What follows belongs to an exercise in optimizing a design on an open flow for small area; a production flow would make more cautious choices. Where RTL was checked, it was by simulation tests only, not by an equivalence proof against the original. Some runs may be left out. An edit can pass the tests and still lose a function that they never use. No functional check of the RTL was part of runs 2 and 3. Power and IR drop assume default switching activity.

--- flow/design.v ---
	module clk_1M(clk0, rst_n, clk_1M, tick);
	input clk0, rst_n;
	output clk_1M;
	output tick;	 
	reg [7:0] cnt;
	reg clk_1M;
	assign tick = (cnt == 8'd19) && !clk_1M;
	always@(posedge clk0 or negedge rst_n)
	begin
		if(!rst_n)	
		begin
			cnt <= 0;
			clk_1M <= 0;
		end
		else
		begin
			if(cnt == 8'd19) 
			begin
				cnt <= 0;
				clk_1M <= ~clk_1M;
			end
			else	cnt <= cnt + 8'h1;
		end
	end
	endmodule
module Encoder(clk, en, clk_rd, chA, chB, rst_n, data);
  input       clk;
  input       en;
  input       rst_n;
  input       chA, chB;
  input       clk_rd;
  output[15:0] data;
  reg[15:0]    data;                                     
  reg[15:0]    databuf;
  reg[1:0]     state;                                     
  reg[1:0]	   state_r1, state_r2;
  wire         outputflag;                                
  reg          clk_rd_r1;
  reg		   	clk_rd_r0;
  wire [1:0]	state_pre, state_last;
  assign outputflag = (clk_rd_r0 & (~clk_rd_r1));
  assign state_pre = state & state_r1;
  assign state_last = state_r1 & state_r2;
  always@(posedge clk or negedge rst_n)
  begin
    if(!rst_n)
    begin
      state <= 0;
      databuf <= 0;
      data <= 0;
      clk_rd_r0 <= 0;
      clk_rd_r1 <= 0;
      state_r1 <= 0;
      state_r2 <= 0;
    end
    else if(en)
      begin
        state[0] <= chA;
        state[1] <= chB;
        clk_rd_r0 <= clk_rd;
        clk_rd_r1 <= clk_rd_r0;
        state_r1 <= state;
        state_r2 <= state_r1;
        if(outputflag)  
        begin
          data <= databuf;
          databuf <= 0;
        end
        else
        begin
			case({state_last, state_pre})
			4'b0010:  databuf <= databuf - 16'd1;
			4'b1011:  databuf <= databuf - 16'd1;
			4'b1101:  databuf <= databuf - 16'd1;
			4'b0100:  databuf <= databuf - 16'd1;
			4'b0001:  databuf <= databuf + 16'd1;
			4'b0111:  databuf <= databuf + 16'd1;
			4'b1110:  databuf <= databuf + 16'd1;
			4'b1000:  databuf <= databuf + 16'd1;
			default:  databuf <= databuf;
			endcase
		end
      end
  end
  endmodule
module IncEncoderGroup(clk_encoder, en, rst_n, RD, chA, chB,
								data_out0, data_out1, data_out2, data_out3, data_out4, data_out5, data_out6);
input clk_encoder, en, rst_n;
input RD;
input [6:0]chA;
input [6:0]chB;
output [15:0]data_out0;
output [15:0]data_out1;
output [15:0]data_out2;
output [15:0]data_out3;
output [15:0]data_out4;
output [15:0]data_out5;
output [15:0]data_out6;
	Encoder	encoder_0(
					.clk(clk_encoder), 
					.en(en), 
					.clk_rd(~RD), 
					.chA(chA[0]), 
					.chB(chB[0]), 
					.rst_n(rst_n), 
					.data(data_out0)
					);
	Encoder	encoder_1(
					.clk(clk_encoder), 
					.en(en), 
					.clk_rd(~RD), 
					.chA(chA[1]), 
					.chB(chB[1]), 
					.rst_n(rst_n), 
					.data(data_out1)
					);
	Encoder	encoder_2(
					.clk(clk_encoder), 
					.en(en), 
					.clk_rd(~RD), 
					.chA(chA[2]), 
					.chB(chB[2]), 
					.rst_n(rst_n), 
					.data(data_out2)
					);
	Encoder	encoder_3(
					.clk(clk_encoder), 
					.en(en), 
					.clk_rd(~RD), 
					.chA(chA[3]), 
					.chB(chB[3]), 
					.rst_n(rst_n), 
					.data(data_out3)
					);
	Encoder	encoder_4(
					.clk(clk_encoder), 
					.en(en), 
					.clk_rd(~RD), 
					.chA(chA[4]), 
					.chB(chB[4]), 
					.rst_n(rst_n), 
					.data(data_out4)
					);
	Encoder	encoder_5(
					.clk(clk_encoder), 
					.en(en), 
					.clk_rd(~RD), 
					.chA(chA[5]), 
					.chB(chB[5]), 
					.rst_n(rst_n), 
					.data(data_out5)
					);
	Encoder	encoder_6(
					.clk(clk_encoder), 
					.en(en), 
					.clk_rd(~RD), 
					.chA(chA[6]), 
					.chB(chB[6]), 
					.rst_n(rst_n), 
					.data(data_out6)
					);
	endmodule
module AbsEncoder(clk, 
						clk_rd, 
						rst_n, data_in, cs0_n, cs1_n, busy0, convst, enc_rst, 
						data_out0, data_out1, data_out2, data_out3, data_out4, data_out5, data_out6, data_out7, 
						data_out8, data_out9, data_outA, data_outB, data_outC, data_outD, data_outE, data_outF 
						);
	input clk, rst_n, busy0;
	input clk_rd;
	input[15:0] 	data_in;
	output 			convst, enc_rst, cs0_n, cs1_n;
	output[15:0]	data_out0;
	output[15:0]	data_out1;
	output[15:0]	data_out2;
	output[15:0]	data_out3;
	output[15:0]	data_out4;
	output[15:0]	data_out5;
	output[15:0]	data_out6;
	output[15:0]	data_out7;
	output[15:0]	data_out8;
	output[15:0]	data_out9;
	output[15:0]	data_outA;
	output[15:0]	data_outB;
	output[15:0]	data_outC;
	output[15:0]	data_outD;
	output[15:0]	data_outE;
	output[15:0]	data_outF;
	reg[15:0]		data_out0;	
	reg[15:0]		data_out1;
	reg[15:0]		data_out2;
	reg[15:0]		data_out3;
	reg[15:0]		data_out4;
	reg[15:0]		data_out5;
	reg[15:0]		data_out6;
	reg[15:0]		data_out7;
	reg[15:0]		data_out8;
	reg[15:0]		data_out9;
	reg[15:0]		data_outA;
	reg[15:0]		data_outB;
	reg[15:0]		data_outC;
	reg[15:0]		data_outD;
	reg[15:0]		data_outE;
	reg[15:0]		data_outF;
	reg				convst, enc_rst, cs0_n, cs1_n;
	reg[2:0]		enc_rst_cnt;
	reg[7:0]		data_cnt;
	reg[3:0]		convst_cnt;
	wire        outputflag;                                
	reg         clk_rd_r1;
	reg		   clk_rd_r0;
	assign outputflag = (clk_rd_r0 & (~clk_rd_r1));
	always@ (posedge clk or negedge rst_n)
	begin
		if(!rst_n)
		begin
			enc_rst <= 1'b1;
			enc_rst_cnt <= 0;
		end
		else
		begin
			if(enc_rst_cnt == 3'b111)
				enc_rst <= 0;
			else
				enc_rst_cnt <= enc_rst_cnt + 3'b001;
		end
	end
	reg busy0_r;
	reg rd_start;
	wire busy0_neg;
	assign busy0_neg = (busy0_r & (~busy0));	 
	always@ (posedge clk or negedge rst_n)
	begin
		if(!rst_n)
		begin
			busy0_r <= 1'b0;
			clk_rd_r0 <= 1'b0;
			clk_rd_r1 <= 1'b0;
		end
		else
		begin
			busy0_r <= busy0;
         clk_rd_r0 <= clk_rd;
         clk_rd_r1 <= clk_rd_r0;
		end
	end
	always@ (posedge clk or negedge rst_n)
	begin
		if(!rst_n)
		begin
			data_cnt <= 0;
		end
		else
		begin
			if(rd_start)
				data_cnt <= data_cnt + 8'h1;
			else
				data_cnt <= 8'd0;
		end
	end
	always@ (posedge clk or negedge rst_n)
	begin
		if(!rst_n)
		begin
			convst_cnt <= 0;
		end
		else
		begin
			if(!convst)
				convst_cnt <= convst_cnt + 4'h1;
			else
				convst_cnt <= 4'd0;
		end
	end	
	always@ (posedge clk or negedge rst_n)
	begin
		if(!rst_n)
		begin
			data_out0 <= 0;
			data_out1 <= 0;
			data_out2 <= 0;
			data_out3 <= 0;
			data_out4 <= 0;
			data_out5 <= 0;
			data_out6 <= 0;
			data_out7 <= 0;
			data_out8 <= 0;
			data_out9 <= 0;
			data_outA <= 0;
			data_outB <= 0;
			data_outC <= 0;
			data_outD <= 0;
			data_outE <= 0;
			data_outF <= 0;
			convst <= 1'b1;			
			cs0_n <= 1'b1;
			cs1_n <= 1'b1;
			rd_start <= 1'b0;
		end
		else
		begin
			if(outputflag && (!enc_rst))
			begin
				convst <= 1'b0;		 
			end
			if(convst_cnt == 4'd4)
				convst <= 1'b1;		 
			if(busy0_neg)				 
			begin
				rd_start <= 1'b1;
			end
			if(rd_start)
			begin
				case(data_cnt)
					8'd0:	
					begin
						cs0_n <= 0;
						cs1_n <= 1;
					end
					8'd1:
					begin
						cs0_n <= 1;
						cs1_n <= 1;
						data_out0 <= data_in;
					end
					8'd2:	
					begin
						cs0_n <= 0;
						cs1_n <= 1;
					end
					8'd3:
					begin
						cs0_n <= 1;
						cs1_n <= 1;
						data_out1 <= data_in;
					end
					8'd4:	
					begin
						cs0_n <= 0;
						cs1_n <= 1;
					end
					8'd5:
					begin
						cs0_n <= 1;
						cs1_n <= 1;
						data_out2 <= data_in;
					end
					8'd6:	
					begin
						cs0_n <= 0;
						cs1_n <= 1;
					end
					8'd7:
					begin
						cs0_n <= 1;
						cs1_n <= 1;
						data_out3 <= data_in;
					end
					8'd8:	
					begin
						cs0_n <= 0;
						cs1_n <= 1;
					end
					8'd9:
					begin
						cs0_n <= 1;
						cs1_n <= 1;
						data_out4 <= data_in;
					end
					8'd10:	
					begin
						cs0_n <= 0;
						cs1_n <= 1;
					end
					8'd11:
					begin
						cs0_n <= 1;
						cs1_n <= 1;
						data_out5 <= data_in;
					end
					8'd12:
					begin
						cs0_n <= 0;
						cs1_n <= 1;
					end
					8'd13:
					begin
						cs0_n <= 1;
						cs1_n <= 1;
						data_out6 <= data_in;
					end
					8'd14:	
					begin
						cs0_n <= 0;
						cs1_n <= 1;
					end
					8'd15:
					begin
						cs0_n <= 1;
						cs1_n <= 1;
						data_out7 <= data_in;
					end
					8'd16:
					begin
						cs0_n <= 1;
						cs1_n <= 0;				
					end
					8'd17:
					begin
						cs0_n <= 1;
						cs1_n <= 1;
						data_out8 <= data_in;
					end
					8'd18:
					begin
						cs0_n <= 1;
						cs1_n <= 0;
					end
					8'd19:
					begin
						cs0_n <= 1;
						cs1_n <= 1;
						data_out9 <= data_in;
					end
					8'd20:	
					begin
						cs0_n <= 1;
						cs1_n <= 0;
					end
					8'd21:
					begin
						cs0_n <= 1;
						cs1_n <= 1;
						data_outA <= data_in;
					end
					8'd22:
					begin
						cs0_n <= 1;
						cs1_n <= 0;
					end
					8'd23:
					begin
						cs0_n <= 1;
						cs1_n <= 1;
						data_outB <= data_in;
					end
					8'd24:
					begin
						cs0_n <= 1;
						cs1_n <= 0;
					end
					8'd25:
					begin
						cs0_n <= 1;
						cs1_n <= 1;
						data_outC <= data_in;
					end
					8'd26:
					begin
						cs0_n <= 1;
						cs1_n <= 0;					
					end
					8'd27:
					begin
						cs0_n <= 1;
						cs1_n <= 1;
						data_outD <= data_in;
					end
					8'd28:
					begin
						cs0_n <= 1;
						cs1_n <= 0;	
					end
					8'd29:
					begin
						cs0_n <= 1;
						cs1_n <= 1;	
						data_outE <= data_in;
					end
					8'd30:
					begin
						cs0_n <= 1;
						cs1_n <= 0;
					end
					8'd31:
					begin
						cs0_n <= 1;
						cs1_n <= 1;	
						data_outF <= data_in;
						rd_start <= 0;
					end
					default:
					begin
						cs0_n <= 1;
						cs1_n <= 1;
					end
				endcase
			end
		end
	end
endmodule
module ParaBus(clk, rst_n, DSP_Add, DSP_Data_in, DSP_Data_out, DSP_Data_oe, WR, RD, CS0, LED,
					IncEncoder1, IncEncoder2, IncEncoder3, IncEncoder4,
					IncEncoder5, IncEncoder6, IncEncoder7, IncEncoderRd,
					AbsEncoder0, AbsEncoder1, AbsEncoder2, AbsEncoder3,
					AbsEncoder4, AbsEncoder5, AbsEncoder6, AbsEncoder7,
					AbsEncoder8, AbsEncoder9, AbsEncoderA, AbsEncoderB,
					AbsEncoderC, AbsEncoderD, AbsEncoderE, AbsEncoderF); 
input clk, rst_n;
input [7:0] DSP_Add;			 
input WR,RD,CS0;				 
input [15:0] IncEncoder1;
input [15:0] IncEncoder2;
input [15:0] IncEncoder3;
input [15:0] IncEncoder4;
input [15:0] IncEncoder5;
input [15:0] IncEncoder6;
input [15:0] IncEncoder7;
input [15:0] AbsEncoder0;
input [15:0] AbsEncoder1;
input [15:0] AbsEncoder2;
input [15:0] AbsEncoder3;
input [15:0] AbsEncoder4;
input [15:0] AbsEncoder5;
input [15:0] AbsEncoder6;
input [15:0] AbsEncoder7;
input [15:0] AbsEncoder8;
input [15:0] AbsEncoder9;
input [15:0] AbsEncoderA;
input [15:0] AbsEncoderB;
input [15:0] AbsEncoderC;
input [15:0] AbsEncoderD;
input [15:0] AbsEncoderE;
input [15:0] AbsEncoderF;
output [3:0] LED;				 
output IncEncoderRd;
input [15:0] DSP_Data_in;
output [15:0] DSP_Data_out;
output DSP_Data_oe;		 
reg [15:0] DSP_Data_reg;
reg [15:0] Control_reg;
reg [3:0] LED_reg; 
reg WR_r, RD_r, oe_reg;
wire wr_rise = WR & ~WR_r;
wire rd_fall = ~RD & RD_r;
always @ (posedge clk or negedge rst_n) 
begin 
	if(!rst_n)
	begin
		Control_reg <= 16'h0000;
		LED_reg <= 4'h0;
	end
	else if(wr_rise && CS0==1'b0)	 
	begin 
		case(DSP_Add)
			6'h00:	
			begin
				Control_reg <= DSP_Data_in;
			end
			6'h01: 		 
			begin 
				LED_reg <= DSP_Data_in[3:0]; 
			end
		endcase 
	end 
end 
always @ (posedge clk or negedge rst_n)
begin 
if(!rst_n)
    DSP_Data_reg <= 16'h0000;
else if(rd_fall && CS0 == 1'b0)	 
    begin
		case(DSP_Add)
			6'h00:
			begin
				DSP_Data_reg <= Control_reg;
			end
        	6'h10:	
			begin 
				DSP_Data_reg <= IncEncoder1;	
			end
        	6'h11:	
			begin 
				DSP_Data_reg <= IncEncoder2;	
			end
        	6'h12:	
			begin 
				DSP_Data_reg <= IncEncoder3;	
			end
        	6'h13:	
			begin 
				DSP_Data_reg <= IncEncoder4;	
			end
        	6'h14:	
			begin 
				DSP_Data_reg <= IncEncoder5;	
			end
        	6'h15:	
			begin 
				DSP_Data_reg <= IncEncoder6;	
			end
        	6'h16:	
			begin 
				DSP_Data_reg <= IncEncoder7;	
			end
        	6'h20:	
			begin 
				DSP_Data_reg <= AbsEncoder0;	
			end
        	6'h21:	
			begin 
				DSP_Data_reg <= AbsEncoder1;	
			end
        	6'h22:	
			begin 
				DSP_Data_reg <= AbsEncoder2;	
			end
        	6'h23:	
			begin 
				DSP_Data_reg <= AbsEncoder3;	
			end
        	6'h24:	
			begin 
				DSP_Data_reg <= AbsEncoder4;	
			end
        	6'h25:	
			begin 
				DSP_Data_reg <= AbsEncoder5;	
			end
        	6'h26:	
			begin 
				DSP_Data_reg <= AbsEncoder6;	
			end			
       	6'h27:	
			begin 
				DSP_Data_reg <= AbsEncoder7;	
			end
        	6'h28:	
			begin 
				DSP_Data_reg <= AbsEncoder8;	
			end
        	6'h29:	
			begin 
				DSP_Data_reg <= AbsEncoder9;	
			end
        	6'h2A:	
			begin 
				DSP_Data_reg <= AbsEncoderA;	
			end
        	6'h2B:	
			begin 
				DSP_Data_reg <= AbsEncoderB;	
			end
        	6'h2C:	
			begin 
				DSP_Data_reg <= AbsEncoderC;	
			end
        	6'h2D:	
			begin 
				DSP_Data_reg <= AbsEncoderD;	
			end
        	6'h2E:	
			begin 
				DSP_Data_reg <= AbsEncoderE;	
			end			
       	6'h2F:	
			begin 
				DSP_Data_reg <= AbsEncoderF;	
			end	
			endcase 
	end 
end
assign IncEncoderRd = Control_reg[0];
assign LED = LED_reg;
always @ (posedge clk or negedge rst_n)
begin
	if(!rst_n)
	begin
		WR_r <= 1'b1;
		RD_r <= 1'b1;
		oe_reg <= 1'b0;
	end
	else
	begin
		WR_r <= WR;
		RD_r <= RD;
		oe_reg <= (CS0 == 1'b0 && RD == 1'b0);
	end
end
assign DSP_Data_out = DSP_Data_reg;
assign DSP_Data_oe = oe_reg;
endmodule 
module sample_dsp(
	input         clk_20M,
	input         rst_n,
	input         WR,
	input         RD,
	input         CS0,
	input  [7:0]  DSP_Add,
	input  [15:0] DSP_Data_in,
	output [15:0] DSP_Data_out,
	output        DSP_Data_oe,
	input  [6:0]  chAn,
	input  [6:0]  chBn,
	input  [15:0] data_in,
	input         busy0,
	output [3:0]  LED,
	output        cs0_n,
	output        cs1_n,
	output        convst,
	output        enc_rst
);
	wire        clk_1M, tick_1M;
	wire        IncEncoderRd;
	wire [15:0] inc0, inc1, inc2, inc3, inc4, inc5, inc6;
	wire [15:0] abs0, abs1, abs2, abs3, abs4, abs5, abs6, abs7;
	wire [15:0] abs8, abs9, absA, absB, absC, absD, absE, absF;
	clk_1M inst45(.clk0(clk_20M), .rst_n(rst_n), .clk_1M(clk_1M), .tick(tick_1M));
	IncEncoderGroup inst(
		.clk_encoder(clk_20M), .en(tick_1M), .rst_n(rst_n), .RD(IncEncoderRd),
		.chA(~chAn), .chB(~chBn),
		.data_out0(inc0), .data_out1(inc1), .data_out2(inc2), .data_out3(inc3),
		.data_out4(inc4), .data_out5(inc5), .data_out6(inc6));
	AbsEncoder inst1(
		.clk(clk_20M), .clk_rd(IncEncoderRd), .rst_n(rst_n),
		.data_in(data_in), .cs0_n(cs0_n), .cs1_n(cs1_n), .busy0(busy0),
		.convst(convst), .enc_rst(enc_rst),
		.data_out0(abs0), .data_out1(abs1), .data_out2(abs2), .data_out3(abs3),
		.data_out4(abs4), .data_out5(abs5), .data_out6(abs6), .data_out7(abs7),
		.data_out8(abs8), .data_out9(abs9), .data_outA(absA), .data_outB(absB),
		.data_outC(absC), .data_outD(absD), .data_outE(absE), .data_outF(absF));
	ParaBus ParaBusInst(
		.clk(clk_20M), .rst_n(rst_n),
		.DSP_Add(DSP_Add), .DSP_Data_in(DSP_Data_in), .DSP_Data_out(DSP_Data_out),
		.DSP_Data_oe(DSP_Data_oe), .WR(WR), .RD(RD), .CS0(CS0), .LED(LED),
		.IncEncoder1(inc0), .IncEncoder2(inc1), .IncEncoder3(inc2), .IncEncoder4(inc3),
		.IncEncoder5(inc4), .IncEncoder6(inc5), .IncEncoder7(inc6), .IncEncoderRd(IncEncoderRd),
		.AbsEncoder0(abs0), .AbsEncoder1(abs1), .AbsEncoder2(abs2), .AbsEncoder3(abs3),
		.AbsEncoder4(abs4), .AbsEncoder5(abs5), .AbsEncoder6(abs6), .AbsEncoder7(abs7),
		.AbsEncoder8(abs8), .AbsEncoder9(abs9), .AbsEncoderA(absA), .AbsEncoderB(absB),
		.AbsEncoderC(absC), .AbsEncoderD(absD), .AbsEncoderE(absE), .AbsEncoderF(absF));
endmodule
--- flow/constraint.sdc ---
create_clock -name core_clock -period 5.0 [get_ports {clk_20M}]
set_input_delay 1.0000 -clock core_clock [delete_from_list [all_inputs] [get_ports {clk_20M}]]
set_output_delay 1.0000 -clock core_clock [all_outputs]
set_load 0.01 [all_outputs]
--- flow/run.sh ---
#!/bin/bash
# synth_recipe.tcl (not shown) runs the flow's synth.tcl, then flattens the netlist and writes it again
# the make line also repeats each setting of config.mk as NAME=value (left out here)
make -C /OpenROAD-flow-scripts/flow DESIGN_CONFIG=/design/flow/config.mk WORK_HOME=/design/flow/orfs CLKGATE_MAP_FILE= SYNTH_SCRIPT=/design/flow/synth_recipe.tcl finish
--- flow/config.mk ---
export PLATFORM = sky130hd
export DESIGN_NAME = sample_dsp
export DESIGN_NICKNAME = sample_dsp
export VERILOG_FILES = /design/flow/design.v
export SDC_FILE = /design/flow/constraint.sdc
export NUM_CORES = 4
export LEC_CHECK = 0
export CAP_MARGIN = 20
export CORE_MARGIN = 2
export CORE_UTILIZATION = 40
export SLEW_MARGIN = 20
==> results.toml, run 1 <==
[global_routing]
grt_pass1_vias = 22294
grt_overflow = 0
grt_pass1_wl_mm = 134

[placed_design]
pre_cts_ws_ps = 710
dp_hpwl_mm = 59.1
portBuffers = 84
gp_congestion = 0.961

[setup_path]
slowest_stage = "o41ai_1"
critical_path_peak_fanout = 14
required_ps = 5480
critPathCaptureType = "flop"
r2r_setup_slack_ps = 610
cp.arrival_ps = 4870
reg2reg_depth = 16
cp-start-kind = "flop"
criticalPathCategory = "reg2reg"
crit_family = "compound AO/OA/AOI/OAI gates"

[synth]
synth_warnings = 4
yosys.area_share.simple_pct = 9.31
synthFlopType = "dfrtp_1"
synth_top_area_share_pct = 48.4
synth.avg_cell_area_um2 = 11.2
synth_most_common_cell = "dfrtp_1"
synthMuxAreaShare_pct = 16.6
syn-cell-area_um2 = 30500
synth-edff-count = 0
synthCells = 2726
syn_nets = 2900
synthXorXnorAreaFrac_pct = 3.22
synth_top_family_by_area = "multiplexers"

[clocking]
insertion_delay_ps = 630
cts_tree = "built"
post_cts_buffers = 0
ctsResizeCount = 0
cts_sinks = 595
cts_buffers = 71

[layout]
seq_area_um2 = 14900
final-clk-cell-share_pct = 6.99
signal_buffers = 143
fillerInstances = 6762
diodes = 0
n_clock_buffer = 103
multi_input_area_um2 = 14700

[timing]
hold_ws_ps = 397
fin_crit_sh_pct = 87.7
fin_skew_ps = 24.4
setup_viol = 0
rsz0062_at_grt = "false"
worstMarginPinSlew_ps = 1130
relSlewSlack_pct = 24.5

[worst_hold_path]
worst_hold_path.endpoint = "inst1.clk_rd_r1"
holdCritStartpoint = "inst1.clk_rd_r0"

[power]
seq-power_w = 0.00657
power-top-group = "registers"
vdd_drop_max_uv = 262
intPower_w = 0.0105
pwr.group.combinational_w = 0.00242
pwr-share-clk_pct = 37.3

[run_status]
outcome = "finished clean"
==> run 1: layout by cell type (no fill, tap or decap), types with 11 or more instances in the layout <==
master	n
buf_4	54
inv_1	48
o22ai_1	22
and2_1	16
nand4_1	15
nor2b_1	29
a222oi_1	13
nor3_1	32
clkbuf_8	19
a22o_1	45
a21o_1	41
xnor2_1	64
a211oi_1	15
clkinv_2	11
nand3_1	52
clkbuf_1	13
o41ai_1	18
o31ai_1	34
mux2_2	401
dfrtp_1	589
or3_1	14
clkdlybuf4s50_1	80
mux2i_1	40
xor2_1	48
nor2_1	98
o21a_1	26
o21ai_0	137
a21oi_1	95
nand2_1	298
and3_1	13
clkbuf_16	71
ha_1	107
a22oi_1	53
a221oi_1	23
a31oi_1	15
nand2b_1	12
==> run 1: layer usage <==
| layer | GRT usage (%) | routed length (um) |
|---|---|---|
| met4 | 7.34 | 2680 |
| met3 | 3.39 | 4920 |
| met5 | 0 | 51 |
| met1 | 31.4 | 39000 |
| met2 | 34.2 | 38800 |
Run 1, sequential cells coloured by instance or generate block:
(1.5 px per um) Other cells in grey.
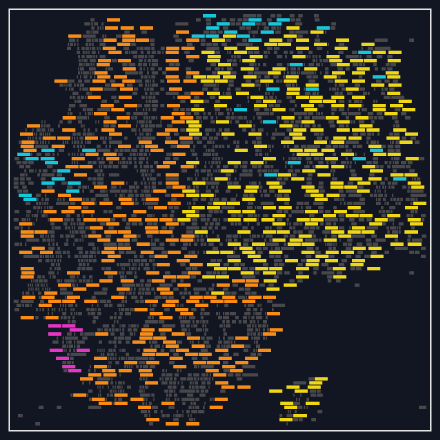
legend:
  `inst45`:
    colour: magenta
    flops: 9
    where: lower left
  `ParaBusInst`:
    colour: cyan
    flops: 39
  `inst1`:
    colour: yellow
    flops: 279
  `inst`:
    colour: orange
    flops: 268
Die ar.: 78400 um^2
Final Instance Count excl. Fillers: 3819
fin util: 46.0%

Run 1, static IR drop:
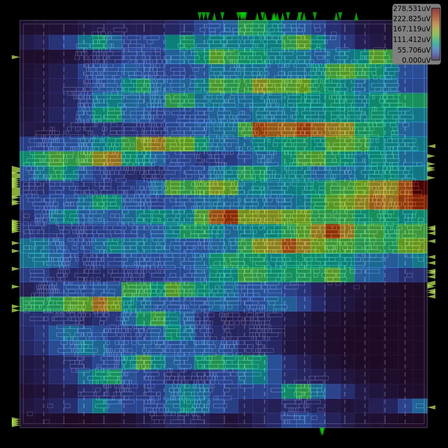
Pwr Total: 0.0143 W
power density over cell area: 412 nW/um^2
Sw Pwr: 0.00382 W

Run 1, I/O nets highlighted:
(2 px per um)
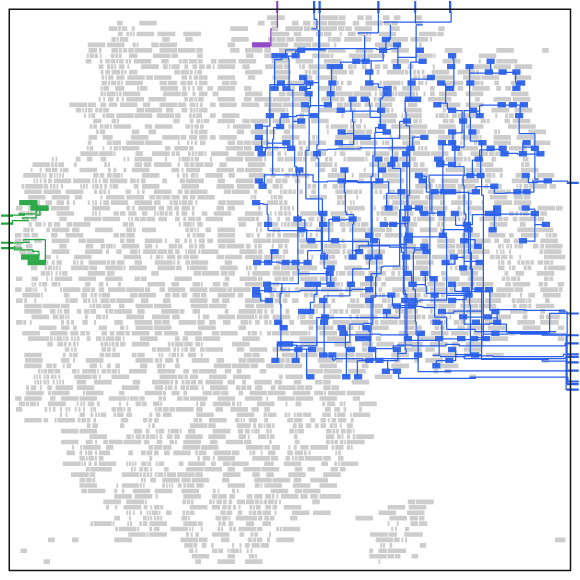
legend:
  `LED`:
    colour: green
    bits: 4
    direction: output
    edge: left
    end_cells: 4
    buffers: 4
    wire: 105 um
  `data_in`:
    colour: blue
    bits: 16
    direction: input
    edge: 11 right, 5 top
    end_cells: 256
    buffers: 16
    wire: 5000 um
  `DSP_Data_oe`:
    colour: purple
    bits: 1
    direction: output
    edge: top
    end_cells: 1
    buffers: 1
    wire: 18.1 um

Run 1, final layout:
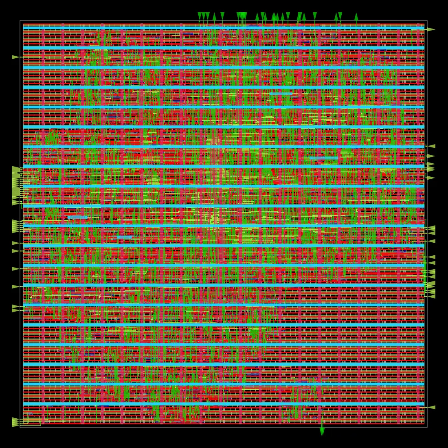
Ports: 85
Die X: 280 um

Run 1, met2 routing:
(2 px per um)
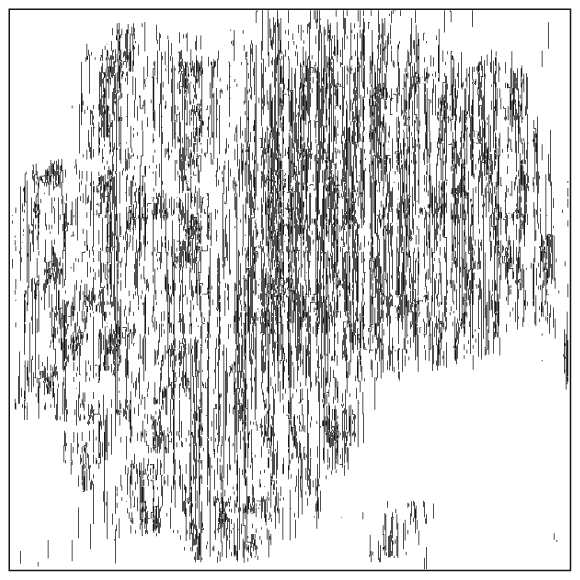

--- run 2 (changed files replaced; the others as in run 1) ---
==> flow/design.v <==
module clk_1M(clk0, rst_n, c80, tick);
	input clk0, rst_n;
	output [6:0] c80;
	output tick;
	reg [6:0] c80;
	assign tick = (c80 == 7'd19) || (c80 == 7'd59);
	always @(posedge clk0 or negedge rst_n)
	begin
		if (!rst_n)
			c80 <= 7'd0;
		else if (c80 == 7'd79)
			c80 <= 7'd0;
		else
			c80 <= c80 + 7'd1;
	end
endmodule
module Encoder(clk, rst_n, tick, latch, act, clr_g, go0, k15, v2, v3, chAn, chBn, snap);
	input clk, rst_n;
	input tick;      
	input latch;     
	input act;       
	input clr_g;     
	input go0;       
	input k15;       
	input v2, v3;    
	input chAn, chBn;    
	output [15:0] snap;
	reg [1:0] state_n, state_r1_n, state_r2_n;
	reg [15:0] acc;
	reg [15:0] snap;
	reg t;
	wire [1:0] state_pre  = ~state_n & ~state_r1_n & {2{v2}};
	wire [1:0] state_last = ~state_r1_n & ~state_r2_n & {2{v3}};
	reg inc, dec;
	always @(*) begin
		inc = 1'b0; dec = 1'b0;
		case ({state_last, state_pre})
			4'b0010, 4'b1011, 4'b1101, 4'b0100: dec = 1'b1;
			4'b0001, 4'b0111, 4'b1110, 4'b1000: inc = 1'b1;
			default: ;
		endcase
	end
	wire q     = acc[0] & ~clr_g;
	wire t_eff = t | ((inc | dec) & go0);
	wire sbit  = q ^ t_eff;
	always @(posedge clk or negedge rst_n)
	begin
		if (!rst_n) begin
			t <= 1'b0;
		end else begin
			t <= t_eff & (q ^ dec) & ~k15;
		end
	end
	always @(posedge clk)
	begin
		acc <= {sbit, acc[15:1]};
		if (tick) begin
			state_n <= {chBn, chAn};
			state_r1_n <= state_n;
			state_r2_n <= state_r1_n;
		end
		if (latch)
			snap <= {acc[12:0], acc[15:13]};
	end
endmodule
module IncEncoderGroup(clk_encoder, rst_n, c80, tick, RD, chAn, chBn,
								rd_sel, data_out, snap_ok);
input clk_encoder, rst_n;
input [6:0] c80;
input tick;
input RD;
input [6:0] chAn;
input [6:0] chBn;
input [2:0] rd_sel;
output [15:0] data_out;
output snap_ok;
	reg clk_rd_r0, clk_rd_r1;
	reg clr;
	reg snap_ok;
	reg rot;
	reg [1:0] ntick;     
	wire v2 = ntick[1];
	wire v3 = &ntick;
	wire outputflag = clk_rd_r0 & ~clk_rd_r1;
	wire latch = tick & outputflag;
	wire act   = ~c80[6] & ~c80[4];             
	wire k0    = (c80[3:0] == 4'd0);
	wire k15   = (c80[3:0] == 4'd15);
	wire clr_g = act & clr;
	wire go0   = act & k0 & ~outputflag;
	always @(posedge clk_encoder or negedge rst_n)
	begin
		if (!rst_n) begin
			clk_rd_r0 <= 1'b0;
			clk_rd_r1 <= 1'b0;
			clr <= 1'b1;
			snap_ok <= 1'b0;
			ntick <= 2'd0;
		end else if (tick) begin
			if (ntick != 2'd3)
				ntick <= ntick + 2'd1;
			clk_rd_r0 <= ~RD;
			clk_rd_r1 <= clk_rd_r0;
			clr <= outputflag;
			if (outputflag)
				snap_ok <= 1'b1;
		end
	end
	always @(posedge clk_encoder)
		if (latch)
			rot <= c80[5];
	wire [15:0] s0, s1, s2, s3, s4, s5, s6;
	Encoder encoder_0(.clk(clk_encoder), .rst_n(rst_n), .tick(tick), .latch(latch), .act(act), .clr_g(clr_g), .go0(go0), .k15(k15), .v2(v2), .v3(v3), .chAn(chAn[0]), .chBn(chBn[0]), .snap(s0));
	Encoder encoder_1(.clk(clk_encoder), .rst_n(rst_n), .tick(tick), .latch(latch), .act(act), .clr_g(clr_g), .go0(go0), .k15(k15), .v2(v2), .v3(v3), .chAn(chAn[1]), .chBn(chBn[1]), .snap(s1));
	Encoder encoder_2(.clk(clk_encoder), .rst_n(rst_n), .tick(tick), .latch(latch), .act(act), .clr_g(clr_g), .go0(go0), .k15(k15), .v2(v2), .v3(v3), .chAn(chAn[2]), .chBn(chBn[2]), .snap(s2));
	Encoder encoder_3(.clk(clk_encoder), .rst_n(rst_n), .tick(tick), .latch(latch), .act(act), .clr_g(clr_g), .go0(go0), .k15(k15), .v2(v2), .v3(v3), .chAn(chAn[3]), .chBn(chBn[3]), .snap(s3));
	Encoder encoder_4(.clk(clk_encoder), .rst_n(rst_n), .tick(tick), .latch(latch), .act(act), .clr_g(clr_g), .go0(go0), .k15(k15), .v2(v2), .v3(v3), .chAn(chAn[4]), .chBn(chBn[4]), .snap(s4));
	Encoder encoder_5(.clk(clk_encoder), .rst_n(rst_n), .tick(tick), .latch(latch), .act(act), .clr_g(clr_g), .go0(go0), .k15(k15), .v2(v2), .v3(v3), .chAn(chAn[5]), .chBn(chBn[5]), .snap(s5));
	Encoder encoder_6(.clk(clk_encoder), .rst_n(rst_n), .tick(tick), .latch(latch), .act(act), .clr_g(clr_g), .go0(go0), .k15(k15), .v2(v2), .v3(v3), .chAn(chAn[6]), .chBn(chBn[6]), .snap(s6));
	reg [15:0] s;
	always @(*) begin
		case (rd_sel)
			3'd0: s = s0;
			3'd1: s = s1;
			3'd2: s = s2;
			3'd3: s = s3;
			3'd4: s = s4;
			3'd5: s = s5;
			default: s = s6;
		endcase
	end
	assign data_out = rot ? {s[7:0], s[15:8]} : s;
endmodule
module AbsEncoder(clk, clk_rd, rst_n, c80, data_in, cs0_n, cs1_n, busy0, convst, enc_rst,
						rd_sel, data_out, word_ok);
	input clk, rst_n, busy0;
	input clk_rd;
	input [6:0] c80;
	input [15:0] data_in;
	input [3:0] rd_sel;
	output convst, enc_rst, cs0_n, cs1_n;
	output [15:0] data_out;
	output word_ok;
	reg enc_rst;
	reg [4:0] data_cnt;
	reg [2:0] cv;
	reg rd_start;
	reg busy0_r, clk_rd_r0, clk_rd_r1;
	reg abs_all;
	reg [15:0] w [0:15];
	wire outputflag = clk_rd_r0 & ~clk_rd_r1;
	wire busy0_neg = busy0_r & ~busy0;
	assign convst = (cv == 3'd0);
	assign cs0_n = ~(data_cnt[0] & ~data_cnt[4]);
	assign cs1_n = ~(data_cnt[0] & data_cnt[4]);
	always @(posedge clk or negedge rst_n)
	begin
		if (!rst_n) begin
			enc_rst <= 1'b1;
			busy0_r <= 1'b0;
			clk_rd_r0 <= 1'b0;
			clk_rd_r1 <= 1'b0;
			data_cnt <= 5'd0;
			rd_start <= 1'b0;
			cv <= 3'd0;
			abs_all <= 1'b0;
		end else begin
			if (c80 == 7'd7)
				enc_rst <= 1'b0;
			busy0_r <= busy0;
			clk_rd_r0 <= clk_rd;
			clk_rd_r1 <= clk_rd_r0;
			if (rd_start)
				data_cnt <= data_cnt + 5'd1;
			else
				data_cnt <= 5'd0;
			if (rd_start && data_cnt == 5'd31)
				rd_start <= 1'b0;
			else if (busy0_neg)
				rd_start <= 1'b1;
			if (data_cnt == 5'd31)
				abs_all <= 1'b1;
			if (cv == 3'd0) begin
				if (outputflag && !enc_rst)
					cv <= 3'd1;
			end else if (cv == 3'd5)
				cv <= 3'd0;
			else
				cv <= cv + 3'd1;
		end
	end
	integer k;
	always @(posedge clk)
		for (k = 0; k < 16; k = k + 1)
			if (data_cnt[0] && data_cnt[4:1] == k)
				w[k] <= data_in;
	assign data_out = w[rd_sel];
	assign word_ok = abs_all | (data_cnt[4:1] > rd_sel);
endmodule
module ParaBus(clk, rst_n, DSP_Add, DSP_Data_in, DSP_Data_out, DSP_Data_oe, WR, RD, CS0, LED,
					IncEncoderRd, inc_data, inc_ok, abs_data, abs_ok);
input clk, rst_n;
input [7:0] DSP_Add;
input WR, RD, CS0;
input [15:0] DSP_Data_in;
input [15:0] inc_data;
input inc_ok;
input [15:0] abs_data;
input abs_ok;
output [15:0] DSP_Data_out;
output DSP_Data_oe;
output [3:0] LED;
output IncEncoderRd;
reg [15:0] DSP_Data_reg;
reg Control0;
reg [15:1] Control_hi;      
reg ctrl_ok;
reg [3:0] LED_reg;
reg WR_r, RD_r, oe_reg;
wire wr_en = WR & ~WR_r & ~CS0;
wire rd_en = ~RD & RD_r & ~CS0;
wire a_ctrl = (DSP_Add == 8'h00);
wire a_inc  = (DSP_Add[7:4] == 4'h1) && (DSP_Add[3:0] < 4'd7);
wire a_abs  = (DSP_Add[7:4] == 4'h2);
always @(posedge clk or negedge rst_n)
begin
	if (!rst_n) begin
		Control0 <= 1'b0;
		ctrl_ok <= 1'b0;
		LED_reg <= 4'h0;
	end else if (wr_en) begin
		if (DSP_Add == 8'h00) begin
			Control0 <= DSP_Data_in[0];
			ctrl_ok <= 1'b1;
		end
		if (DSP_Add == 8'h01)
			LED_reg <= DSP_Data_in[3:0];
	end
end
always @(posedge clk)
	if (wr_en && DSP_Add == 8'h00)
		Control_hi <= DSP_Data_in[15:1];
wire [15:0] rdata = ({16{a_ctrl & ctrl_ok}} & {Control_hi, Control0}) |
                    ({16{a_inc & inc_ok}} & inc_data) |
                    ({16{a_abs & abs_ok}} & abs_data);
always @(posedge clk or negedge rst_n)
begin
	if (!rst_n)
		DSP_Data_reg <= 16'h0000;
	else if (rd_en && (a_ctrl || a_inc || a_abs))
		DSP_Data_reg <= rdata;
end
always @(posedge clk or negedge rst_n)
begin
	if (!rst_n) begin
		WR_r <= 1'b1;
		RD_r <= 1'b1;
		oe_reg <= 1'b0;
	end else begin
		WR_r <= WR;
		RD_r <= RD;
		oe_reg <= (CS0 == 1'b0 && RD == 1'b0);
	end
end
assign IncEncoderRd = Control0;
assign LED = LED_reg;
assign DSP_Data_out = DSP_Data_reg;
assign DSP_Data_oe = oe_reg;
endmodule
module sample_dsp(
	input         clk_20M,
	input         rst_n,
	input         WR,
	input         RD,
	input         CS0,
	input  [7:0]  DSP_Add,
	input  [15:0] DSP_Data_in,
	output [15:0] DSP_Data_out,
	output        DSP_Data_oe,
	input  [6:0]  chAn,
	input  [6:0]  chBn,
	input  [15:0] data_in,
	input         busy0,
	output [3:0]  LED,
	output        cs0_n,
	output        cs1_n,
	output        convst,
	output        enc_rst
);
	wire [6:0]  c80;
	wire        tick;
	wire        IncEncoderRd;
	wire [15:0] inc_data, abs_data;
	wire        inc_ok, abs_ok;
	clk_1M inst45(.clk0(clk_20M), .rst_n(rst_n), .c80(c80), .tick(tick));
	IncEncoderGroup inst(
		.clk_encoder(clk_20M), .rst_n(rst_n), .c80(c80), .tick(tick), .RD(IncEncoderRd),
		.chAn(chAn), .chBn(chBn), .rd_sel(DSP_Add[2:0]), .data_out(inc_data), .snap_ok(inc_ok));
	AbsEncoder inst1(
		.clk(clk_20M), .clk_rd(IncEncoderRd), .rst_n(rst_n), .c80(c80),
		.data_in(data_in), .cs0_n(cs0_n), .cs1_n(cs1_n), .busy0(busy0),
		.convst(convst), .enc_rst(enc_rst), .rd_sel(DSP_Add[3:0]), .data_out(abs_data), .word_ok(abs_ok));
	ParaBus ParaBusInst(
		.clk(clk_20M), .rst_n(rst_n),
		.DSP_Add(DSP_Add), .DSP_Data_in(DSP_Data_in), .DSP_Data_out(DSP_Data_out),
		.DSP_Data_oe(DSP_Data_oe), .WR(WR), .RD(RD), .CS0(CS0), .LED(LED),
		.IncEncoderRd(IncEncoderRd), .inc_data(inc_data), .inc_ok(inc_ok),
		.abs_data(abs_data), .abs_ok(abs_ok));
endmodule
==> flow/config.mk <==
export PLATFORM = sky130hd
export DESIGN_NAME = sample_dsp
export DESIGN_NICKNAME = sample_dsp
export VERILOG_FILES = /design/flow/design.v
export SDC_FILE = /design/flow/constraint.sdc
export NUM_CORES = 4
export LEC_CHECK = 0
export CAP_MARGIN = 20
export CORE_MARGIN = 2
export CORE_UTILIZATION = 40
export CTS_BUF_LIST = sky130_fd_sc_hd__clkbuf_4
export SLEW_MARGIN = 20
Run 2, met2 routing:
(2 px per um)
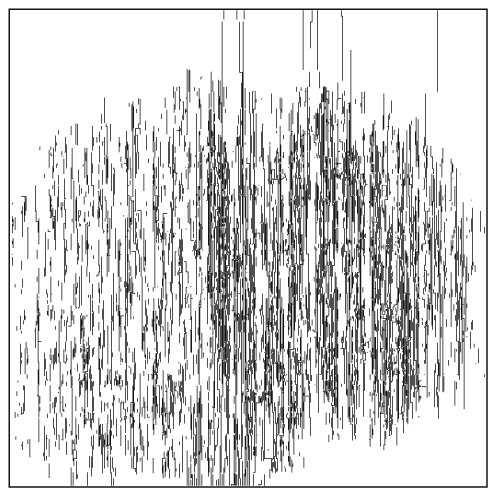
share of all routed wire: 47%
main direction: vertical
longest straight run: 105 um
wire length on this layer: 26.5 mm

Run 2, sequential cells coloured by instance or generate block:
(2 px per um) Other cells in grey.
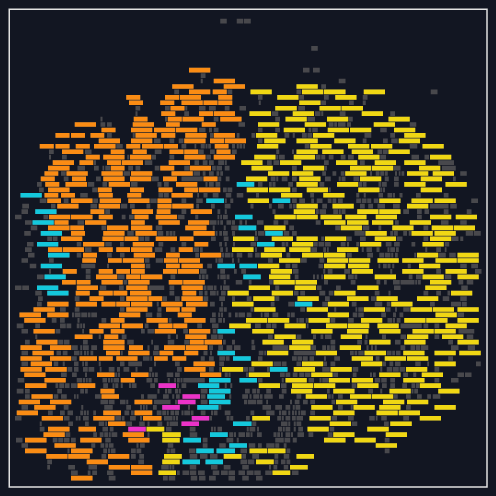
legend:
  `inst`:
    colour: orange
    flops: 280
  `inst1`:
    colour: yellow
    flops: 270
  `ParaBusInst`:
    colour: cyan
    flops: 40
  `inst45`:
    colour: magenta
    flops: 7

Run 2, final layout:
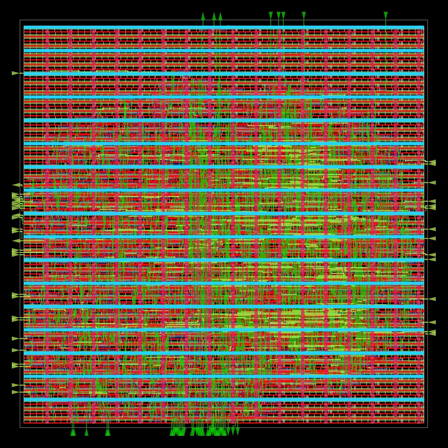
Die X: 238 um
Final Instance Count excl. Fillers: 2430
cell row count: 85

==> results.toml, run 2 <==
[synth]
syn-cell-area_um2 = 21900
synth.avg_cell_area_um2 = 15.7
synth-edff-count = 426
synth_most_common_cell = "edfxtp_1"
synthFlopType = "edfxtp_1"

[drt]
wl_met1_mm = 23.3
wl_met3_mm = 4.89
wl_met2_mm = 26.5
routed.top_layer = "met4"

[global_routing]
grt.busiest_layer = "met2"
grt_use_met3_pct = 5.46
grt_pass1_wl_mm = 83.8
grt_overflow = 0
met2_usage_pct = 31.8

[layout]
mostFrequentLayoutCell = "edfxtp_1"
final_core_util_pct = 47.4
multi_input_area_um2 = 4970
signal_buffers = 123
final-clk-cell-share_pct = 7.86
fillerInstances = 4763

[power]
p_per_area_nw_per_um2 = 430
pwr-share-clk_pct = 38.6
p_total_w = 0.0110
vdd_drop_max_uv = 221
pwr.group.combinational_w = 0.000968
power-top-group = "registers"
seq-power_w = 0.00579

[timing]
worstMarginPinSlew_ps = 1010
fin_skew_ps = 49.4
hold_ws_ps = 320
rsz0062_at_grt = "false"
setup_viol = 0

[clocking]
ctsResizeCount = 0
cts_buffers = 151
post_cts_buffers = 0
insertion_delay_ps = 860
cts_sinks = 597

[placed_design]
pre_cts_ws_ps = 1050
portBuffers = 84
dp_hpwl_mm = 36.1

[setup_path]
cp-start-kind = "input pin"
cp.arrival_ps = 3860
r2r_setup_slack_ps = 2460
critical_path_peak_fanout = 36

[die]
io_pins = 85

[run_status]
outcome = "finished clean"
[run 2: changes by cell type after synthesis, sizes merged, moves of 32 or more]
cell / change
nand2: -218
dfrtp: -534
dfxtp: +112
clkbuf: -86
inv: -32
a21oi: -53
mux2: -381
edfxtp: +426
ha: -98
xnor2: -47
o31ai: -32
nand3: -36
o21ai: -97
a21o: -36
[run 2: kinds of logic after synthesis]
kind of cell             Yosys count  synth area share [%]
AO/OA/AOI/OAI                    289                  9.25
multiplexers                      87                  4.44
flip-flops                       597                  75.3
AND/OR/NAND/NOR                  304                  6.95
XOR/XNOR                          34                  1.36
buffers and inverters             81                  2.17
adder cells (fa/ha/maj)            9                 0.513
[run 2: path summary, 6_finish.rpt]
| check | startpoint | to | cells after the start |
|---|---|---|---|
| worst max-delay path | DSP_Add[3] | ParaBusInst.DSP_Data_reg[2] | 11 |
| worst min-delay path | rst_n | inst.encoder_3.t | 2 |
| min in group core_clock | inst.encoder_3.acc[5] | inst.encoder_3.acc[4] | 0 |
| worst min register to register | inst.encoder_3.acc[5] | inst.encoder_3.acc[4] | 0 |
| max in group asynchronous | rst_n | ParaBusInst.DSP_Data_reg[7] | 2 |
| worst max register to register | inst.ntick[1] | inst.encoder_0.t | 7 |
Run 2, I/O nets highlighted:
(3 px per um)
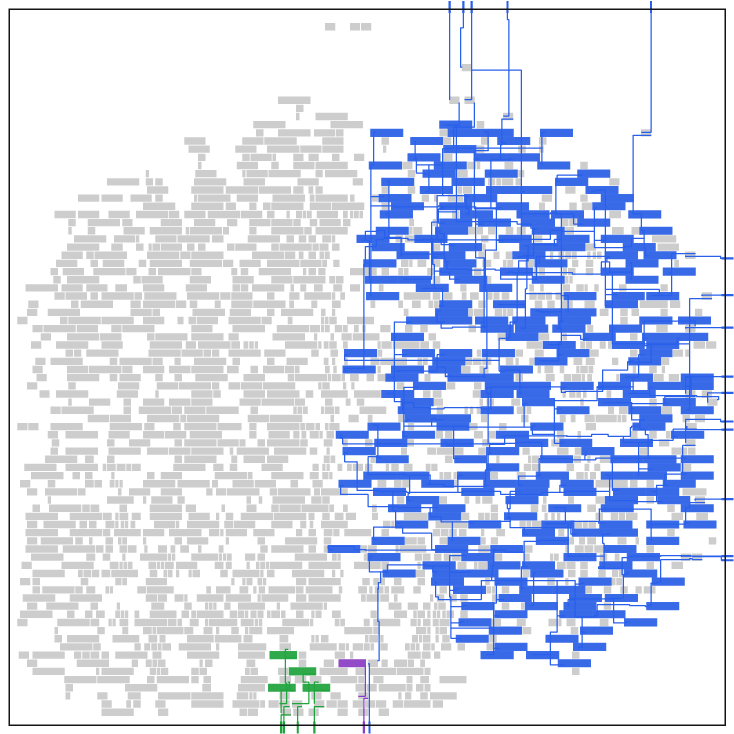

==> run 2 -> run 3 <==
--- a/flow/config.mk
+++ b/flow/config.mk
@@ -9,4 +9,5 @@
 export CORE_MARGIN = 2
-export CORE_UTILIZATION = 40
-export CTS_BUF_LIST = sky130_fd_sc_hd__clkbuf_4
+export CORE_UTILIZATION = 60
+export CTS_BUF_LIST = sky130_fd_sc_hd__clkbuf_8
+export CTS_CLUSTER_SIZE = 40
 export SLEW_MARGIN = 20
Run 3, I/O nets highlighted:
(3 px per um)
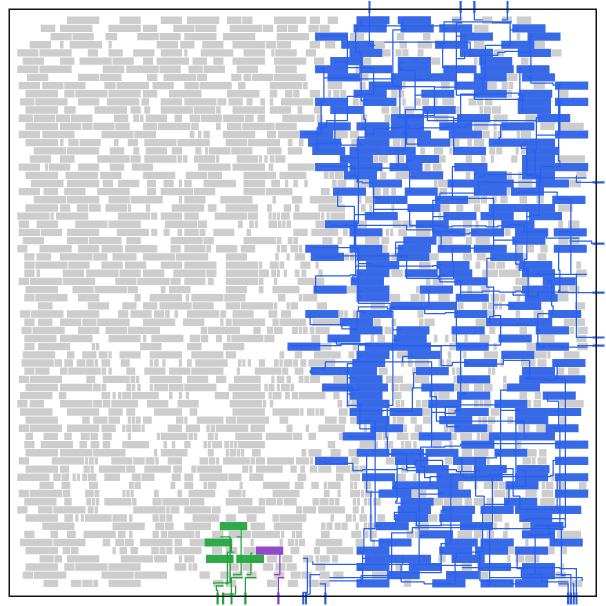
legend:
  `data_in`:
    colour: blue
    bits: 16
    direction: input
    edge: 7 bottom, 5 right, 4 top
    end_cells: 256
    buffers: 16
    wire: 3990 um
  `LED`:
    colour: green
    bits: 4
    direction: output
    edge: bottom
    end_cells: 4
    buffers: 4
    wire: 107 um
  `DSP_Data_oe`:
    colour: purple
    bits: 1
    direction: output
    edge: bottom
    end_cells: 1
    buffers: 1
    wire: 17.4 um

Run 3, met2 routing:
(3 px per um)
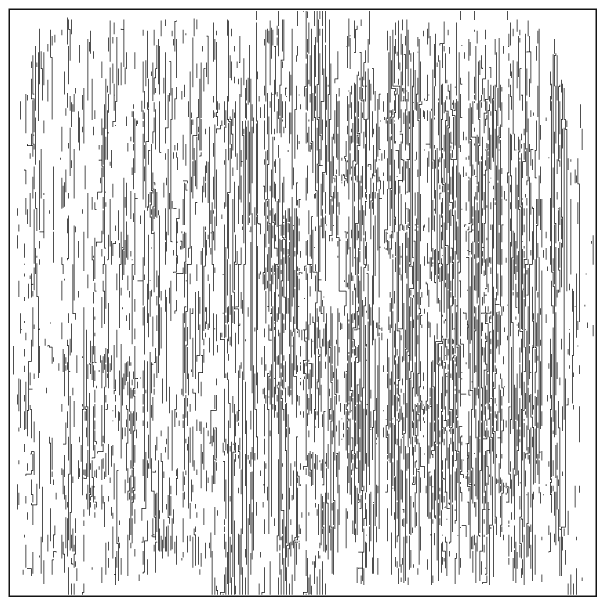
longest straight run: 97.2 um
share of all routed wire: 49%
nets with wire on the layer: 1393

Run 3, sequential cells coloured by instance or generate block:
(2 px per um) Other cells in grey.
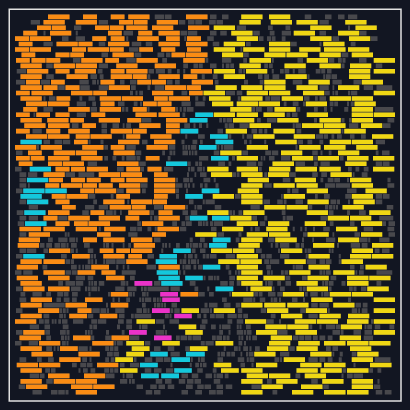
legend:
  `inst45`:
    colour: magenta
    flops: 7
    where: bottom centre
  `inst`:
    colour: orange
    flops: 280
  `ParaBusInst`:
    colour: cyan
    flops: 40
  `inst1`:
    colour: yellow
    flops: 270

==> results.toml, run 3 <==
[layout]
multi_input_area_um2 = 4970
diodes = 0
seq_area_um2 = 16500
layout_common_cells = "edfxtp_1 (426), dfxtp_1 (112), clkbuf_8 (105)"
final_cells = 2094

[synth]
synth-edff-count = 426
syn_nets = 1470
synthMuxAreaShare_pct = 4.44
synthFlopType = "edfxtp_1"
synth_warnings = 6
yosys.area_share.simple_pct = 6.95
synthXorXnorAreaFrac_pct = 1.36
syn-cell-area_um2 = 21900

[timing]
worstMarginPinSlew_ps = 933
setup_viol = 0

[power]
p_total_w = 0.0106
p_switching_w = 0.00260
p_per_area_nw_per_um2 = 424
pwr-share-clk_pct = 36.5
intPower_w = 0.00802
seq-power_w = 0.00579

[drt]
wl_met1_mm = 20.8
routed.top_layer = "met4"

[run_status]
outcome = "finished clean"

[placed_design]
pre_cts_ws_ps = 1220
gp_congestion = 0.873
dp_hpwl_mm = 35.1
portBuffers = 84

[setup_path]
cp.arrival_ps = 3710
cp-startpoint = "DSP_Add[3]"
crit_path_end = "ParaBusInst.DSP_Data_reg[0]"
reg2reg_depth = 6
critical_path_peak_fanout = 36
critPathCaptureType = "flop"
rr_startpoint = "inst.ntick[1]"
required_ps = 5540

[clocking]
cts_tree = "built"
ctsResizeCount = 0
cts_buffers = 91

[global_routing]
grt.busiest_layer = "met2"
grt_pass1_wl_mm = 79.2
grt_overflow = 0

[die]
row_count = 70
[run 3: worst max-delay path, cell delays in order]
cell and delay, ps:
clkdlybuf4s50_1 510, buf_12 230, inv_1 250, ha_1 370, nand3_1 90, o311ai_0 380
a21oi_1 100, buf_4 210, o21ai_0 90, a21oi_1 80, o32a_1 360
[run 3: how the worst min path moves through the flow]
stage,end
after global routing,inst.encoder_2.t
after CTS,inst.ntick[0]
after detailed placement,inst.encoder_3.acc[1]
after global placement,inst.encoder_4.acc[10]
final,inst.ntick[0]
after floorplan,inst.encoder_0.acc[0]
[run 3: area by class of cell]
type / count / share of cell area, %
multi-input cells: 723 / 19.8
flip-flops and latches: 597 / 65.9
repair buffers: 123 / 4.63
inverters: 16 / 0.240
clock inverters: 62 / 1.34
well taps: 468 / 2.34
clock buffers: 105 / 5.76
[run 3: stage by stage]
| step | hold WS (ps) | util, % |
|---|---|---|
| 2_1_floorplan | 327 | - |
| 3_3_place_gp | 331 | 64.2 |
| 3_5_place_dp | 333 | 64.2 |
| 4_1_cts | 179 | 69.1 |
| 5_1_grt | 193 | 69.1 |
| 6_report | 223 | 69.1 |
Run 3, sequential cells coloured by netlist name:
(2 px per um) Other sequential cells in the stronger grey, the rest of the logic in the fainter grey.
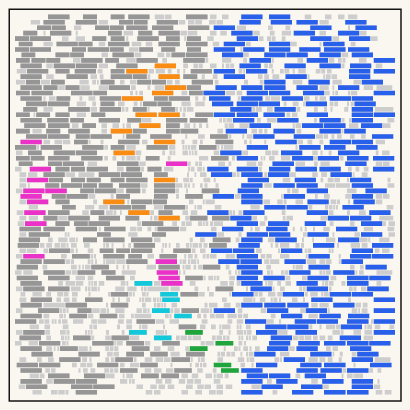

==> run 3 -> run 4 <==
--- a/flow/design.v
+++ b/flow/design.v
@@ -16,3 +16,3 @@
 endmodule
-module Encoder(clk, rst_n, tick, latch, act, clr_g, go0, k15, v2, v3, chAn, chBn, snap);
+module Encoder(clk, rst_n, tick, latch, act, clr_g, go0, k15, chA, chB, snap);
 	input clk, rst_n;
@@ -24,6 +24,5 @@
 	input k15;       
-	input v2, v3;    
-	input chAn, chBn;    
+	input chA, chB;
 	output [15:0] snap;
-	reg [1:0] state_n, state_r1_n, state_r2_n;
+	reg [1:0] state, state_r1, state_r2;
 	reg [15:0] acc;
@@ -31,4 +30,4 @@
 	reg t;
-	wire [1:0] state_pre  = ~state_n & ~state_r1_n & {2{v2}};
-	wire [1:0] state_last = ~state_r1_n & ~state_r2_n & {2{v3}};
+	wire [1:0] state_pre  = state & state_r1;
+	wire [1:0] state_last = state_r1 & state_r2;
 	reg inc, dec;
@@ -48,2 +47,5 @@
 		if (!rst_n) begin
+			state <= 2'b00;
+			state_r1 <= 2'b00;
+			state_r2 <= 2'b00;
 			t <= 1'b0;
@@ -51,2 +53,7 @@
 			t <= t_eff & (q ^ dec) & ~k15;
+			if (tick) begin
+				state <= {chB, chA};
+				state_r1 <= state;
+				state_r2 <= state_r1;
+			end
 		end
@@ -56,7 +63,2 @@
 		acc <= {sbit, acc[15:1]};
-		if (tick) begin
-			state_n <= {chBn, chAn};
-			state_r1_n <= state_n;
-			state_r2_n <= state_r1_n;
-		end
 		if (latch)
@@ -65,3 +67,3 @@
 endmodule
-module IncEncoderGroup(clk_encoder, rst_n, c80, tick, RD, chAn, chBn,
+module IncEncoderGroup(clk_encoder, rst_n, c80, tick, RD, chA, chB,
 								rd_sel, data_out, snap_ok);
@@ -71,4 +73,4 @@
 input RD;
-input [6:0] chAn;
-input [6:0] chBn;
+input [6:0] chA;
+input [6:0] chB;
 input [2:0] rd_sel;
@@ -80,5 +82,2 @@
 	reg rot;
-	reg [1:0] ntick;     
-	wire v2 = ntick[1];
-	wire v3 = &ntick;
 	wire outputflag = clk_rd_r0 & ~clk_rd_r1;
@@ -97,6 +96,3 @@
 			snap_ok <= 1'b0;
-			ntick <= 2'd0;
 		end else if (tick) begin
-			if (ntick != 2'd3)
-				ntick <= ntick + 2'd1;
 			clk_rd_r0 <= ~RD;
@@ -112,9 +108,9 @@
 	wire [15:0] s0, s1, s2, s3, s4, s5, s6;
-	Encoder encoder_0(.clk(clk_encoder), .rst_n(rst_n), .tick(tick), .latch(latch), .act(act), .clr_g(clr_g), .go0(go0), .k15(k15), .v2(v2), .v3(v3), .chAn(chAn[0]), .chBn(chBn[0]), .snap(s0));
-	Encoder encoder_1(.clk(clk_encoder), .rst_n(rst_n), .tick(tick), .latch(latch), .act(act), .clr_g(clr_g), .go0(go0), .k15(k15), .v2(v2), .v3(v3), .chAn(chAn[1]), .chBn(chBn[1]), .snap(s1));
-	Encoder encoder_2(.clk(clk_encoder), .rst_n(rst_n), .tick(tick), .latch(latch), .act(act), .clr_g(clr_g), .go0(go0), .k15(k15), .v2(v2), .v3(v3), .chAn(chAn[2]), .chBn(chBn[2]), .snap(s2));
-	Encoder encoder_3(.clk(clk_encoder), .rst_n(rst_n), .tick(tick), .latch(latch), .act(act), .clr_g(clr_g), .go0(go0), .k15(k15), .v2(v2), .v3(v3), .chAn(chAn[3]), .chBn(chBn[3]), .snap(s3));
-	Encoder encoder_4(.clk(clk_encoder), .rst_n(rst_n), .tick(tick), .latch(latch), .act(act), .clr_g(clr_g), .go0(go0), .k15(k15), .v2(v2), .v3(v3), .chAn(chAn[4]), .chBn(chBn[4]), .snap(s4));
-	Encoder encoder_5(.clk(clk_encoder), .rst_n(rst_n), .tick(tick), .latch(latch), .act(act), .clr_g(clr_g), .go0(go0), .k15(k15), .v2(v2), .v3(v3), .chAn(chAn[5]), .chBn(chBn[5]), .snap(s5));
-	Encoder encoder_6(.clk(clk_encoder), .rst_n(rst_n), .tick(tick), .latch(latch), .act(act), .clr_g(clr_g), .go0(go0), .k15(k15), .v2(v2), .v3(v3), .chAn(chAn[6]), .chBn(chBn[6]), .snap(s6));
+	Encoder encoder_0(.clk(clk_encoder), .rst_n(rst_n), .tick(tick), .latch(latch), .act(act), .clr_g(clr_g), .go0(go0), .k15(k15), .chA(chA[0]), .chB(chB[0]), .snap(s0));
+	Encoder encoder_1(.clk(clk_encoder), .rst_n(rst_n), .tick(tick), .latch(latch), .act(act), .clr_g(clr_g), .go0(go0), .k15(k15), .chA(chA[1]), .chB(chB[1]), .snap(s1));
+	Encoder encoder_2(.clk(clk_encoder), .rst_n(rst_n), .tick(tick), .latch(latch), .act(act), .clr_g(clr_g), .go0(go0), .k15(k15), .chA(chA[2]), .chB(chB[2]), .snap(s2));
+	Encoder encoder_3(.clk(clk_encoder), .rst_n(rst_n), .tick(tick), .latch(latch), .act(act), .clr_g(clr_g), .go0(go0), .k15(k15), .chA(chA[3]), .chB(chB[3]), .snap(s3));
+	Encoder encoder_4(.clk(clk_encoder), .rst_n(rst_n), .tick(tick), .latch(latch), .act(act), .clr_g(clr_g), .go0(go0), .k15(k15), .chA(chA[4]), .chB(chB[4]), .snap(s4));
+	Encoder encoder_5(.clk(clk_encoder), .rst_n(rst_n), .tick(tick), .latch(latch), .act(act), .clr_g(clr_g), .go0(go0), .k15(k15), .chA(chA[5]), .chB(chB[5]), .snap(s5));
+	Encoder encoder_6(.clk(clk_encoder), .rst_n(rst_n), .tick(tick), .latch(latch), .act(act), .clr_g(clr_g), .go0(go0), .k15(k15), .chA(chA[6]), .chB(chB[6]), .snap(s6));
 	reg [15:0] s;
@@ -297,3 +293,3 @@
 		.clk_encoder(clk_20M), .rst_n(rst_n), .c80(c80), .tick(tick), .RD(IncEncoderRd),
-		.chAn(chAn), .chBn(chBn), .rd_sel(DSP_Add[2:0]), .data_out(inc_data), .snap_ok(inc_ok));
+		.chA(~chAn), .chB(~chBn), .rd_sel(DSP_Add[2:0]), .data_out(inc_data), .snap_ok(inc_ok));
 	AbsEncoder inst1(
--- a/flow/config.mk
+++ b/flow/config.mk
@@ -9,5 +9,3 @@
 export CORE_MARGIN = 2
-export CORE_UTILIZATION = 60
-export CTS_BUF_LIST = sky130_fd_sc_hd__clkbuf_8
-export CTS_CLUSTER_SIZE = 40
+export CORE_UTILIZATION = 40
 export SLEW_MARGIN = 20
Run 4, sequential cells coloured by netlist name:
(1.5 px per um) Other sequential cells in the stronger grey, the rest of the logic in the fainter grey.
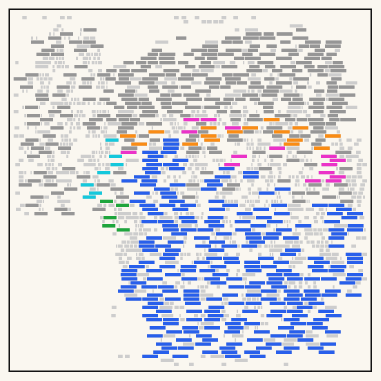
legend:
  `inst45.c80`:
    colour: cyan
    flops: 7
    where: middle left
  `inst1.w`:
    colour: blue
    flops: 256
  `ParaBusInst.Control_hi`:
    colour: magenta
    flops: 15
  `inst.encoder_6.snap`:
    colour: orange
    flops: 16
  `inst1.data_cnt`:
    colour: green
    flops: 5
    where: middle left
not coloured: 296
sequential share of cell area: 62.3%
seq pwr: 0.00576 W
storage element area: 16300 um^2

Run 4, static IR drop:
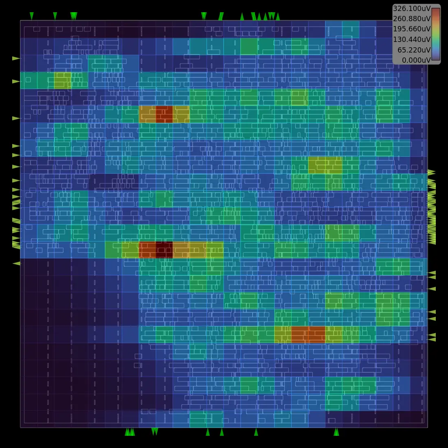
Sw Pwr: 0.00269 W
Pwr Total: 0.0114 W
power density over cell area: 436 nW/um^2
Int Pwr: 0.00869 W

==> results.toml, run 4 <==
[layout]
n_clock_buffer = 85
multi_input_gates = 740
fillerInstances = 4706
multi_input_area_share_pct = 21.8
buffer_area_share_pct = 4.21
signal_buffers = 116
dominant_cells = "sequential cells"
seq_cell_count = 595
multi_input_area_um2 = 5690
design_area_um2 = 26100
diodes = 0
nNonClkInverters = 16
layout_common_cells = "edfxtp_1 (384), dfxtp_1 (112), dfrtp_1 (95)"
final-clk-cell-share_pct = 7.86
mostFrequentLayoutCell = "edfxtp_1"

[synth]
synth.avg_cell_area_um2 = 15.7
syn_nets = 1491
synth_seq_area_share_pct = 72.7
synth_top_area_share_pct = 51.6
synth_warnings = 6
synth-edff-count = 384
syn-cell-area_um2 = 22400
synth_most_common_cell = "edfxtp_1"
synthCells = 1423
synthFlopType = "edfxtp_1"

[setup_path]
slowest_delay_ps = 740
critPathCaptureType = "flop"
reg2reg_depth = 7
r2r-end = "ParaBusInst.DSP_Data_reg[12]"
r2r_setup_slack_ps = 1930
slowest_stage = "nor2_1"
rr_startpoint = "inst1.data_cnt[1]"
crit_family = "simple AND/OR/NAND/NOR gates"
crit_cells = 9
criticalPathCategory = "in2reg"
cp.arrival_ps = 3870
cp-startpoint = "DSP_Add[2]"
crit_chain = "buf_2 > inv_1 > buf_4 > ha_1 > nand3_1 > o2111ai_1 > nor2_1 > o221ai_1 > a31oi_1"
crit_path_end = "ParaBusInst.DSP_Data_reg[12]"
cp-start-kind = "input pin"
required_ps = 5540
path_buf_inv = 3
critical_path_peak_fanout = 23

[worst_hold_path]
worst_hold_path.endpoint = "inst.encoder_4.acc[13]"
holdCritStartpoint = "inst.encoder_4.acc[14]"
worstHoldPathCells = 0

[timing]
fin_crit_sh_pct = 66.6
rsz0062_at_grt = "false"
setup_viol = 0
fmax_mhz = 300
worstMarginPinSlew_ps = 1070
finalMaxSlewViolations = 0
fin_skew_ps = 28.7
relSlewSlack_pct = 28.4
hold_ws_ps = 345

[clocking]
insertion_delay_ps = 620
cts_tree = "built"
cts_buffers = 59
cts_sinks = 595
post_cts_buffers = 0
ctsResizeCount = 0

[placed_design]
gp_congestion = 0.880
pre_cts_ws_ps = 1150
portBuffers = 84
dp_hpwl_mm = 35.4

[global_routing]
grt.busiest_layer = "met2"
use_met1_pct = 26.6
met2_usage_pct = 29.3
grt_use_met3_pct = 3.50
grt_pass1_wl_mm = 80.8
grt_pass1_vias = 12597
grt_overflow = 0

[drt]
via_count = 12644
wl_met2_mm = 25.0
wl_met1_mm = 23.8
wl_per_cell_um = 23.2
routed.top_layer = "met5"
wl_met3_mm = 3.42

[die]
io_pins = 85
initial_utilization_pct = 40.5
tap_cells = 748
die_w_um = 240
row_count = 86

[power]
p_comb_share_pct = 8.9
pwr-share-clk_pct = 40.4
vdd_drop_max_uv = 294

[run_status]
outcome = "finished clean"
Run 4, sequential cells coloured by instance or generate block:
(2 px per um) Other cells in grey.
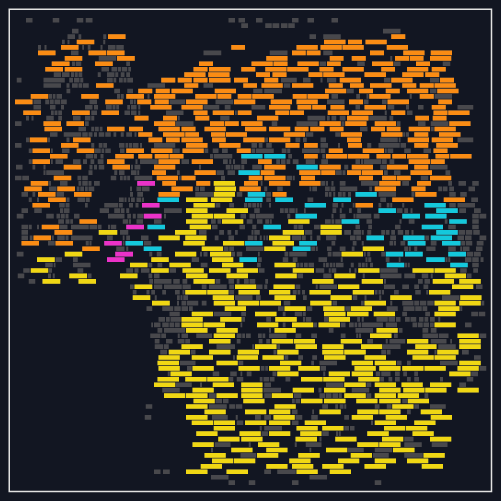
legend:
  `inst45`:
    colour: magenta
    flops: 7
    where: middle left
  `inst`:
    colour: orange
    flops: 278
  `inst1`:
    colour: yellow
    flops: 270
  `ParaBusInst`:
    colour: cyan
    flops: 40
Final Instance Count excl. Fillers: 2326
fin util: 47.3%
Die ar.: 57800 um^2

## run 4: cell count changes after synthesis, sizes merged, moves of 18 or more
| cell | before | now |
|---|---|---|
| mux2 | 26 | 52 |
| nor2b | 19 | 42 |
| mux4 | 5 | 23 |
| nor2 | 87 | 48 |
| dfrtp | 55 | 95 |
| nor3b | 26 | 2 |
| edfxtp | 426 | 384 |
| o21ai | 49 | 67 |
| mux2i | 56 | 35 |
## run 4: power by group through the flow
stage / clock network (W) / logic [W] / registers, W
3_3_place_gp: 0 / 0.000998 / 0.00586
4_1_cts: 0.00468 / 0.00102 / 0.00576
2_1_floorplan: 0 / 0.000556 / 0.00577
6_report: 0.00460 / 0.00102 / 0.00576
5_1_grt: 0.00487 / 0.00111 / 0.00579
3_5_place_dp: 0 / 0.00102 / 0.00587
## run 4: cell families after synthesis
family	Yosys count	synth area share, %
mux	110	6.57
simple gates	293	7.07
xor+xnor	34	1.33
buf+inv	88	2.26
fa+ha+maj	8	0.448
flops	595	72.7
compound gates	295	9.60
Run 4, I/O nets highlighted:
(3 px per um)
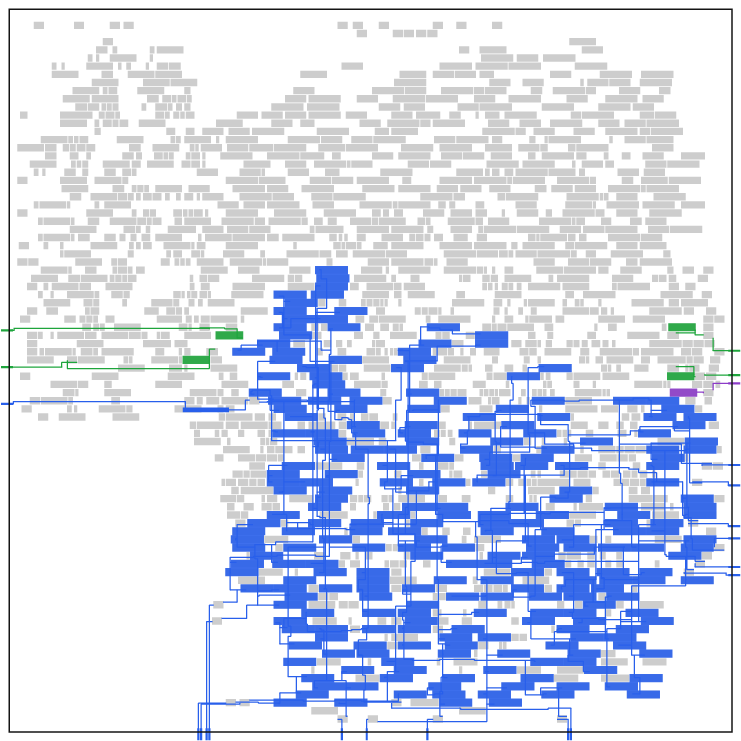

## Run 5: files that changed since run 4, shown whole
==> flow/design.v <==
module clk_1M(clk0, rst_n, c80, tick);
	input clk0, rst_n;
	output [6:0] c80;
	output tick;
	reg [6:0] c80;
	assign tick = (c80 == 7'd19) || (c80 == 7'd59);
	always @(posedge clk0 or negedge rst_n)
	begin
		if (!rst_n)
			c80 <= 7'd0;
		else if (c80 == 7'd79)
			c80 <= 7'd0;
		else
			c80 <= c80 + 7'd1;
	end
endmodule
module Encoder(clk, rst_n, tick, latch, act, clr_g, go0, k15, v2, v3, chAn, chBn, snap);
	input clk, rst_n;
	input tick;      
	input latch;     
	input act;       
	input clr_g;     
	input go0;       
	input k15;       
	input v2, v3;    
	input chAn, chBn;    
	output [15:0] snap;
	reg [1:0] state_n, state_r1_n, state_r2_n;
	reg [15:0] acc;
	reg [15:0] snap;
	reg t;
	wire [1:0] state_pre  = ~state_n & ~state_r1_n & {2{v2}};
	wire [1:0] state_last = ~state_r1_n & ~state_r2_n & {2{v3}};
	reg inc, dec;
	always @(*) begin
		inc = 1'b0; dec = 1'b0;
		case ({state_last, state_pre})
			4'b0010, 4'b1011, 4'b1101, 4'b0100: dec = 1'b1;
			4'b0001, 4'b0111, 4'b1110, 4'b1000: inc = 1'b1;
			default: ;
		endcase
	end
	wire q     = acc[0] & ~clr_g;
	wire t_eff = t | ((inc | dec) & go0);
	wire sbit  = q ^ t_eff;
	always @(posedge clk or negedge rst_n)
	begin
		if (!rst_n) begin
			t <= 1'b0;
		end else begin
			t <= t_eff & (q ^ dec) & ~k15;
		end
	end
	always @(posedge clk)
	begin
		acc <= {sbit, acc[15:1]};
		if (tick) begin
			state_n <= {chBn, chAn};
			state_r1_n <= state_n;
			state_r2_n <= state_r1_n;
		end
		if (latch)
			snap <= {acc[12:0], acc[15:13]};
	end
endmodule
module IncEncoderGroup(clk_encoder, rst_n, c80, tick, RD, chAn, chBn,
								snaps, rot, snap_ok);
input clk_encoder, rst_n;
input [6:0] c80;
input tick;
input RD;
input [6:0] chAn;
input [6:0] chBn;
output [111:0] snaps;
output rot;
output snap_ok;
	reg clk_rd_r0, clk_rd_r1;
	reg clr;
	reg snap_ok;
	reg rot;
	reg [1:0] ntick;     
	wire v2 = ntick[1];
	wire v3 = &ntick;
	wire outputflag = clk_rd_r0 & ~clk_rd_r1;
	wire latch = tick & outputflag;
	wire act   = ~c80[6] & ~c80[4];             
	wire k0    = (c80[3:0] == 4'd0);
	wire k15   = (c80[3:0] == 4'd15);
	wire clr_g = act & clr;
	wire go0   = act & k0 & ~outputflag;
	always @(posedge clk_encoder or negedge rst_n)
	begin
		if (!rst_n) begin
			clk_rd_r0 <= 1'b0;
			clk_rd_r1 <= 1'b0;
			clr <= 1'b1;
			snap_ok <= 1'b0;
			ntick <= 2'd0;
		end else if (tick) begin
			if (ntick != 2'd3)
				ntick <= ntick + 2'd1;
			clk_rd_r0 <= ~RD;
			clk_rd_r1 <= clk_rd_r0;
			clr <= outputflag;
			if (outputflag)
				snap_ok <= 1'b1;
		end
	end
	always @(posedge clk_encoder)
		if (latch)
			rot <= c80[5];
	genvar g;
	generate
		for (g = 0; g < 7; g = g + 1) begin : enc
			Encoder encoder(.clk(clk_encoder), .rst_n(rst_n), .tick(tick), .latch(latch), .act(act),
				.clr_g(clr_g), .go0(go0), .k15(k15), .v2(v2), .v3(v3),
				.chAn(chAn[g]), .chBn(chBn[g]), .snap(snaps[16*g +: 16]));
		end
	endgenerate
endmodule
module AbsEncoder(clk, clk_rd, rst_n, c80, data_in, cs0_n, cs1_n, busy0, convst, enc_rst,
						words, word_ok);
	input clk, rst_n, busy0;
	input clk_rd;
	input [6:0] c80;
	input [15:0] data_in;
	output convst, enc_rst, cs0_n, cs1_n;
	output [255:0] words;
	output [15:0] word_ok;
	reg enc_rst;
	reg [4:0] data_cnt;
	reg [2:0] cv;
	reg rd_start;
	reg busy0_r, clk_rd_r0, clk_rd_r1;
	reg abs_all;
	reg [255:0] words;
	wire outputflag = clk_rd_r0 & ~clk_rd_r1;
	wire busy0_neg = busy0_r & ~busy0;
	assign convst = (cv == 3'd0);
	assign cs0_n = ~(data_cnt[0] & ~data_cnt[4]);
	assign cs1_n = ~(data_cnt[0] & data_cnt[4]);
	always @(posedge clk or negedge rst_n)
	begin
		if (!rst_n) begin
			enc_rst <= 1'b1;
			busy0_r <= 1'b0;
			clk_rd_r0 <= 1'b0;
			clk_rd_r1 <= 1'b0;
			data_cnt <= 5'd0;
			rd_start <= 1'b0;
			cv <= 3'd0;
			abs_all <= 1'b0;
		end else begin
			if (c80 == 7'd7)
				enc_rst <= 1'b0;
			busy0_r <= busy0;
			clk_rd_r0 <= clk_rd;
			clk_rd_r1 <= clk_rd_r0;
			if (rd_start)
				data_cnt <= data_cnt + 5'd1;
			else
				data_cnt <= 5'd0;
			if (rd_start && data_cnt == 5'd31)
				rd_start <= 1'b0;
			else if (busy0_neg)
				rd_start <= 1'b1;
			if (data_cnt == 5'd31)
				abs_all <= 1'b1;
			if (cv == 3'd0) begin
				if (outputflag && !enc_rst)
					cv <= 3'd1;
			end else if (cv == 3'd5)
				cv <= 3'd0;
			else
				cv <= cv + 3'd1;
		end
	end
	genvar k;
	generate
		for (k = 0; k < 16; k = k + 1) begin : wd
			always @(posedge clk)
				if (data_cnt[0] && data_cnt[4:1] == k)
					words[16*k +: 16] <= data_in;
			assign word_ok[k] = abs_all | (data_cnt[4:1] > k);
		end
	endgenerate
endmodule
module ParaBus(clk, rst_n, DSP_Add, DSP_Data_in, DSP_Data_out, DSP_Data_oe, WR, RD, CS0, LED,
					IncEncoderRd, snaps, rot, inc_ok, words, word_ok);
input clk, rst_n;
input [7:0] DSP_Add;
input WR, RD, CS0;
input [15:0] DSP_Data_in;
input [111:0] snaps;
input rot;
input inc_ok;
input [255:0] words;
input [15:0] word_ok;
output [15:0] DSP_Data_out;
output DSP_Data_oe;
output [3:0] LED;
output IncEncoderRd;
reg [15:0] DSP_Data_reg;
reg Control0;
reg [15:1] Control_hi;      
reg ctrl_ok;
reg [3:0] LED_reg;
reg WR_r, RD_r, oe_reg;
wire wr_en = WR & ~WR_r & ~CS0;
wire rd_en = ~RD & RD_r & ~CS0;
wire a_ctrl = (DSP_Add == 8'h00);
wire a_inc  = (DSP_Add[7:4] == 4'h1) && (DSP_Add[3:0] < 4'd7);
wire a_abs  = (DSP_Add[7:4] == 4'h2);
always @(posedge clk or negedge rst_n)
begin
	if (!rst_n) begin
		Control0 <= 1'b0;
		ctrl_ok <= 1'b0;
		LED_reg <= 4'h0;
	end else if (wr_en) begin
		if (DSP_Add == 8'h00) begin
			Control0 <= DSP_Data_in[0];
			ctrl_ok <= 1'b1;
		end
		if (DSP_Add == 8'h01)
			LED_reg <= DSP_Data_in[3:0];
	end
end
always @(posedge clk)
	if (wr_en && DSP_Add == 8'h00)
		Control_hi <= DSP_Data_in[15:1];
wire [17:0] sel;
wire [6:0] si;
genvar k, i;
generate
	for (k = 0; k < 16; k = k + 1) begin : sa
		assign sel[k] = rd_en & a_abs & (DSP_Add[3:0] == k) & word_ok[k];
	end
	for (k = 0; k < 7; k = k + 1) begin : sinc
		assign si[k] = rd_en & a_inc & (DSP_Add[2:0] == k) & inc_ok;
	end
endgenerate
assign sel[16] = rd_en & a_ctrl & ctrl_ok;
assign sel[17] = ~(rd_en & (a_ctrl | a_inc | a_abs));
wire [15:0] ctrl = {Control_hi, Control0};
wire [15:0] m;       
wire [15:0] d;
generate
	for (i = 0; i < 16; i = i + 1) begin : rb
		wire [5:0] n;
		for (k = 0; k < 5; k = k + 1) begin : t
			rd_aoi222 u(.a1(sel[3*k]), .b1(words[16*(3*k) + i]),
			            .a2(sel[3*k+1]), .b2(words[16*(3*k+1) + i]),
			            .a3(sel[3*k+2]), .b3(words[16*(3*k+2) + i]), .y(n[k]));
		end
		rd_aoi222 u5(.a1(sel[15]), .b1(words[16*15 + i]), .a2(sel[16]), .b2(ctrl[i]),
		             .a3(sel[17]), .b3(DSP_Data_reg[i]), .y(n[5]));
		wire mn0, mn1, mn2;
		rd_aoi222 ui0(.a1(si[0]), .b1(snaps[16*0 + i]), .a2(si[1]), .b2(snaps[16*1 + i]),
		              .a3(si[2]), .b3(snaps[16*2 + i]), .y(mn0));
		rd_aoi222 ui1(.a1(si[3]), .b1(snaps[16*3 + i]), .a2(si[4]), .b2(snaps[16*4 + i]),
		              .a3(si[5]), .b3(snaps[16*5 + i]), .y(mn1));
		rd_nand2 ui2(.a(si[6]), .b(snaps[16*6 + i]), .y(mn2));
		rd_nand3 ui3(.a(mn0), .b(mn1), .c(mn2), .y(m[i]));
		wire x0, x1;
		rd_nand3 ux0(.a(n[0]), .b(n[1]), .c(n[2]), .y(x0));
		rd_nand3 ux1(.a(n[3]), .b(n[4]), .c(n[5]), .y(x1));
	end
	for (i = 0; i < 16; i = i + 1) begin : rf
		rd_fin uf(.x0(rb[i].x0), .x1(rb[i].x1), .ma(m[i]), .mb(m[(i + 8) % 16]), .rot(rot), .y(d[i]));
	end
endgenerate
always @(posedge clk or negedge rst_n)
begin
	if (!rst_n)
		DSP_Data_reg <= 16'h0000;
	else
		DSP_Data_reg <= d;
end
always @(posedge clk or negedge rst_n)
begin
	if (!rst_n) begin
		WR_r <= 1'b1;
		RD_r <= 1'b1;
		oe_reg <= 1'b0;
	end else begin
		WR_r <= WR;
		RD_r <= RD;
		oe_reg <= (CS0 == 1'b0 && RD == 1'b0);
	end
end
assign IncEncoderRd = Control0;
assign LED = LED_reg;
assign DSP_Data_out = DSP_Data_reg;
assign DSP_Data_oe = oe_reg;
endmodule
module rd_aoi222(input a1, b1, a2, b2, a3, b3, output y);
	assign y = ~((a1 & b1) | (a2 & b2) | (a3 & b3));
endmodule
module rd_nand2(input a, b, output y);
	assign y = ~(a & b);
endmodule
module rd_nand3(input a, b, c, output y);
	assign y = ~(a & b & c);
endmodule
module rd_fin(input x0, x1, ma, mb, rot, output y);
	assign y = x0 | x1 | (rot ? mb : ma);
endmodule
module sample_dsp(
	input         clk_20M,
	input         rst_n,
	input         WR,
	input         RD,
	input         CS0,
	input  [7:0]  DSP_Add,
	input  [15:0] DSP_Data_in,
	output [15:0] DSP_Data_out,
	output        DSP_Data_oe,
	input  [6:0]  chAn,
	input  [6:0]  chBn,
	input  [15:0] data_in,
	input         busy0,
	output [3:0]  LED,
	output        cs0_n,
	output        cs1_n,
	output        convst,
	output        enc_rst
);
	wire [6:0]   c80;
	wire         tick;
	wire         IncEncoderRd;
	wire [111:0] snaps;
	wire         rot, inc_ok;
	wire [255:0] words;
	wire [15:0]  word_ok;
	clk_1M inst45(.clk0(clk_20M), .rst_n(rst_n), .c80(c80), .tick(tick));
	IncEncoderGroup inst(
		.clk_encoder(clk_20M), .rst_n(rst_n), .c80(c80), .tick(tick), .RD(IncEncoderRd),
		.chAn(chAn), .chBn(chBn), .snaps(snaps), .rot(rot), .snap_ok(inc_ok));
	AbsEncoder inst1(
		.clk(clk_20M), .clk_rd(IncEncoderRd), .rst_n(rst_n), .c80(c80),
		.data_in(data_in), .cs0_n(cs0_n), .cs1_n(cs1_n), .busy0(busy0),
		.convst(convst), .enc_rst(enc_rst), .words(words), .word_ok(word_ok));
	ParaBus ParaBusInst(
		.clk(clk_20M), .rst_n(rst_n),
		.DSP_Add(DSP_Add), .DSP_Data_in(DSP_Data_in), .DSP_Data_out(DSP_Data_out),
		.DSP_Data_oe(DSP_Data_oe), .WR(WR), .RD(RD), .CS0(CS0), .LED(LED),
		.IncEncoderRd(IncEncoderRd), .snaps(snaps), .rot(rot), .inc_ok(inc_ok),
		.words(words), .word_ok(word_ok));
endmodule
==> flow/config.mk <==
export PLATFORM = sky130hd
export DESIGN_NAME = sample_dsp
export DESIGN_NICKNAME = sample_dsp
export VERILOG_FILES = /design/flow/design.v
export SDC_FILE = /design/flow/constraint.sdc
export NUM_CORES = 4
export LEC_CHECK = 0
export CAP_MARGIN = 20
export CORE_MARGIN = 2
export CORE_UTILIZATION = 60
export CTS_BUF_LIST = sky130_fd_sc_hd__clkbuf_16
export CTS_CLUSTER_DIAMETER = 100
export CTS_CLUSTER_SIZE = 28
export SLEW_MARGIN = 20
export SYNTH_HIERARCHICAL = 1
Run 5, I/O nets highlighted:
(4 px per um)
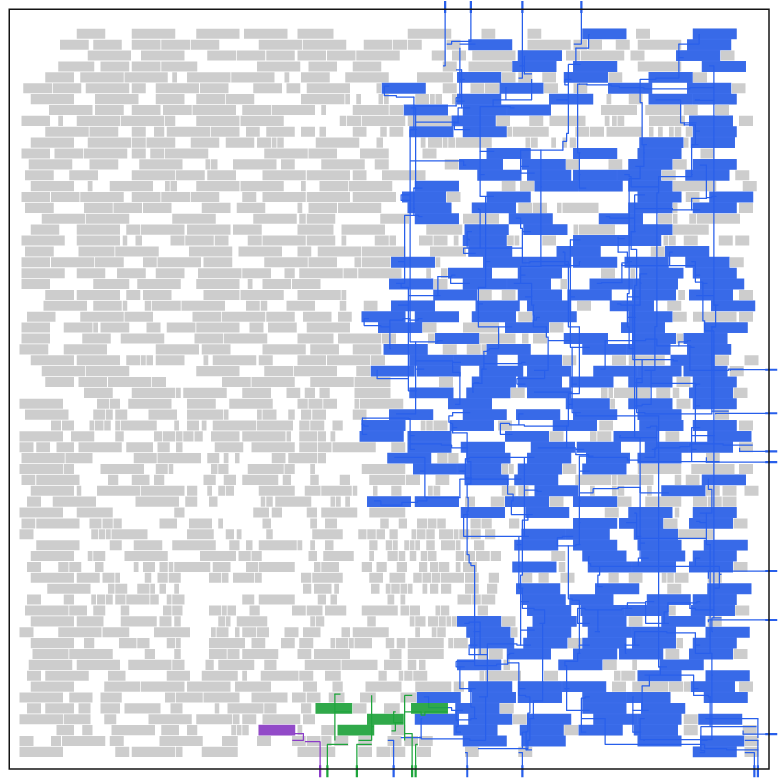
legend:
  `data_in`:
    colour: blue
    bits: 16
    direction: input
    edge: 7 right, 5 bottom, 4 top
    end_cells: 256
    buffers: 16
    wire: 3300 um
  `DSP_Data_oe`:
    colour: purple
    bits: 1
    direction: output
    edge: bottom
    end_cells: 1
    buffers: 1
    wire: 16.7 um
  `LED`:
    colour: green
    bits: 4
    direction: output
    edge: bottom
    end_cells: 4
    buffers: 4
    wire: 102 um

Run 5, sequential cells coloured by netlist name:
(2 px per um) Other sequential cells in the stronger grey, the rest of the logic in the fainter grey.
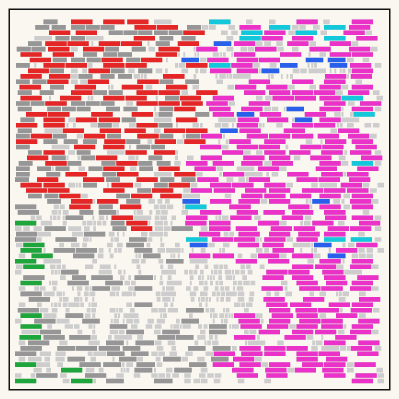
legend:
  `inst.enc.encoder.snap`:
    colour: red
    flops: 112
  `ParaBusInst.DSP_Data_reg`:
    colour: blue
    flops: 16
  `inst.enc.encoder.state_n`:
    colour: green
    flops: 14
  `ParaBusInst.Control_hi`:
    colour: cyan
    flops: 15
  `inst1.words`:
    colour: magenta
    flops: 256
not coloured: 184
fin util: 68.7%
storage element area: 16500 um^2
seq pwr: 0.00568 W
sequential share of cell area: 71.3%

==> results.toml, run 5 <==
[layout]
multi_input_area_um2 = 4130
final-clk-cell-share_pct = 3.10
dominant_cells = "sequential cells"
seq_cell_count = 597
design_area_um2 = 23200
n_clock_buffer = 25
multi_input_gates = 526
layout_common_cells = "edfxtp_1 (426), a222oi_1 (128), dfxtp_1 (112)"
fillerInstances = 2331
mostFrequentLayoutCell = "edfxtp_1"
diodes = 1

[synth]
synth_warnings = 11
syn_nets = 1215
synthFlopType = "edfxtp_1"
yosys.area_share.simple_pct = 8.72
synth-edff-count = 426
syn-cell-area_um2 = 20700
synth_seq_area_share_pct = 79.9
synth.avg_cell_area_um2 = 17.9
synthXorXnorAreaFrac_pct = 1.70
synthMuxAreaShare_pct = 1.33
synth_top_family_by_area = "simple AND/OR/NAND/NOR gates"
synth_most_common_cell = "edfxtp_1"
synthAdderAreaFrac_pct = 0.242
synthCells = 1151
synth-compound-area-share_pct = 7.46

[die]
row_count = 67
io_pins = 85
tap_cells = 448
dieArea_um2 = 35900

[setup_path]
r2r_setup_slack_ps = 2010
critical_path_peak_fanout = 9
slowest_stage = "nor3_2"
critPathCaptureType = "flop"
cp-start-kind = "input pin"
criticalPathCategory = "in2reg"
path_buf_inv = 2

[timing]
fin_skew_ps = 42.2
finalMaxSlewViolations = 0
fin_crit_sh_pct = 67.2
hold_ws_ps = 340
rsz0062_at_grt = "false"

[clocking]
cts_tree = "built"
post_cts_buffers = 0
ctsResizeCount = 0
cts_buffers = 25
insertion_delay_ps = 580

[global_routing]
grt_pass1_vias = 10938
grt_pass1_wl_mm = 67.0

[run_status]
outcome = "finished clean"

[placed_design]
gp_congestion = 0.818
dp_hpwl_mm = 28.5
pre_cts_ws_ps = 1080

[power]
vdd_drop_max_uv = 388

[drt]
via_count = 11006
wl_per_cell_um = 25.2
Run 5, static IR drop:
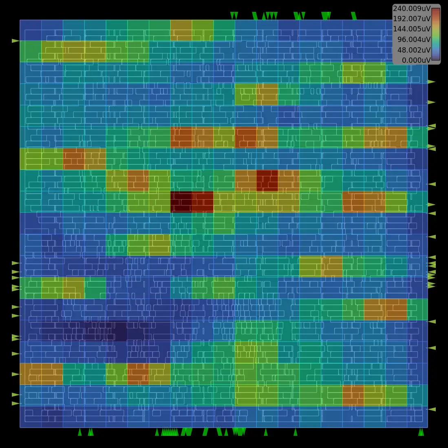
Sw Pwr: 0.00190 W
Int Pwr: 0.00668 W
Pwr Total: 0.00858 W
power density over cell area: 371 nW/um^2

## run 5: changes by cell type after synthesis, moves of 17 or more
cell	before	now
o21ai_0	65	3
nor2b_1	41	4
edfxtp_1	384	426
a22oi_1	44	0
dfrtp_1	95	55
a221oi_1	30	0
mux2_2	51	6
mux4_2	19	0
clkbuf_1	20	2
a222oi_1	0	128
nand3_1	21	62
mux2i_1	35	18
nand2_1	67	46
## run 5: routing by layer
metal  global-route usage (%)  vias up  part of all wire [%]
met5                        0        -                     0
met4                     6.80        0                   2.8
met3                     4.10       66                   7.6
met2                     43.5      405                    51
met1                     33.5     5558                    39
li1                         -     4977                     -
## run 5: final timing paths
kind,startpoint,to,cells past startpoint
min reg2reg,inst.enc[6].encoder.acc[4],inst.enc[6].encoder.acc[3],0
min,inst.enc[6].encoder.acc[4],inst.enc[6].encoder.acc[3],0
max reg2reg,inst1.data_cnt[3],ParaBusInst.DSP_Data_reg[0],8
max,DSP_Add[3],ParaBusInst.DSP_Data_reg[10],9
min in group asynchronous,rst_n,inst1.rd_start,1
max in group asynchronous,rst_n,ParaBusInst.DSP_Data_reg[9],2
## run 5: power breakdown
part	internal (W)	switching, W
logic	0.000225	0.000359
clock network	0.000930	0.00139
registers	0.00553	0.000149
Run 5, sequential cells coloured by instance or generate block:
(2 px per um) Other cells in grey.
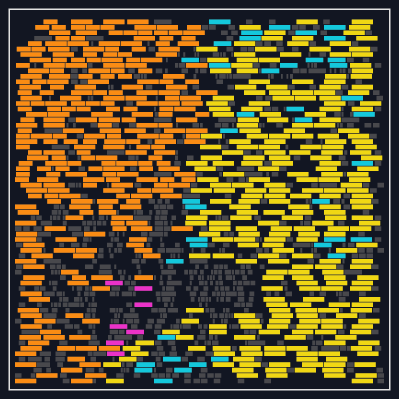

==> run 5 -> run 6 <==
--- a/flow/design.v
+++ b/flow/design.v
@@ -16,3 +16,3 @@
 endmodule
-module Encoder(clk, rst_n, tick, latch, act, clr_g, go0, k15, v2, v3, chAn, chBn, snap);
+module Encoder(clk, rst_n, tick, latch, clr_gn, go0, k15n, v2n, v3n, chAn, chBn, snap);
 	input clk, rst_n;
@@ -20,7 +20,6 @@
 	input latch;     
-	input act;       
-	input clr_g;     
+	input clr_gn;    
 	input go0;       
-	input k15;       
-	input v2, v3;    
+	input k15n;      
+	input v2n, v3n;  
 	input chAn, chBn;    
@@ -31,23 +30,17 @@
 	reg t;
-	wire [1:0] state_pre  = ~state_n & ~state_r1_n & {2{v2}};
-	wire [1:0] state_last = ~state_r1_n & ~state_r2_n & {2{v3}};
-	reg inc, dec;
-	always @(*) begin
-		inc = 1'b0; dec = 1'b0;
-		case ({state_last, state_pre})
-			4'b0010, 4'b1011, 4'b1101, 4'b0100: dec = 1'b1;
-			4'b0001, 4'b0111, 4'b1110, 4'b1000: inc = 1'b1;
-			default: ;
-		endcase
-	end
-	wire q     = acc[0] & ~clr_g;
-	wire t_eff = t | ((inc | dec) & go0);
-	wire sbit  = q ^ t_eff;
+	wire mv, dec;
+	enc_step ust(.s_n(state_n), .r1_n(state_r1_n), .r2_n(state_r2_n), .v2n(v2n), .v3n(v3n),
+	             .mv(mv), .dec(dec));
+	wire q, t_eff, sbit, qd, t_nx;
+	enc_and2 uq(.a(acc[0]), .b(clr_gn), .y(q));
+	enc_a21o  ut(.a1(mv), .a2(go0), .b1(t), .y(t_eff));
+	enc_xor2  us(.a(q), .b(t_eff), .y(sbit));
+	enc_xnor2 uqd(.a(q), .b(dec), .y(qd));
+	enc_and3b utn(.a(t_eff), .b(k15n), .cn(qd), .y(t_nx));
 	always @(posedge clk or negedge rst_n)
 	begin
-		if (!rst_n) begin
+		if (!rst_n)
 			t <= 1'b0;
-		end else begin
-			t <= t_eff & (q ^ dec) & ~k15;
-		end
+		else
+			t <= t_nx;
 	end
@@ -65,2 +58,23 @@
 endmodule
+module enc_step(input [1:0] s_n, r1_n, r2_n, input v2n, v3n, output mv, dec);
+	wire [1:0] pre  = ~(s_n | r1_n | {2{v2n}});
+	wire [1:0] last = ~(r1_n | r2_n | {2{v3n}});
+	assign mv  = pre[0] ^ pre[1] ^ last[0] ^ last[1];
+	assign dec = pre[1] ^ last[0];
+endmodule
+module enc_xor2(input a, b, output y);
+	assign y = a ^ b;
+endmodule
+module enc_xnor2(input a, b, output y);
+	assign y = ~(a ^ b);
+endmodule
+module enc_and2(input a, b, output y);
+	assign y = a & b;
+endmodule
+module enc_a21o(input a1, a2, b1, output y);
+	assign y = (a1 & a2) | b1;
+endmodule
+module enc_and3b(input a, b, cn, output y);
+	assign y = a & b & ~cn;
+endmodule
 module IncEncoderGroup(clk_encoder, rst_n, c80, tick, RD, chAn, chBn,
@@ -81,4 +95,4 @@
 	reg [1:0] ntick;     
-	wire v2 = ntick[1];
-	wire v3 = &ntick;
+	wire v2n = ~ntick[1];
+	wire v3n = ~(&ntick);
 	wire outputflag = clk_rd_r0 & ~clk_rd_r1;
@@ -87,4 +101,4 @@
 	wire k0    = (c80[3:0] == 4'd0);
-	wire k15   = (c80[3:0] == 4'd15);
-	wire clr_g = act & clr;
+	wire k15n  = ~(c80[3:0] == 4'd15);
+	wire clr_gn = ~(act & clr);
 	wire go0   = act & k0 & ~outputflag;
@@ -114,4 +128,3 @@
 		for (g = 0; g < 7; g = g + 1) begin : enc
-			Encoder encoder(.clk(clk_encoder), .rst_n(rst_n), .tick(tick), .latch(latch), .act(act),
-				.clr_g(clr_g), .go0(go0), .k15(k15), .v2(v2), .v3(v3),
+			Encoder encoder(.clk(clk_encoder), .rst_n(rst_n), .tick(tick), .latch(latch), .clr_gn(clr_gn), .go0(go0), .k15n(k15n), .v2n(v2n), .v3n(v3n),
 				.chAn(chAn[g]), .chBn(chBn[g]), .snap(snaps[16*g +: 16]));
@@ -202,3 +215,4 @@
 output IncEncoderRd;
-reg [15:0] DSP_Data_reg;
+reg [15:0] DSP_Data_reg;    
+reg dvalid;
 reg Control0;
@@ -243,3 +257,3 @@
 assign sel[16] = rd_en & a_ctrl & ctrl_ok;
-assign sel[17] = ~(rd_en & (a_ctrl | a_inc | a_abs));
+assign sel[17] = ~(rd_en & (a_ctrl | a_inc | a_abs)) & dvalid;
 wire [15:0] ctrl = {Control_hi, Control0};
@@ -272,2 +286,4 @@
 endgenerate
+always @(posedge clk)
+	DSP_Data_reg <= d;
 always @(posedge clk or negedge rst_n)
@@ -275,5 +291,5 @@
 	if (!rst_n)
-		DSP_Data_reg <= 16'h0000;
+		dvalid <= 1'b0;
 	else
-		DSP_Data_reg <= d;
+		dvalid <= 1'b1;
 end
==> flow/flow/run.sh (new file) <==
#!/bin/bash
set -euo pipefail
export BUFFER_PORTS_ARGS="-buffer_cell sky130_fd_sc_hd__buf_1"
bash standard.sh > standard_flow.log 2>&1
==> flow/standard.sh (new file) <==
#!/bin/bash
# synth_recipe.tcl (not shown) runs the flow's synth.tcl, then flattens the netlist and writes it again
# the make line also repeats each setting of config.mk as NAME=value (left out here)
make -C /OpenROAD-flow-scripts/flow DESIGN_CONFIG=/design/flow/config.mk WORK_HOME=/design/flow/orfs CLKGATE_MAP_FILE= SYNTH_SCRIPT=/design/flow/synth_recipe.tcl "${@:-finish}"
removed: flow/run.sh
Run 6, sequential cells coloured by instance or generate block:
(2 px per um) Other cells in grey.
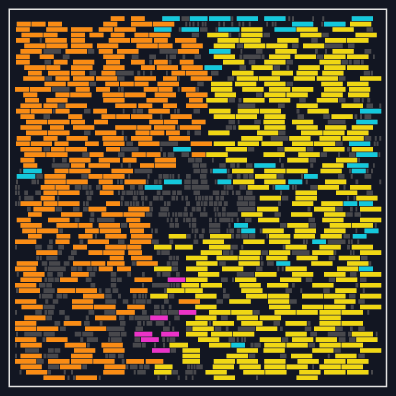
legend:
  `inst`:
    colour: orange
    flops: 280
  `ParaBusInst`:
    colour: cyan
    flops: 41
  `inst45`:
    colour: magenta
    flops: 7
    where: bottom centre
  `inst1`:
    colour: yellow
    flops: 270

Run 6, met2 routing:
(3 px per um)
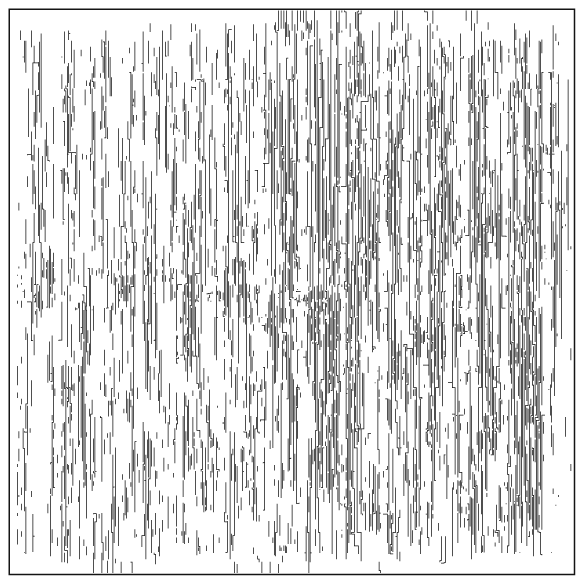
main direction: vertical
share of all routed wire: 51%
wire length on this layer: 22.3 mm

==> results.toml, run 6 <==
[run_status]
outcome = "finished clean"

[setup_path]
crit_chain = "buf_1 > nor4_1 > nand4_1 > and4_1 > a222oi_1 > nand3_1 > nor2_1 > nand2_1"
criticalPathCategory = "in2reg"
required_ps = 5450
critPathCaptureType = "flop"
slowest_delay_ps = 840
reg2reg_depth = 7
rr_startpoint = "ParaBusInst.RD_r"
cp-startpoint = "DSP_Add[4]"
r2r_setup_slack_ps = 1790
slowest_stage = "nor4_1"
crit_path_end = "ParaBusInst.DSP_Data_reg[1]"
cp.arrival_ps = 3690
critical_path_peak_fanout = 16
cp-start-kind = "input pin"
r2r-end = "ParaBusInst.DSP_Data_reg[1]"

[synth]
synthTopCellsByArea = "edfxtp_1 (63%), dfxtp_1 (13%), a222oi_1 (6.3%)"
synth_top_family_by_area = "simple AND/OR/NAND/NOR gates"
synthCells = 1116
synthArstFlopShare_pct = 7.36
syn_nets = 1180
synth-edff-count = 426
synth_seq_area_share_pct = 81.1
synthXorXnorAreaFrac_pct = 2.03
netlist-cell-type-count = 57
synthAdderAreaFrac_pct = 0.247
yosys.area_share.simple_pct = 7.68
synth_warnings = 11
syn-cell-area_um2 = 20300
synth_top_area_share_pct = 63.0
synth.avg_cell_area_um2 = 18.2
synthFlopType = "edfxtp_1"
synth-compound-area-share_pct = 7.22
synthMuxAreaShare_pct = 1.28
synth_most_common_cell = "edfxtp_1"

[layout]
design_area_um2 = 22200
n_clock_buffer = 25
nNonClkInverters = 10
seq_cell_count = 598
mostFrequentLayoutCell = "edfxtp_1"
multi_input_area_share_pct = 17.4
layout_common_cells = "edfxtp_1 (426), dfxtp_1 (128), a222oi_1 (128)"
dominant_cells = "sequential cells"
final-clk-cell-share_pct = 3.28
seq_area_um2 = 16500
final_core_util_pct = 66.2
drive_gt1_share_pct = 9.12
fillerInstances = 2313
final_cells = 1709
diodes = 0
signal_buffers = 110
multi_input_area_um2 = 3860
buffer_area_share_pct = 2.31
multi_input_gates = 497
seq_share_pct = 74.3
largest_register_ffs = 256

[global_routing]
grt.total_usage_pct = 25.1
grt_pass1_vias = 10643
grt_overflow = 0
grt.busiest_layer = "met2"
grt_pass1_wl_mm = 65.6
met2_usage_pct = 43.2
use_met1_pct = 33.5
grt_max_degree = 66
grt_use_met3_pct = 3.43

[drt]
wl_met3_mm = 3.02
ant_nets = 0
routed_via_density = 6.29
wl_per_cell_um = 25.7
wl_met2_mm = 22.3
via_count = 10749
wl_met1_mm = 17.3
routed.top_layer = "met4"

[timing]
worstMarginPinSlew_ps = 1100
layout_setup_ws_ps = 1760
hold_ws_ps = 347
relSlewSlack_pct = 26.4
fmax_mhz = 309
finalMaxSlewViolations = 0
setup_tns_ps = 0
setup_viol = 0
min_period_ps = 3240
fin_skew_ps = 24.8
rsz0062_at_grt = "false"
fin_crit_sh_pct = 64.8

[die]
tap_cells = 448
die_w_um = 188
row_count = 67
initial_utilization_pct = 60.7
io_pins = 85
core_area_um2 = 33400
dieArea_um2 = 35300

[worst_hold_path]
worst_hold_path.endpoint = "inst.enc[6].encoder.acc[7]"
holdCritStartpoint = "inst.enc[6].encoder.acc[8]"
worstHoldPathCells = 0
hold_class = "reg2reg"

[clocking]
ctsResizeCount = 0
holdBufCountCts = 0
cts_sinks = 598
post_cts_buffers = 0
cts_buffers = 25
cts_root_buf = "clkbuf_16"
insertion_delay_ps = 580
cts_tree = "built"

[placed_design]
dp_hpwl_mm = 28.0
gp_congestion = 0.869
pre_cts_ws_ps = 1230
portBuffers = 84

[power]
vdd_drop_max_uv = 342
cellLeakagePower_nw = 7.99
Run 6, static IR drop:
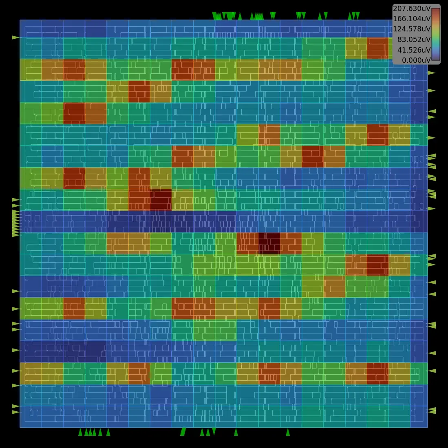
Pwr Total: 0.00850 W
Int Pwr: 0.00660 W
power density over cell area: 384 nW/um^2
Sw Pwr: 0.00190 W

-- run 6: cell types whose count changed in the layout (fill, tap and decap cells not counted), sizes merged, moves of 15 or more --
cell and change:
nor3b -30, clkdlybuf4s50 -83, nor3 +27, dfxtp +16, dfrtp -15, buf +66
-- run 6: power breakdown --
| group | switching [W] | total (W) | internal [W] |
|---|---|---|---|
| Clock | 0.00140 | 0.00233 | 0.000934 |
| Combinational | 0.000343 | 0.000486 | 0.000143 |
| Sequential | 0.000159 | 0.00569 | 0.00553 |
| Total | 0.00190 | 0.00850 | 0.00660 |
-- run 6: modules after synthesis, one instance, submodules excluded, excerpt --
module	flops+latches	times used	cells inside
Encoder	39	7	39
enc_xnor2	0	7	1
enc_and2	0	7	1
clk_1M	7	1	30
enc_a21o	0	7	1
rd_aoi222	0	128	1
enc_step	0	7	7
rd_nand2	0	16	1
AbsEncoder	270	1	353
rd_nand3	0	48	1
IncEncoderGroup	7	1	27
-- run 6: critical path: cells and delay by family --
family,cells,cell delay (ps)
compound gates,1,470
buf+inv,1,100
simple gates,6,2100
Run 6, sequential cells coloured by netlist name:
(2 px per um) Other sequential cells in the stronger grey, the rest of the logic in the fainter grey.
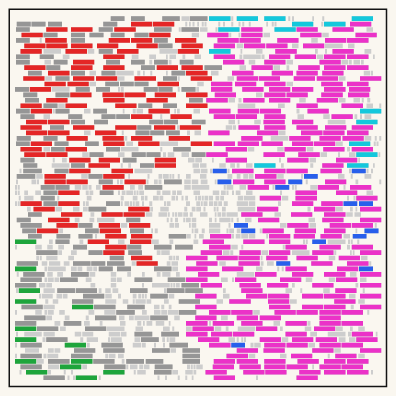

==> run 6 -> run 7 <==
--- a/flow/design.v
+++ b/flow/design.v
@@ -59,6 +59,9 @@
 module enc_step(input [1:0] s_n, r1_n, r2_n, input v2n, v3n, output mv, dec);
-	wire [1:0] pre  = ~(s_n | r1_n | {2{v2n}});
-	wire [1:0] last = ~(r1_n | r2_n | {2{v3n}});
-	assign mv  = pre[0] ^ pre[1] ^ last[0] ^ last[1];
-	assign dec = pre[1] ^ last[0];
+	wire [1:0] pre_n  = s_n | r1_n | {2{v2n}};
+	wire [1:0] last_n = r1_n | r2_n | {2{v3n}};
+	wire dp, dl;
+	enc_xor2 x0(.a(pre_n[0]), .b(pre_n[1]), .y(dp));
+	enc_xor2 x1(.a(last_n[0]), .b(last_n[1]), .y(dl));
+	enc_xor2 x2(.a(dp), .b(dl), .y(mv));
+	enc_xor2 x3(.a(pre_n[1]), .b(last_n[0]), .y(dec));
 endmodule
@@ -278,8 +281,5 @@
 		rd_nand3 ui3(.a(mn0), .b(mn1), .c(mn2), .y(m[i]));
-		wire x0, x1;
-		rd_nand3 ux0(.a(n[0]), .b(n[1]), .c(n[2]), .y(x0));
-		rd_nand3 ux1(.a(n[3]), .b(n[4]), .c(n[5]), .y(x1));
 	end
 	for (i = 0; i < 16; i = i + 1) begin : rf
-		rd_fin uf(.x0(rb[i].x0), .x1(rb[i].x1), .ma(m[i]), .mb(m[(i + 8) % 16]), .rot(rot), .y(d[i]));
+		rd_fin uf(.n(rb[i].n), .ma(m[i]), .mb(m[(i + 8) % 16]), .rot(rot), .y(d[i]));
 	end
@@ -321,4 +321,4 @@
 endmodule
-module rd_fin(input x0, x1, ma, mb, rot, output y);
-	assign y = x0 | x1 | (rot ? mb : ma);
+module rd_fin(input [5:0] n, input ma, mb, rot, output y);
+	assign y = ~(&n) | (rot ? mb : ma);
 endmodule
--- a/flow/config.mk
+++ b/flow/config.mk
@@ -12,3 +12,3 @@
 export CTS_CLUSTER_DIAMETER = 100
-export CTS_CLUSTER_SIZE = 28
+export CTS_CLUSTER_SIZE = 30
 export SLEW_MARGIN = 20
Run 7, sequential cells coloured by netlist name:
(2 px per um) Other sequential cells in the stronger grey, the rest of the logic in the fainter grey.
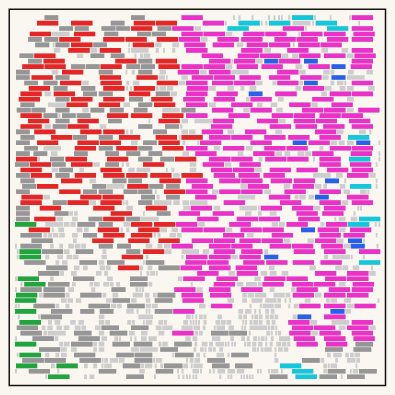
legend:
  `ParaBusInst.DSP_Data_reg`:
    colour: blue
    flops: 16
  `ParaBusInst.Control_hi`:
    colour: cyan
    flops: 15
  `inst1.words`:
    colour: magenta
    flops: 256
  `inst.enc.encoder.state_n`:
    colour: green
    flops: 14
    where: lower left
  `inst.enc.encoder.snap`:
    colour: red
    flops: 112
storage element area: 16500 um^2
fin util: 65.9%

Run 7, sequential cells coloured by instance or generate block:
(2 px per um) Other cells in grey.
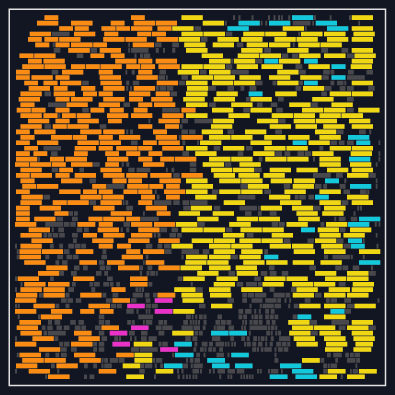
legend:
  `inst1`:
    colour: yellow
    flops: 270
  `inst45`:
    colour: magenta
    flops: 7
  `inst`:
    colour: orange
    flops: 280
  `ParaBusInst`:
    colour: cyan
    flops: 41
Die ar.: 35100 um^2
Final Instance Count excl. Fillers: 1677

Run 7, met2 routing:
(3 px per um)
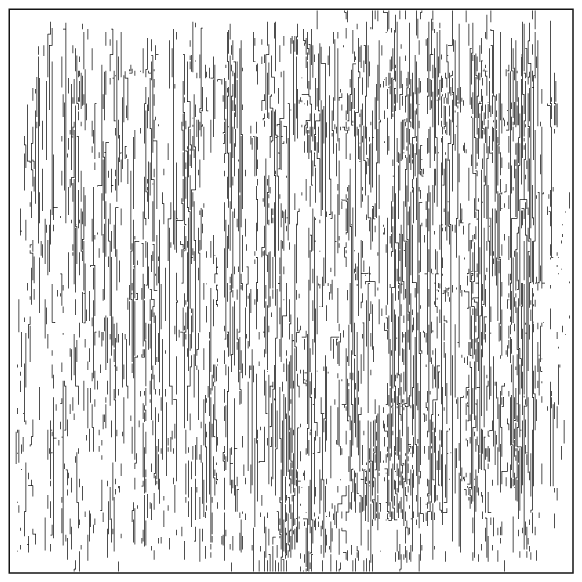
nets with wire on the layer: 1113
wire length on this layer: 21.1 mm
longest straight run: 80.4 um
share of all routed wire: 48%

==> results.toml, run 7 <==
[setup_path]
cp-startpoint = "DSP_Add[4]"
slowest_stage = "and3_1"
cp.arrival_ps = 3650
r2r_setup_slack_ps = 1880
crit_path_end = "ParaBusInst.DSP_Data_reg[7]"
path_buf_inv = 1
slowest_delay_ps = 920
cp-start-kind = "input pin"
rr_startpoint = "ParaBusInst.RD_r"
reg2reg_depth = 6
critPathCaptureType = "flop"
criticalPathCategory = "in2reg"
crit_chain = "buf_1 > or4b_4 > nor3_1 > and3_1 > a222oi_1 > and4_1 > nand4_1"
required_ps = 5500
crit_cells = 7
crit_family = "simple AND/OR/NAND/NOR gates"
r2r-end = "ParaBusInst.DSP_Data_reg[7]"
critical_path_peak_fanout = 16

[die]
initial_utilization_pct = 60.5
io_pins = 85
die_w_um = 187
row_count = 67
core_area_um2 = 33400

[layout]
design_area_um2 = 22000
drive_gt1_share_pct = 7.24
largest_register_ffs = 256
diodes = 0
multi_input_area_um2 = 3770
mostFrequentLayoutCell = "edfxtp_1"
fillerInstances = 2377
layout_common_cells = "edfxtp_1 (426), dfxtp_1 (128), a222oi_1 (128)"

[synth]
synth_seq_area_share_pct = 81.5
synth.avg_cell_area_um2 = 18.5
synth_warnings = 11
synthTopCellsByArea = "edfxtp_1 (63%), dfxtp_1 (13%), a222oi_1 (6.3%)"
synth_most_common_cell = "edfxtp_1"
synthArstFlopShare_pct = 7.36
synth-edff-count = 426
syn_nets = 1155
synth_top_area_share_pct = 63.4
syn-cell-area_um2 = 20200
netlist-cell-type-count = 55
synthCells = 1091
synthFlopType = "edfxtp_1"

[clocking]
cts_root_buf = "clkbuf_16"
post_cts_buffers = 0
clk_path_buf_depth = 3
ctsResizeCount = 0
holdBufCountCts = 0
cts_sinks = 598
clkTransAtPathRegs_ps = 110
insertion_delay_ps = 570
cts_tree = "built"
cts_buffers = 23

[global_routing]
met2_usage_pct = 41.5
grt_pass1_vias = 10293
grt_overflow = 0
grt.busiest_layer = "met2"
use_met1_pct = 35.4
grt_max_degree = 53
grt.total_usage_pct = 24.9
grt_pass1_wl_mm = 65.3
grt_use_met3_pct = 3.62

[timing]
min_period_ps = 3140
fin_crit_sh_pct = 62.9
hold_ws_ps = 354
relSlewSlack_pct = 21.9
layout_setup_ws_ps = 1860
setup_tns_ps = 0
fmax_mhz = 318
worstMarginPinSlew_ps = 1170
finalMaxSlewViolations = 0
setup_viol = 0
fin_skew_ps = 15.6
rsz0062_at_grt = "false"

[drt]
routed_via_density = 6.34
wl_per_cell_um = 26.1
drcViolationCount = 0
initialDrtViolationCount = 1624
ant_nets = 0
via_count = 10632

[placed_design]
gp_congestion = 0.832
portBuffers = 84
dp_hpwl_mm = 28.0
pre_cts_ws_ps = 1350

[power]
p_total_w = 0.00840
cellLeakagePower_nw = 7.72
p_per_area_nw_per_um2 = 382
vdd_drop_max_uv = 305

[worst_hold_path]
hold_class = "reg2reg"
worst_hold_path.endpoint = "inst.enc[3].encoder.acc[9]"
holdCritStartpoint = "inst.enc[3].encoder.acc[10]"
worstHoldPathCells = 0

[run_status]
outcome = "finished clean"
-- run 7: where the power goes --
| group | internal, W | switching (W) |
|---|---|---|
| logic | 0.000143 | 0.000342 |
| registers | 0.00553 | 0.000159 |
| clock network | 0.000854 | 0.00137 |
| total | 0.00652 | 0.00187 |
-- run 7: cell families (layout without fill, tap and decap cells) --
logic type / after synthesis / after routing / synth area share (%)
other cells: 1 / 1 / 0.0186
simple gates: 241 / 241 / 7.13
fa+ha+maj: 4 / 4 / 0.248
flops: 598 / 598 / 81.5
compound gates: 153 / 153 / 7.26
xor+xnor: 48 / 48 / 2.08
buf+inv: 21 / 159 / 0.446
mux: 25 / 25 / 1.28
-- run 7: layer usage --
metal / up-vias / wire [um] / share of wire, %
met2: 443 / 21100 / 48
li1: 4735 / - / -
met4: 0 / 1110 / 2.5
met5: - / 0 / 0
met3: 68 / 3170 / 7.3
met1: 5386 / 18300 / 42
-- run 7: final cells by class --
type,instances,area share (%)
clock buffers,23,2.62
clock inverters,19,0.347
inverters,10,0.188
multi-input cells,472,17.1
flip-flops and latches,598,74.9
well taps,448,2.55
repair buffers,107,2.28
Run 7, static IR drop:
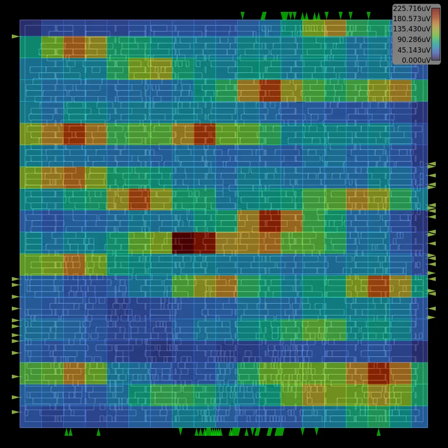

==> run 7 -> run 8 <==
--- a/flow/design.v
+++ b/flow/design.v
@@ -193,7 +193,14 @@
 	end
+	wire [3:0] pa, pb;
 	genvar k;
 	generate
+		for (k = 0; k < 4; k = k + 1) begin : pd
+			assign pa[k] = data_cnt[0] & (data_cnt[2:1] == k);
+			assign pb[k] = (data_cnt[4:3] == k);
+		end
 		for (k = 0; k < 16; k = k + 1) begin : wd
+			wire en;
+			abs_and2 ue(.a(pa[k % 4]), .b(pb[k / 4]), .y(en));
 			always @(posedge clk)
-				if (data_cnt[0] && data_cnt[4:1] == k)
+				if (en)
 					words[16*k +: 16] <= data_in;
@@ -203,2 +210,5 @@
 endmodule
+module abs_and2(input a, b, output y);
+	assign y = a & b;
+endmodule
 module ParaBus(clk, rst_n, DSP_Add, DSP_Data_in, DSP_Data_out, DSP_Data_oe, WR, RD, CS0, LED,
@@ -252,7 +262,15 @@
 generate
+	wire [3:0] lo, hi_abs;
+	wire [1:0] hi_inc;
+	for (k = 0; k < 4; k = k + 1) begin : pd
+		assign lo[k] = (DSP_Add[1:0] == k);
+		assign hi_abs[k] = rd_en & a_abs & (DSP_Add[3:2] == k);
+	end
+	assign hi_inc[0] = rd_en & a_inc & inc_ok & ~DSP_Add[2];
+	assign hi_inc[1] = rd_en & a_inc & inc_ok & DSP_Add[2];
 	for (k = 0; k < 16; k = k + 1) begin : sa
-		assign sel[k] = rd_en & a_abs & (DSP_Add[3:0] == k) & word_ok[k];
+		rd_and3 us(.a(hi_abs[k / 4]), .b(lo[k % 4]), .c(word_ok[k]), .y(sel[k]));
 	end
 	for (k = 0; k < 7; k = k + 1) begin : sinc
-		assign si[k] = rd_en & a_inc & (DSP_Add[2:0] == k) & inc_ok;
+		rd_and2 us(.a(hi_inc[k / 4]), .b(lo[k % 4]), .y(si[k]));
 	end
@@ -324,2 +342,8 @@
 endmodule
+module rd_and3(input a, b, c, output y);
+	assign y = a & b & c;
+endmodule
+module rd_and2(input a, b, output y);
+	assign y = a & b;
+endmodule
 module sample_dsp(
Run 8, static IR drop:
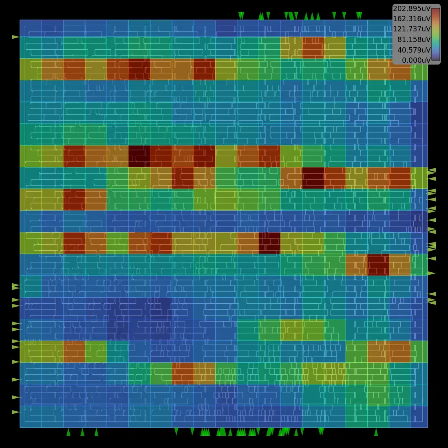
Pwr Total: 0.00830 W
Sw Pwr: 0.00179 W

Run 8, final layout:
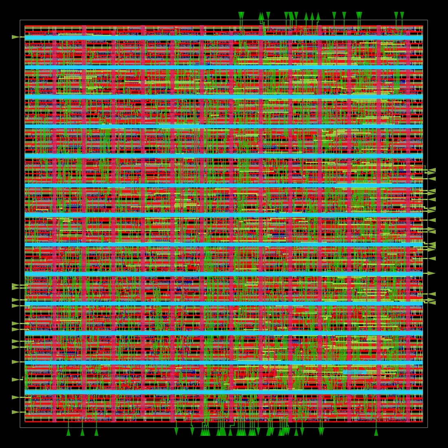
Die X: 188 um
Die ar.: 35200 um^2
Final Cell Area: 21800 um^2
Die H: 188 um

==> results.toml, run 8 <==
[layout]
mostFrequentLayoutCell = "edfxtp_1"
final_core_util_pct = 65.3
signal_buffers = 89
n_clock_buffer = 23
multi_input_area_share_pct = 17.0
seq_share_pct = 75.5
multi_input_gates = 473
seq_cell_count = 598
dominant_cells = "sequential cells"
nNonClkInverters = 13
final-clk-cell-share_pct = 2.99
seq_area_um2 = 16500
layout_common_cells = "edfxtp_1 (426), dfxtp_1 (128), a222oi_1 (128)"
buffer_area_share_pct = 1.68

[setup_path]
crit_path_end = "ParaBusInst.DSP_Data_reg[7]"
cp-start-kind = "input pin"
critPathCaptureType = "flop"
rr_startpoint = "ParaBusInst.RD_r"
criticalPathCategory = "in2reg"
required_ps = 5500
cp.arrival_ps = 3900

[clocking]
cts_sinks = 598
ctsResizeCount = 0
clk_path_buf_depth = 3
insertion_delay_ps = 570
clkTransAtPathRegs_ps = 100
cts_root_buf = "clkbuf_16"
cts_tree = "built"
post_cts_buffers = 0

[synth]
synth.avg_cell_area_um2 = 18.6
synth_most_common_cell = "edfxtp_1"
synthArstFlopShare_pct = 7.36
synthCells = 1091
synth-edff-count = 426
synth_seq_area_share_pct = 81.3
synth_top_area_share_pct = 63.2
synthTopCellsByArea = "edfxtp_1 (63%), dfxtp_1 (13%), a222oi_1 (6.3%)"

[timing]
fmax_mhz = 294
setup_tns_ps = 0
relSlewSlack_pct = 32.3
fin_crit_sh_pct = 68.0
min_period_ps = 3400

[power]
seq_power_share_pct = 68.2
intPower_w = 0.00651
p_per_area_nw_per_um2 = 381
pwr-share-clk_pct = 26.8
netSwitchingFraction_pct = 21.6
pg_clk_w = 0.00222

[placed_design]
portBuffers = 84
dp_hpwl_mm = 26.9
pre_cts_ws_ps = 1170

[run_status]
outcome = "finished clean"

[worst_hold_path]
worst_hold_path.endpoint = "inst.enc[4].encoder.acc[11]"
hold_class = "reg2reg"
worstHoldPathCells = 0
holdCritStartpoint = "inst.enc[4].encoder.acc[12]"

[global_routing]
grt_pass1_vias = 10157
met2_usage_pct = 38.9
use_met1_pct = 34.0

[die]
core_area_um2 = 33400

[drt]
wl_per_cell_um = 24.9
routed.top_layer = "met5"
wl_met1_mm = 17.3
Run 8, I/O nets highlighted:
(4 px per um)
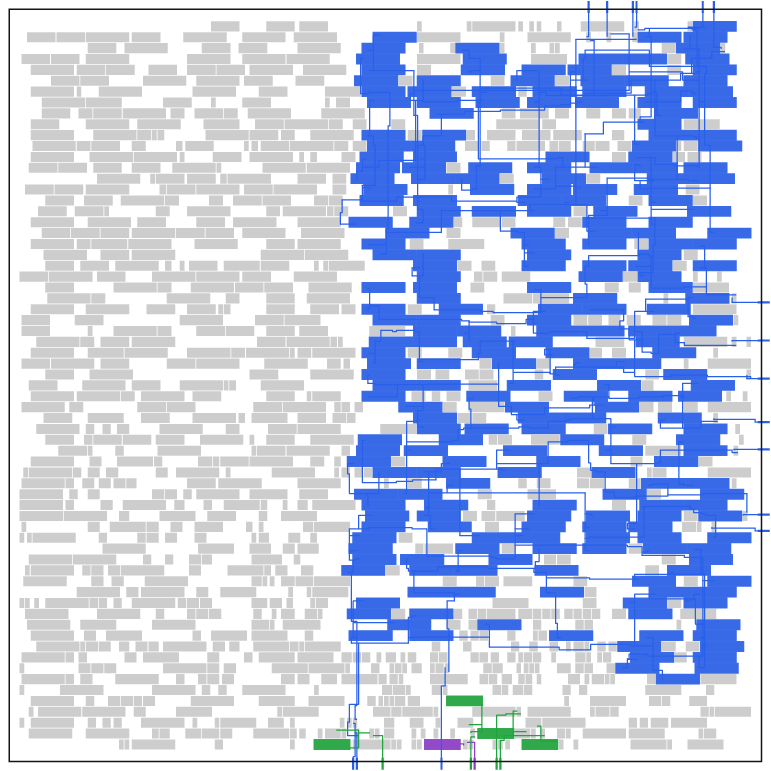
legend:
  `LED`:
    colour: green
    bits: 4
    direction: output
    edge: bottom
    end_cells: 4
    buffers: 4
    wire: 96.7 um
  `data_in`:
    colour: blue
    bits: 16
    direction: input
    edge: 7 right, 6 top, 3 bottom
    end_cells: 256
    buffers: 16
    wire: 3360 um
  `DSP_Data_oe`:
    colour: purple
    bits: 1
    direction: output
    edge: bottom
    end_cells: 1
    buffers: 1
    wire: 7.30 um

## run 8: cell types whose count changed in the layout (fill, tap and decap cells not counted), sizes merged, moves of 3 or more
cell and change:
nor2 -8, a211oi +3, and3 +5, and2 +24
nor3 -15, buf -18, nand3 -4, inv +3
## run 8: Yosys stat by module (local to each module, per instance), excerpt
module           cells  copies in the design
enc_xnor2            1                     7
IncEncoderGroup     27                     1
enc_a21o             1                     7
rd_aoi222            1                   128
enc_step             4                     7
AbsEncoder         339                     1
clk_1M              30                     1
enc_and3b            1                     7
## run 8: worst max-delay path, delay by kind of cell
kind	cells	cell delay, ps
AOI/OAI and AO/OA	1	340
buffers and inverters	1	140
and+or+nand+nor	5	2400
## run 8: logic make-up (layout without fill, tap and decap cells)
family	after synthesis	count (layout)	share of synthesized area, %
other	1	1	0.0185
buffers and inverters	20	144	0.463
AND/OR/NAND/NOR	237	237	7.16
multiplexers	25	25	1.28
flip-flops	598	598	81.3
adder cells (fa/ha/maj)	4	4	0.247
XOR/XNOR	48	48	2.08
AO/OA/AOI/OAI	158	158	7.45

## Gallery

Met2 routing.
shot_01.png
(3 px per um)
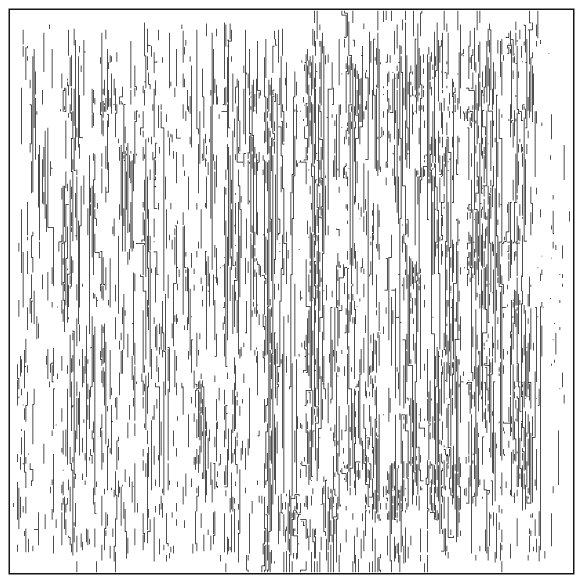
shot_02.png
(2 px per um)
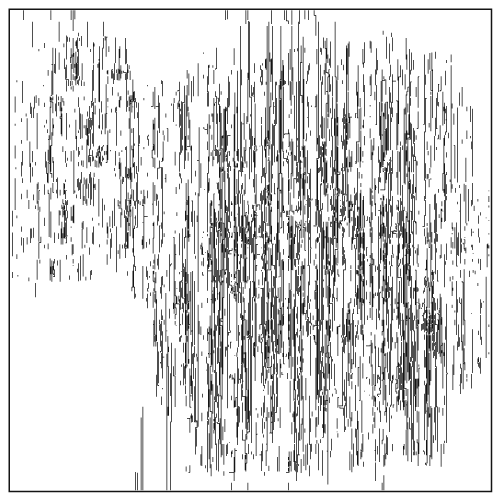
shot_02.png: run 4
shot_01.png: run 8
The one with the largest die is shot_02.png.

Key to shot_02.png:
nets with wire on the layer: 1344
main direction: vertical


==> notes/layouts.md <==
Pictures saved along the way, in no particular order.

Final layout.
(a)
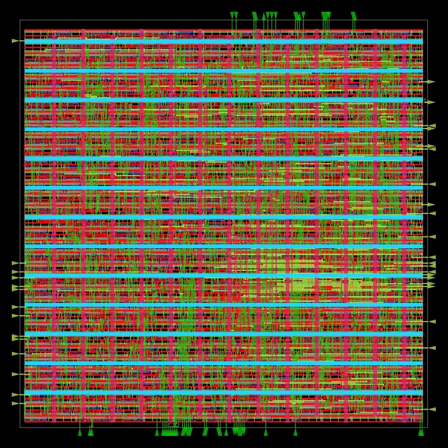
(b)
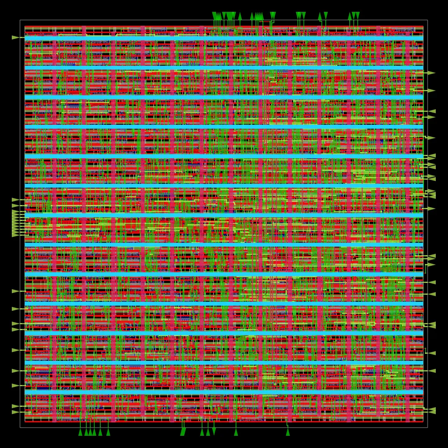
(c)
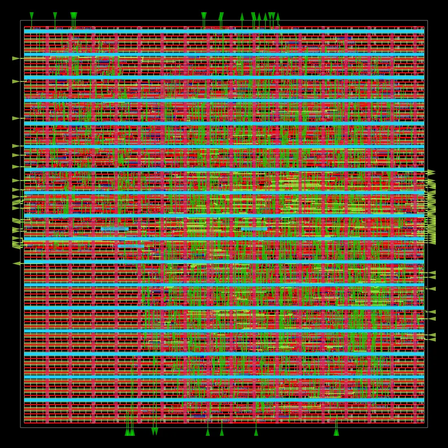
(c) -> run 4
(b) -> run 6
(a) -> run 5
- most cells: (c)
- most wire: (c)

-- afterwards: timing with drivers on the ports --
Ports are ideal in the flow. The routed layouts listed here were re-timed in OpenROAD. Step 1 (the two cells are an assumption about what drives the block):
set clk [get_ports {clk_20M}]
set_driving_cell -lib_cell sky130_fd_sc_hd__clkbuf_16 $clk
set_driving_cell -lib_cell sky130_fd_sc_hd__buf_2 [delete_from_list [all_inputs] $clk]
Step 2 moves the port delays by t, midway between the first and last clock arrival at a register: inputs arrive t later, outputs are due t later. That takes back most of the time a late clock gives input paths. Slacks: ideal / step 1 / step 2; pairs: ideal / step 1.
run	shift t [ns]	setup WS [ns]	worst hold slack (ns)	worst setup path at the end	pins driven straight from the clock port
run 1	0.677	0.613 / 0.613 / 0.408	0.397 / 0.396 / 0.397	input to register	1
run 2	0.890	1.859 / 1.887 / 0.997	0.320 / 0.288 / 0.323	input to register	1
run 3	0.710	1.832 / 1.858 / 1.148	0.223 / 0.194 / 0.346	input to register	1
run 4	0.657	1.669 / 1.644 / 1.043	0.345 / 0.345 / 0.345	input to register	1
run 5	0.607	1.642 / 1.651 / 1.044	0.340 / 0.329 / 0.340	input to register	1
run 6	0.623	1.760 / 1.786 / 1.171	0.347 / 0.347 / 0.347	input to register	1
run 7	0.616	1.856 / 1.878 / 1.267	0.354 / 0.354 / 0.354	input to register	1
run 8	0.617	1.602 / 1.634 / 1.017	0.351 / 0.351 / 0.351	input to register	1
After both steps setup and hold are still met in every run listed. The setup slack of run 2, which loses most, moves by +0.028 ns with the drivers and by -0.862 ns with both steps.
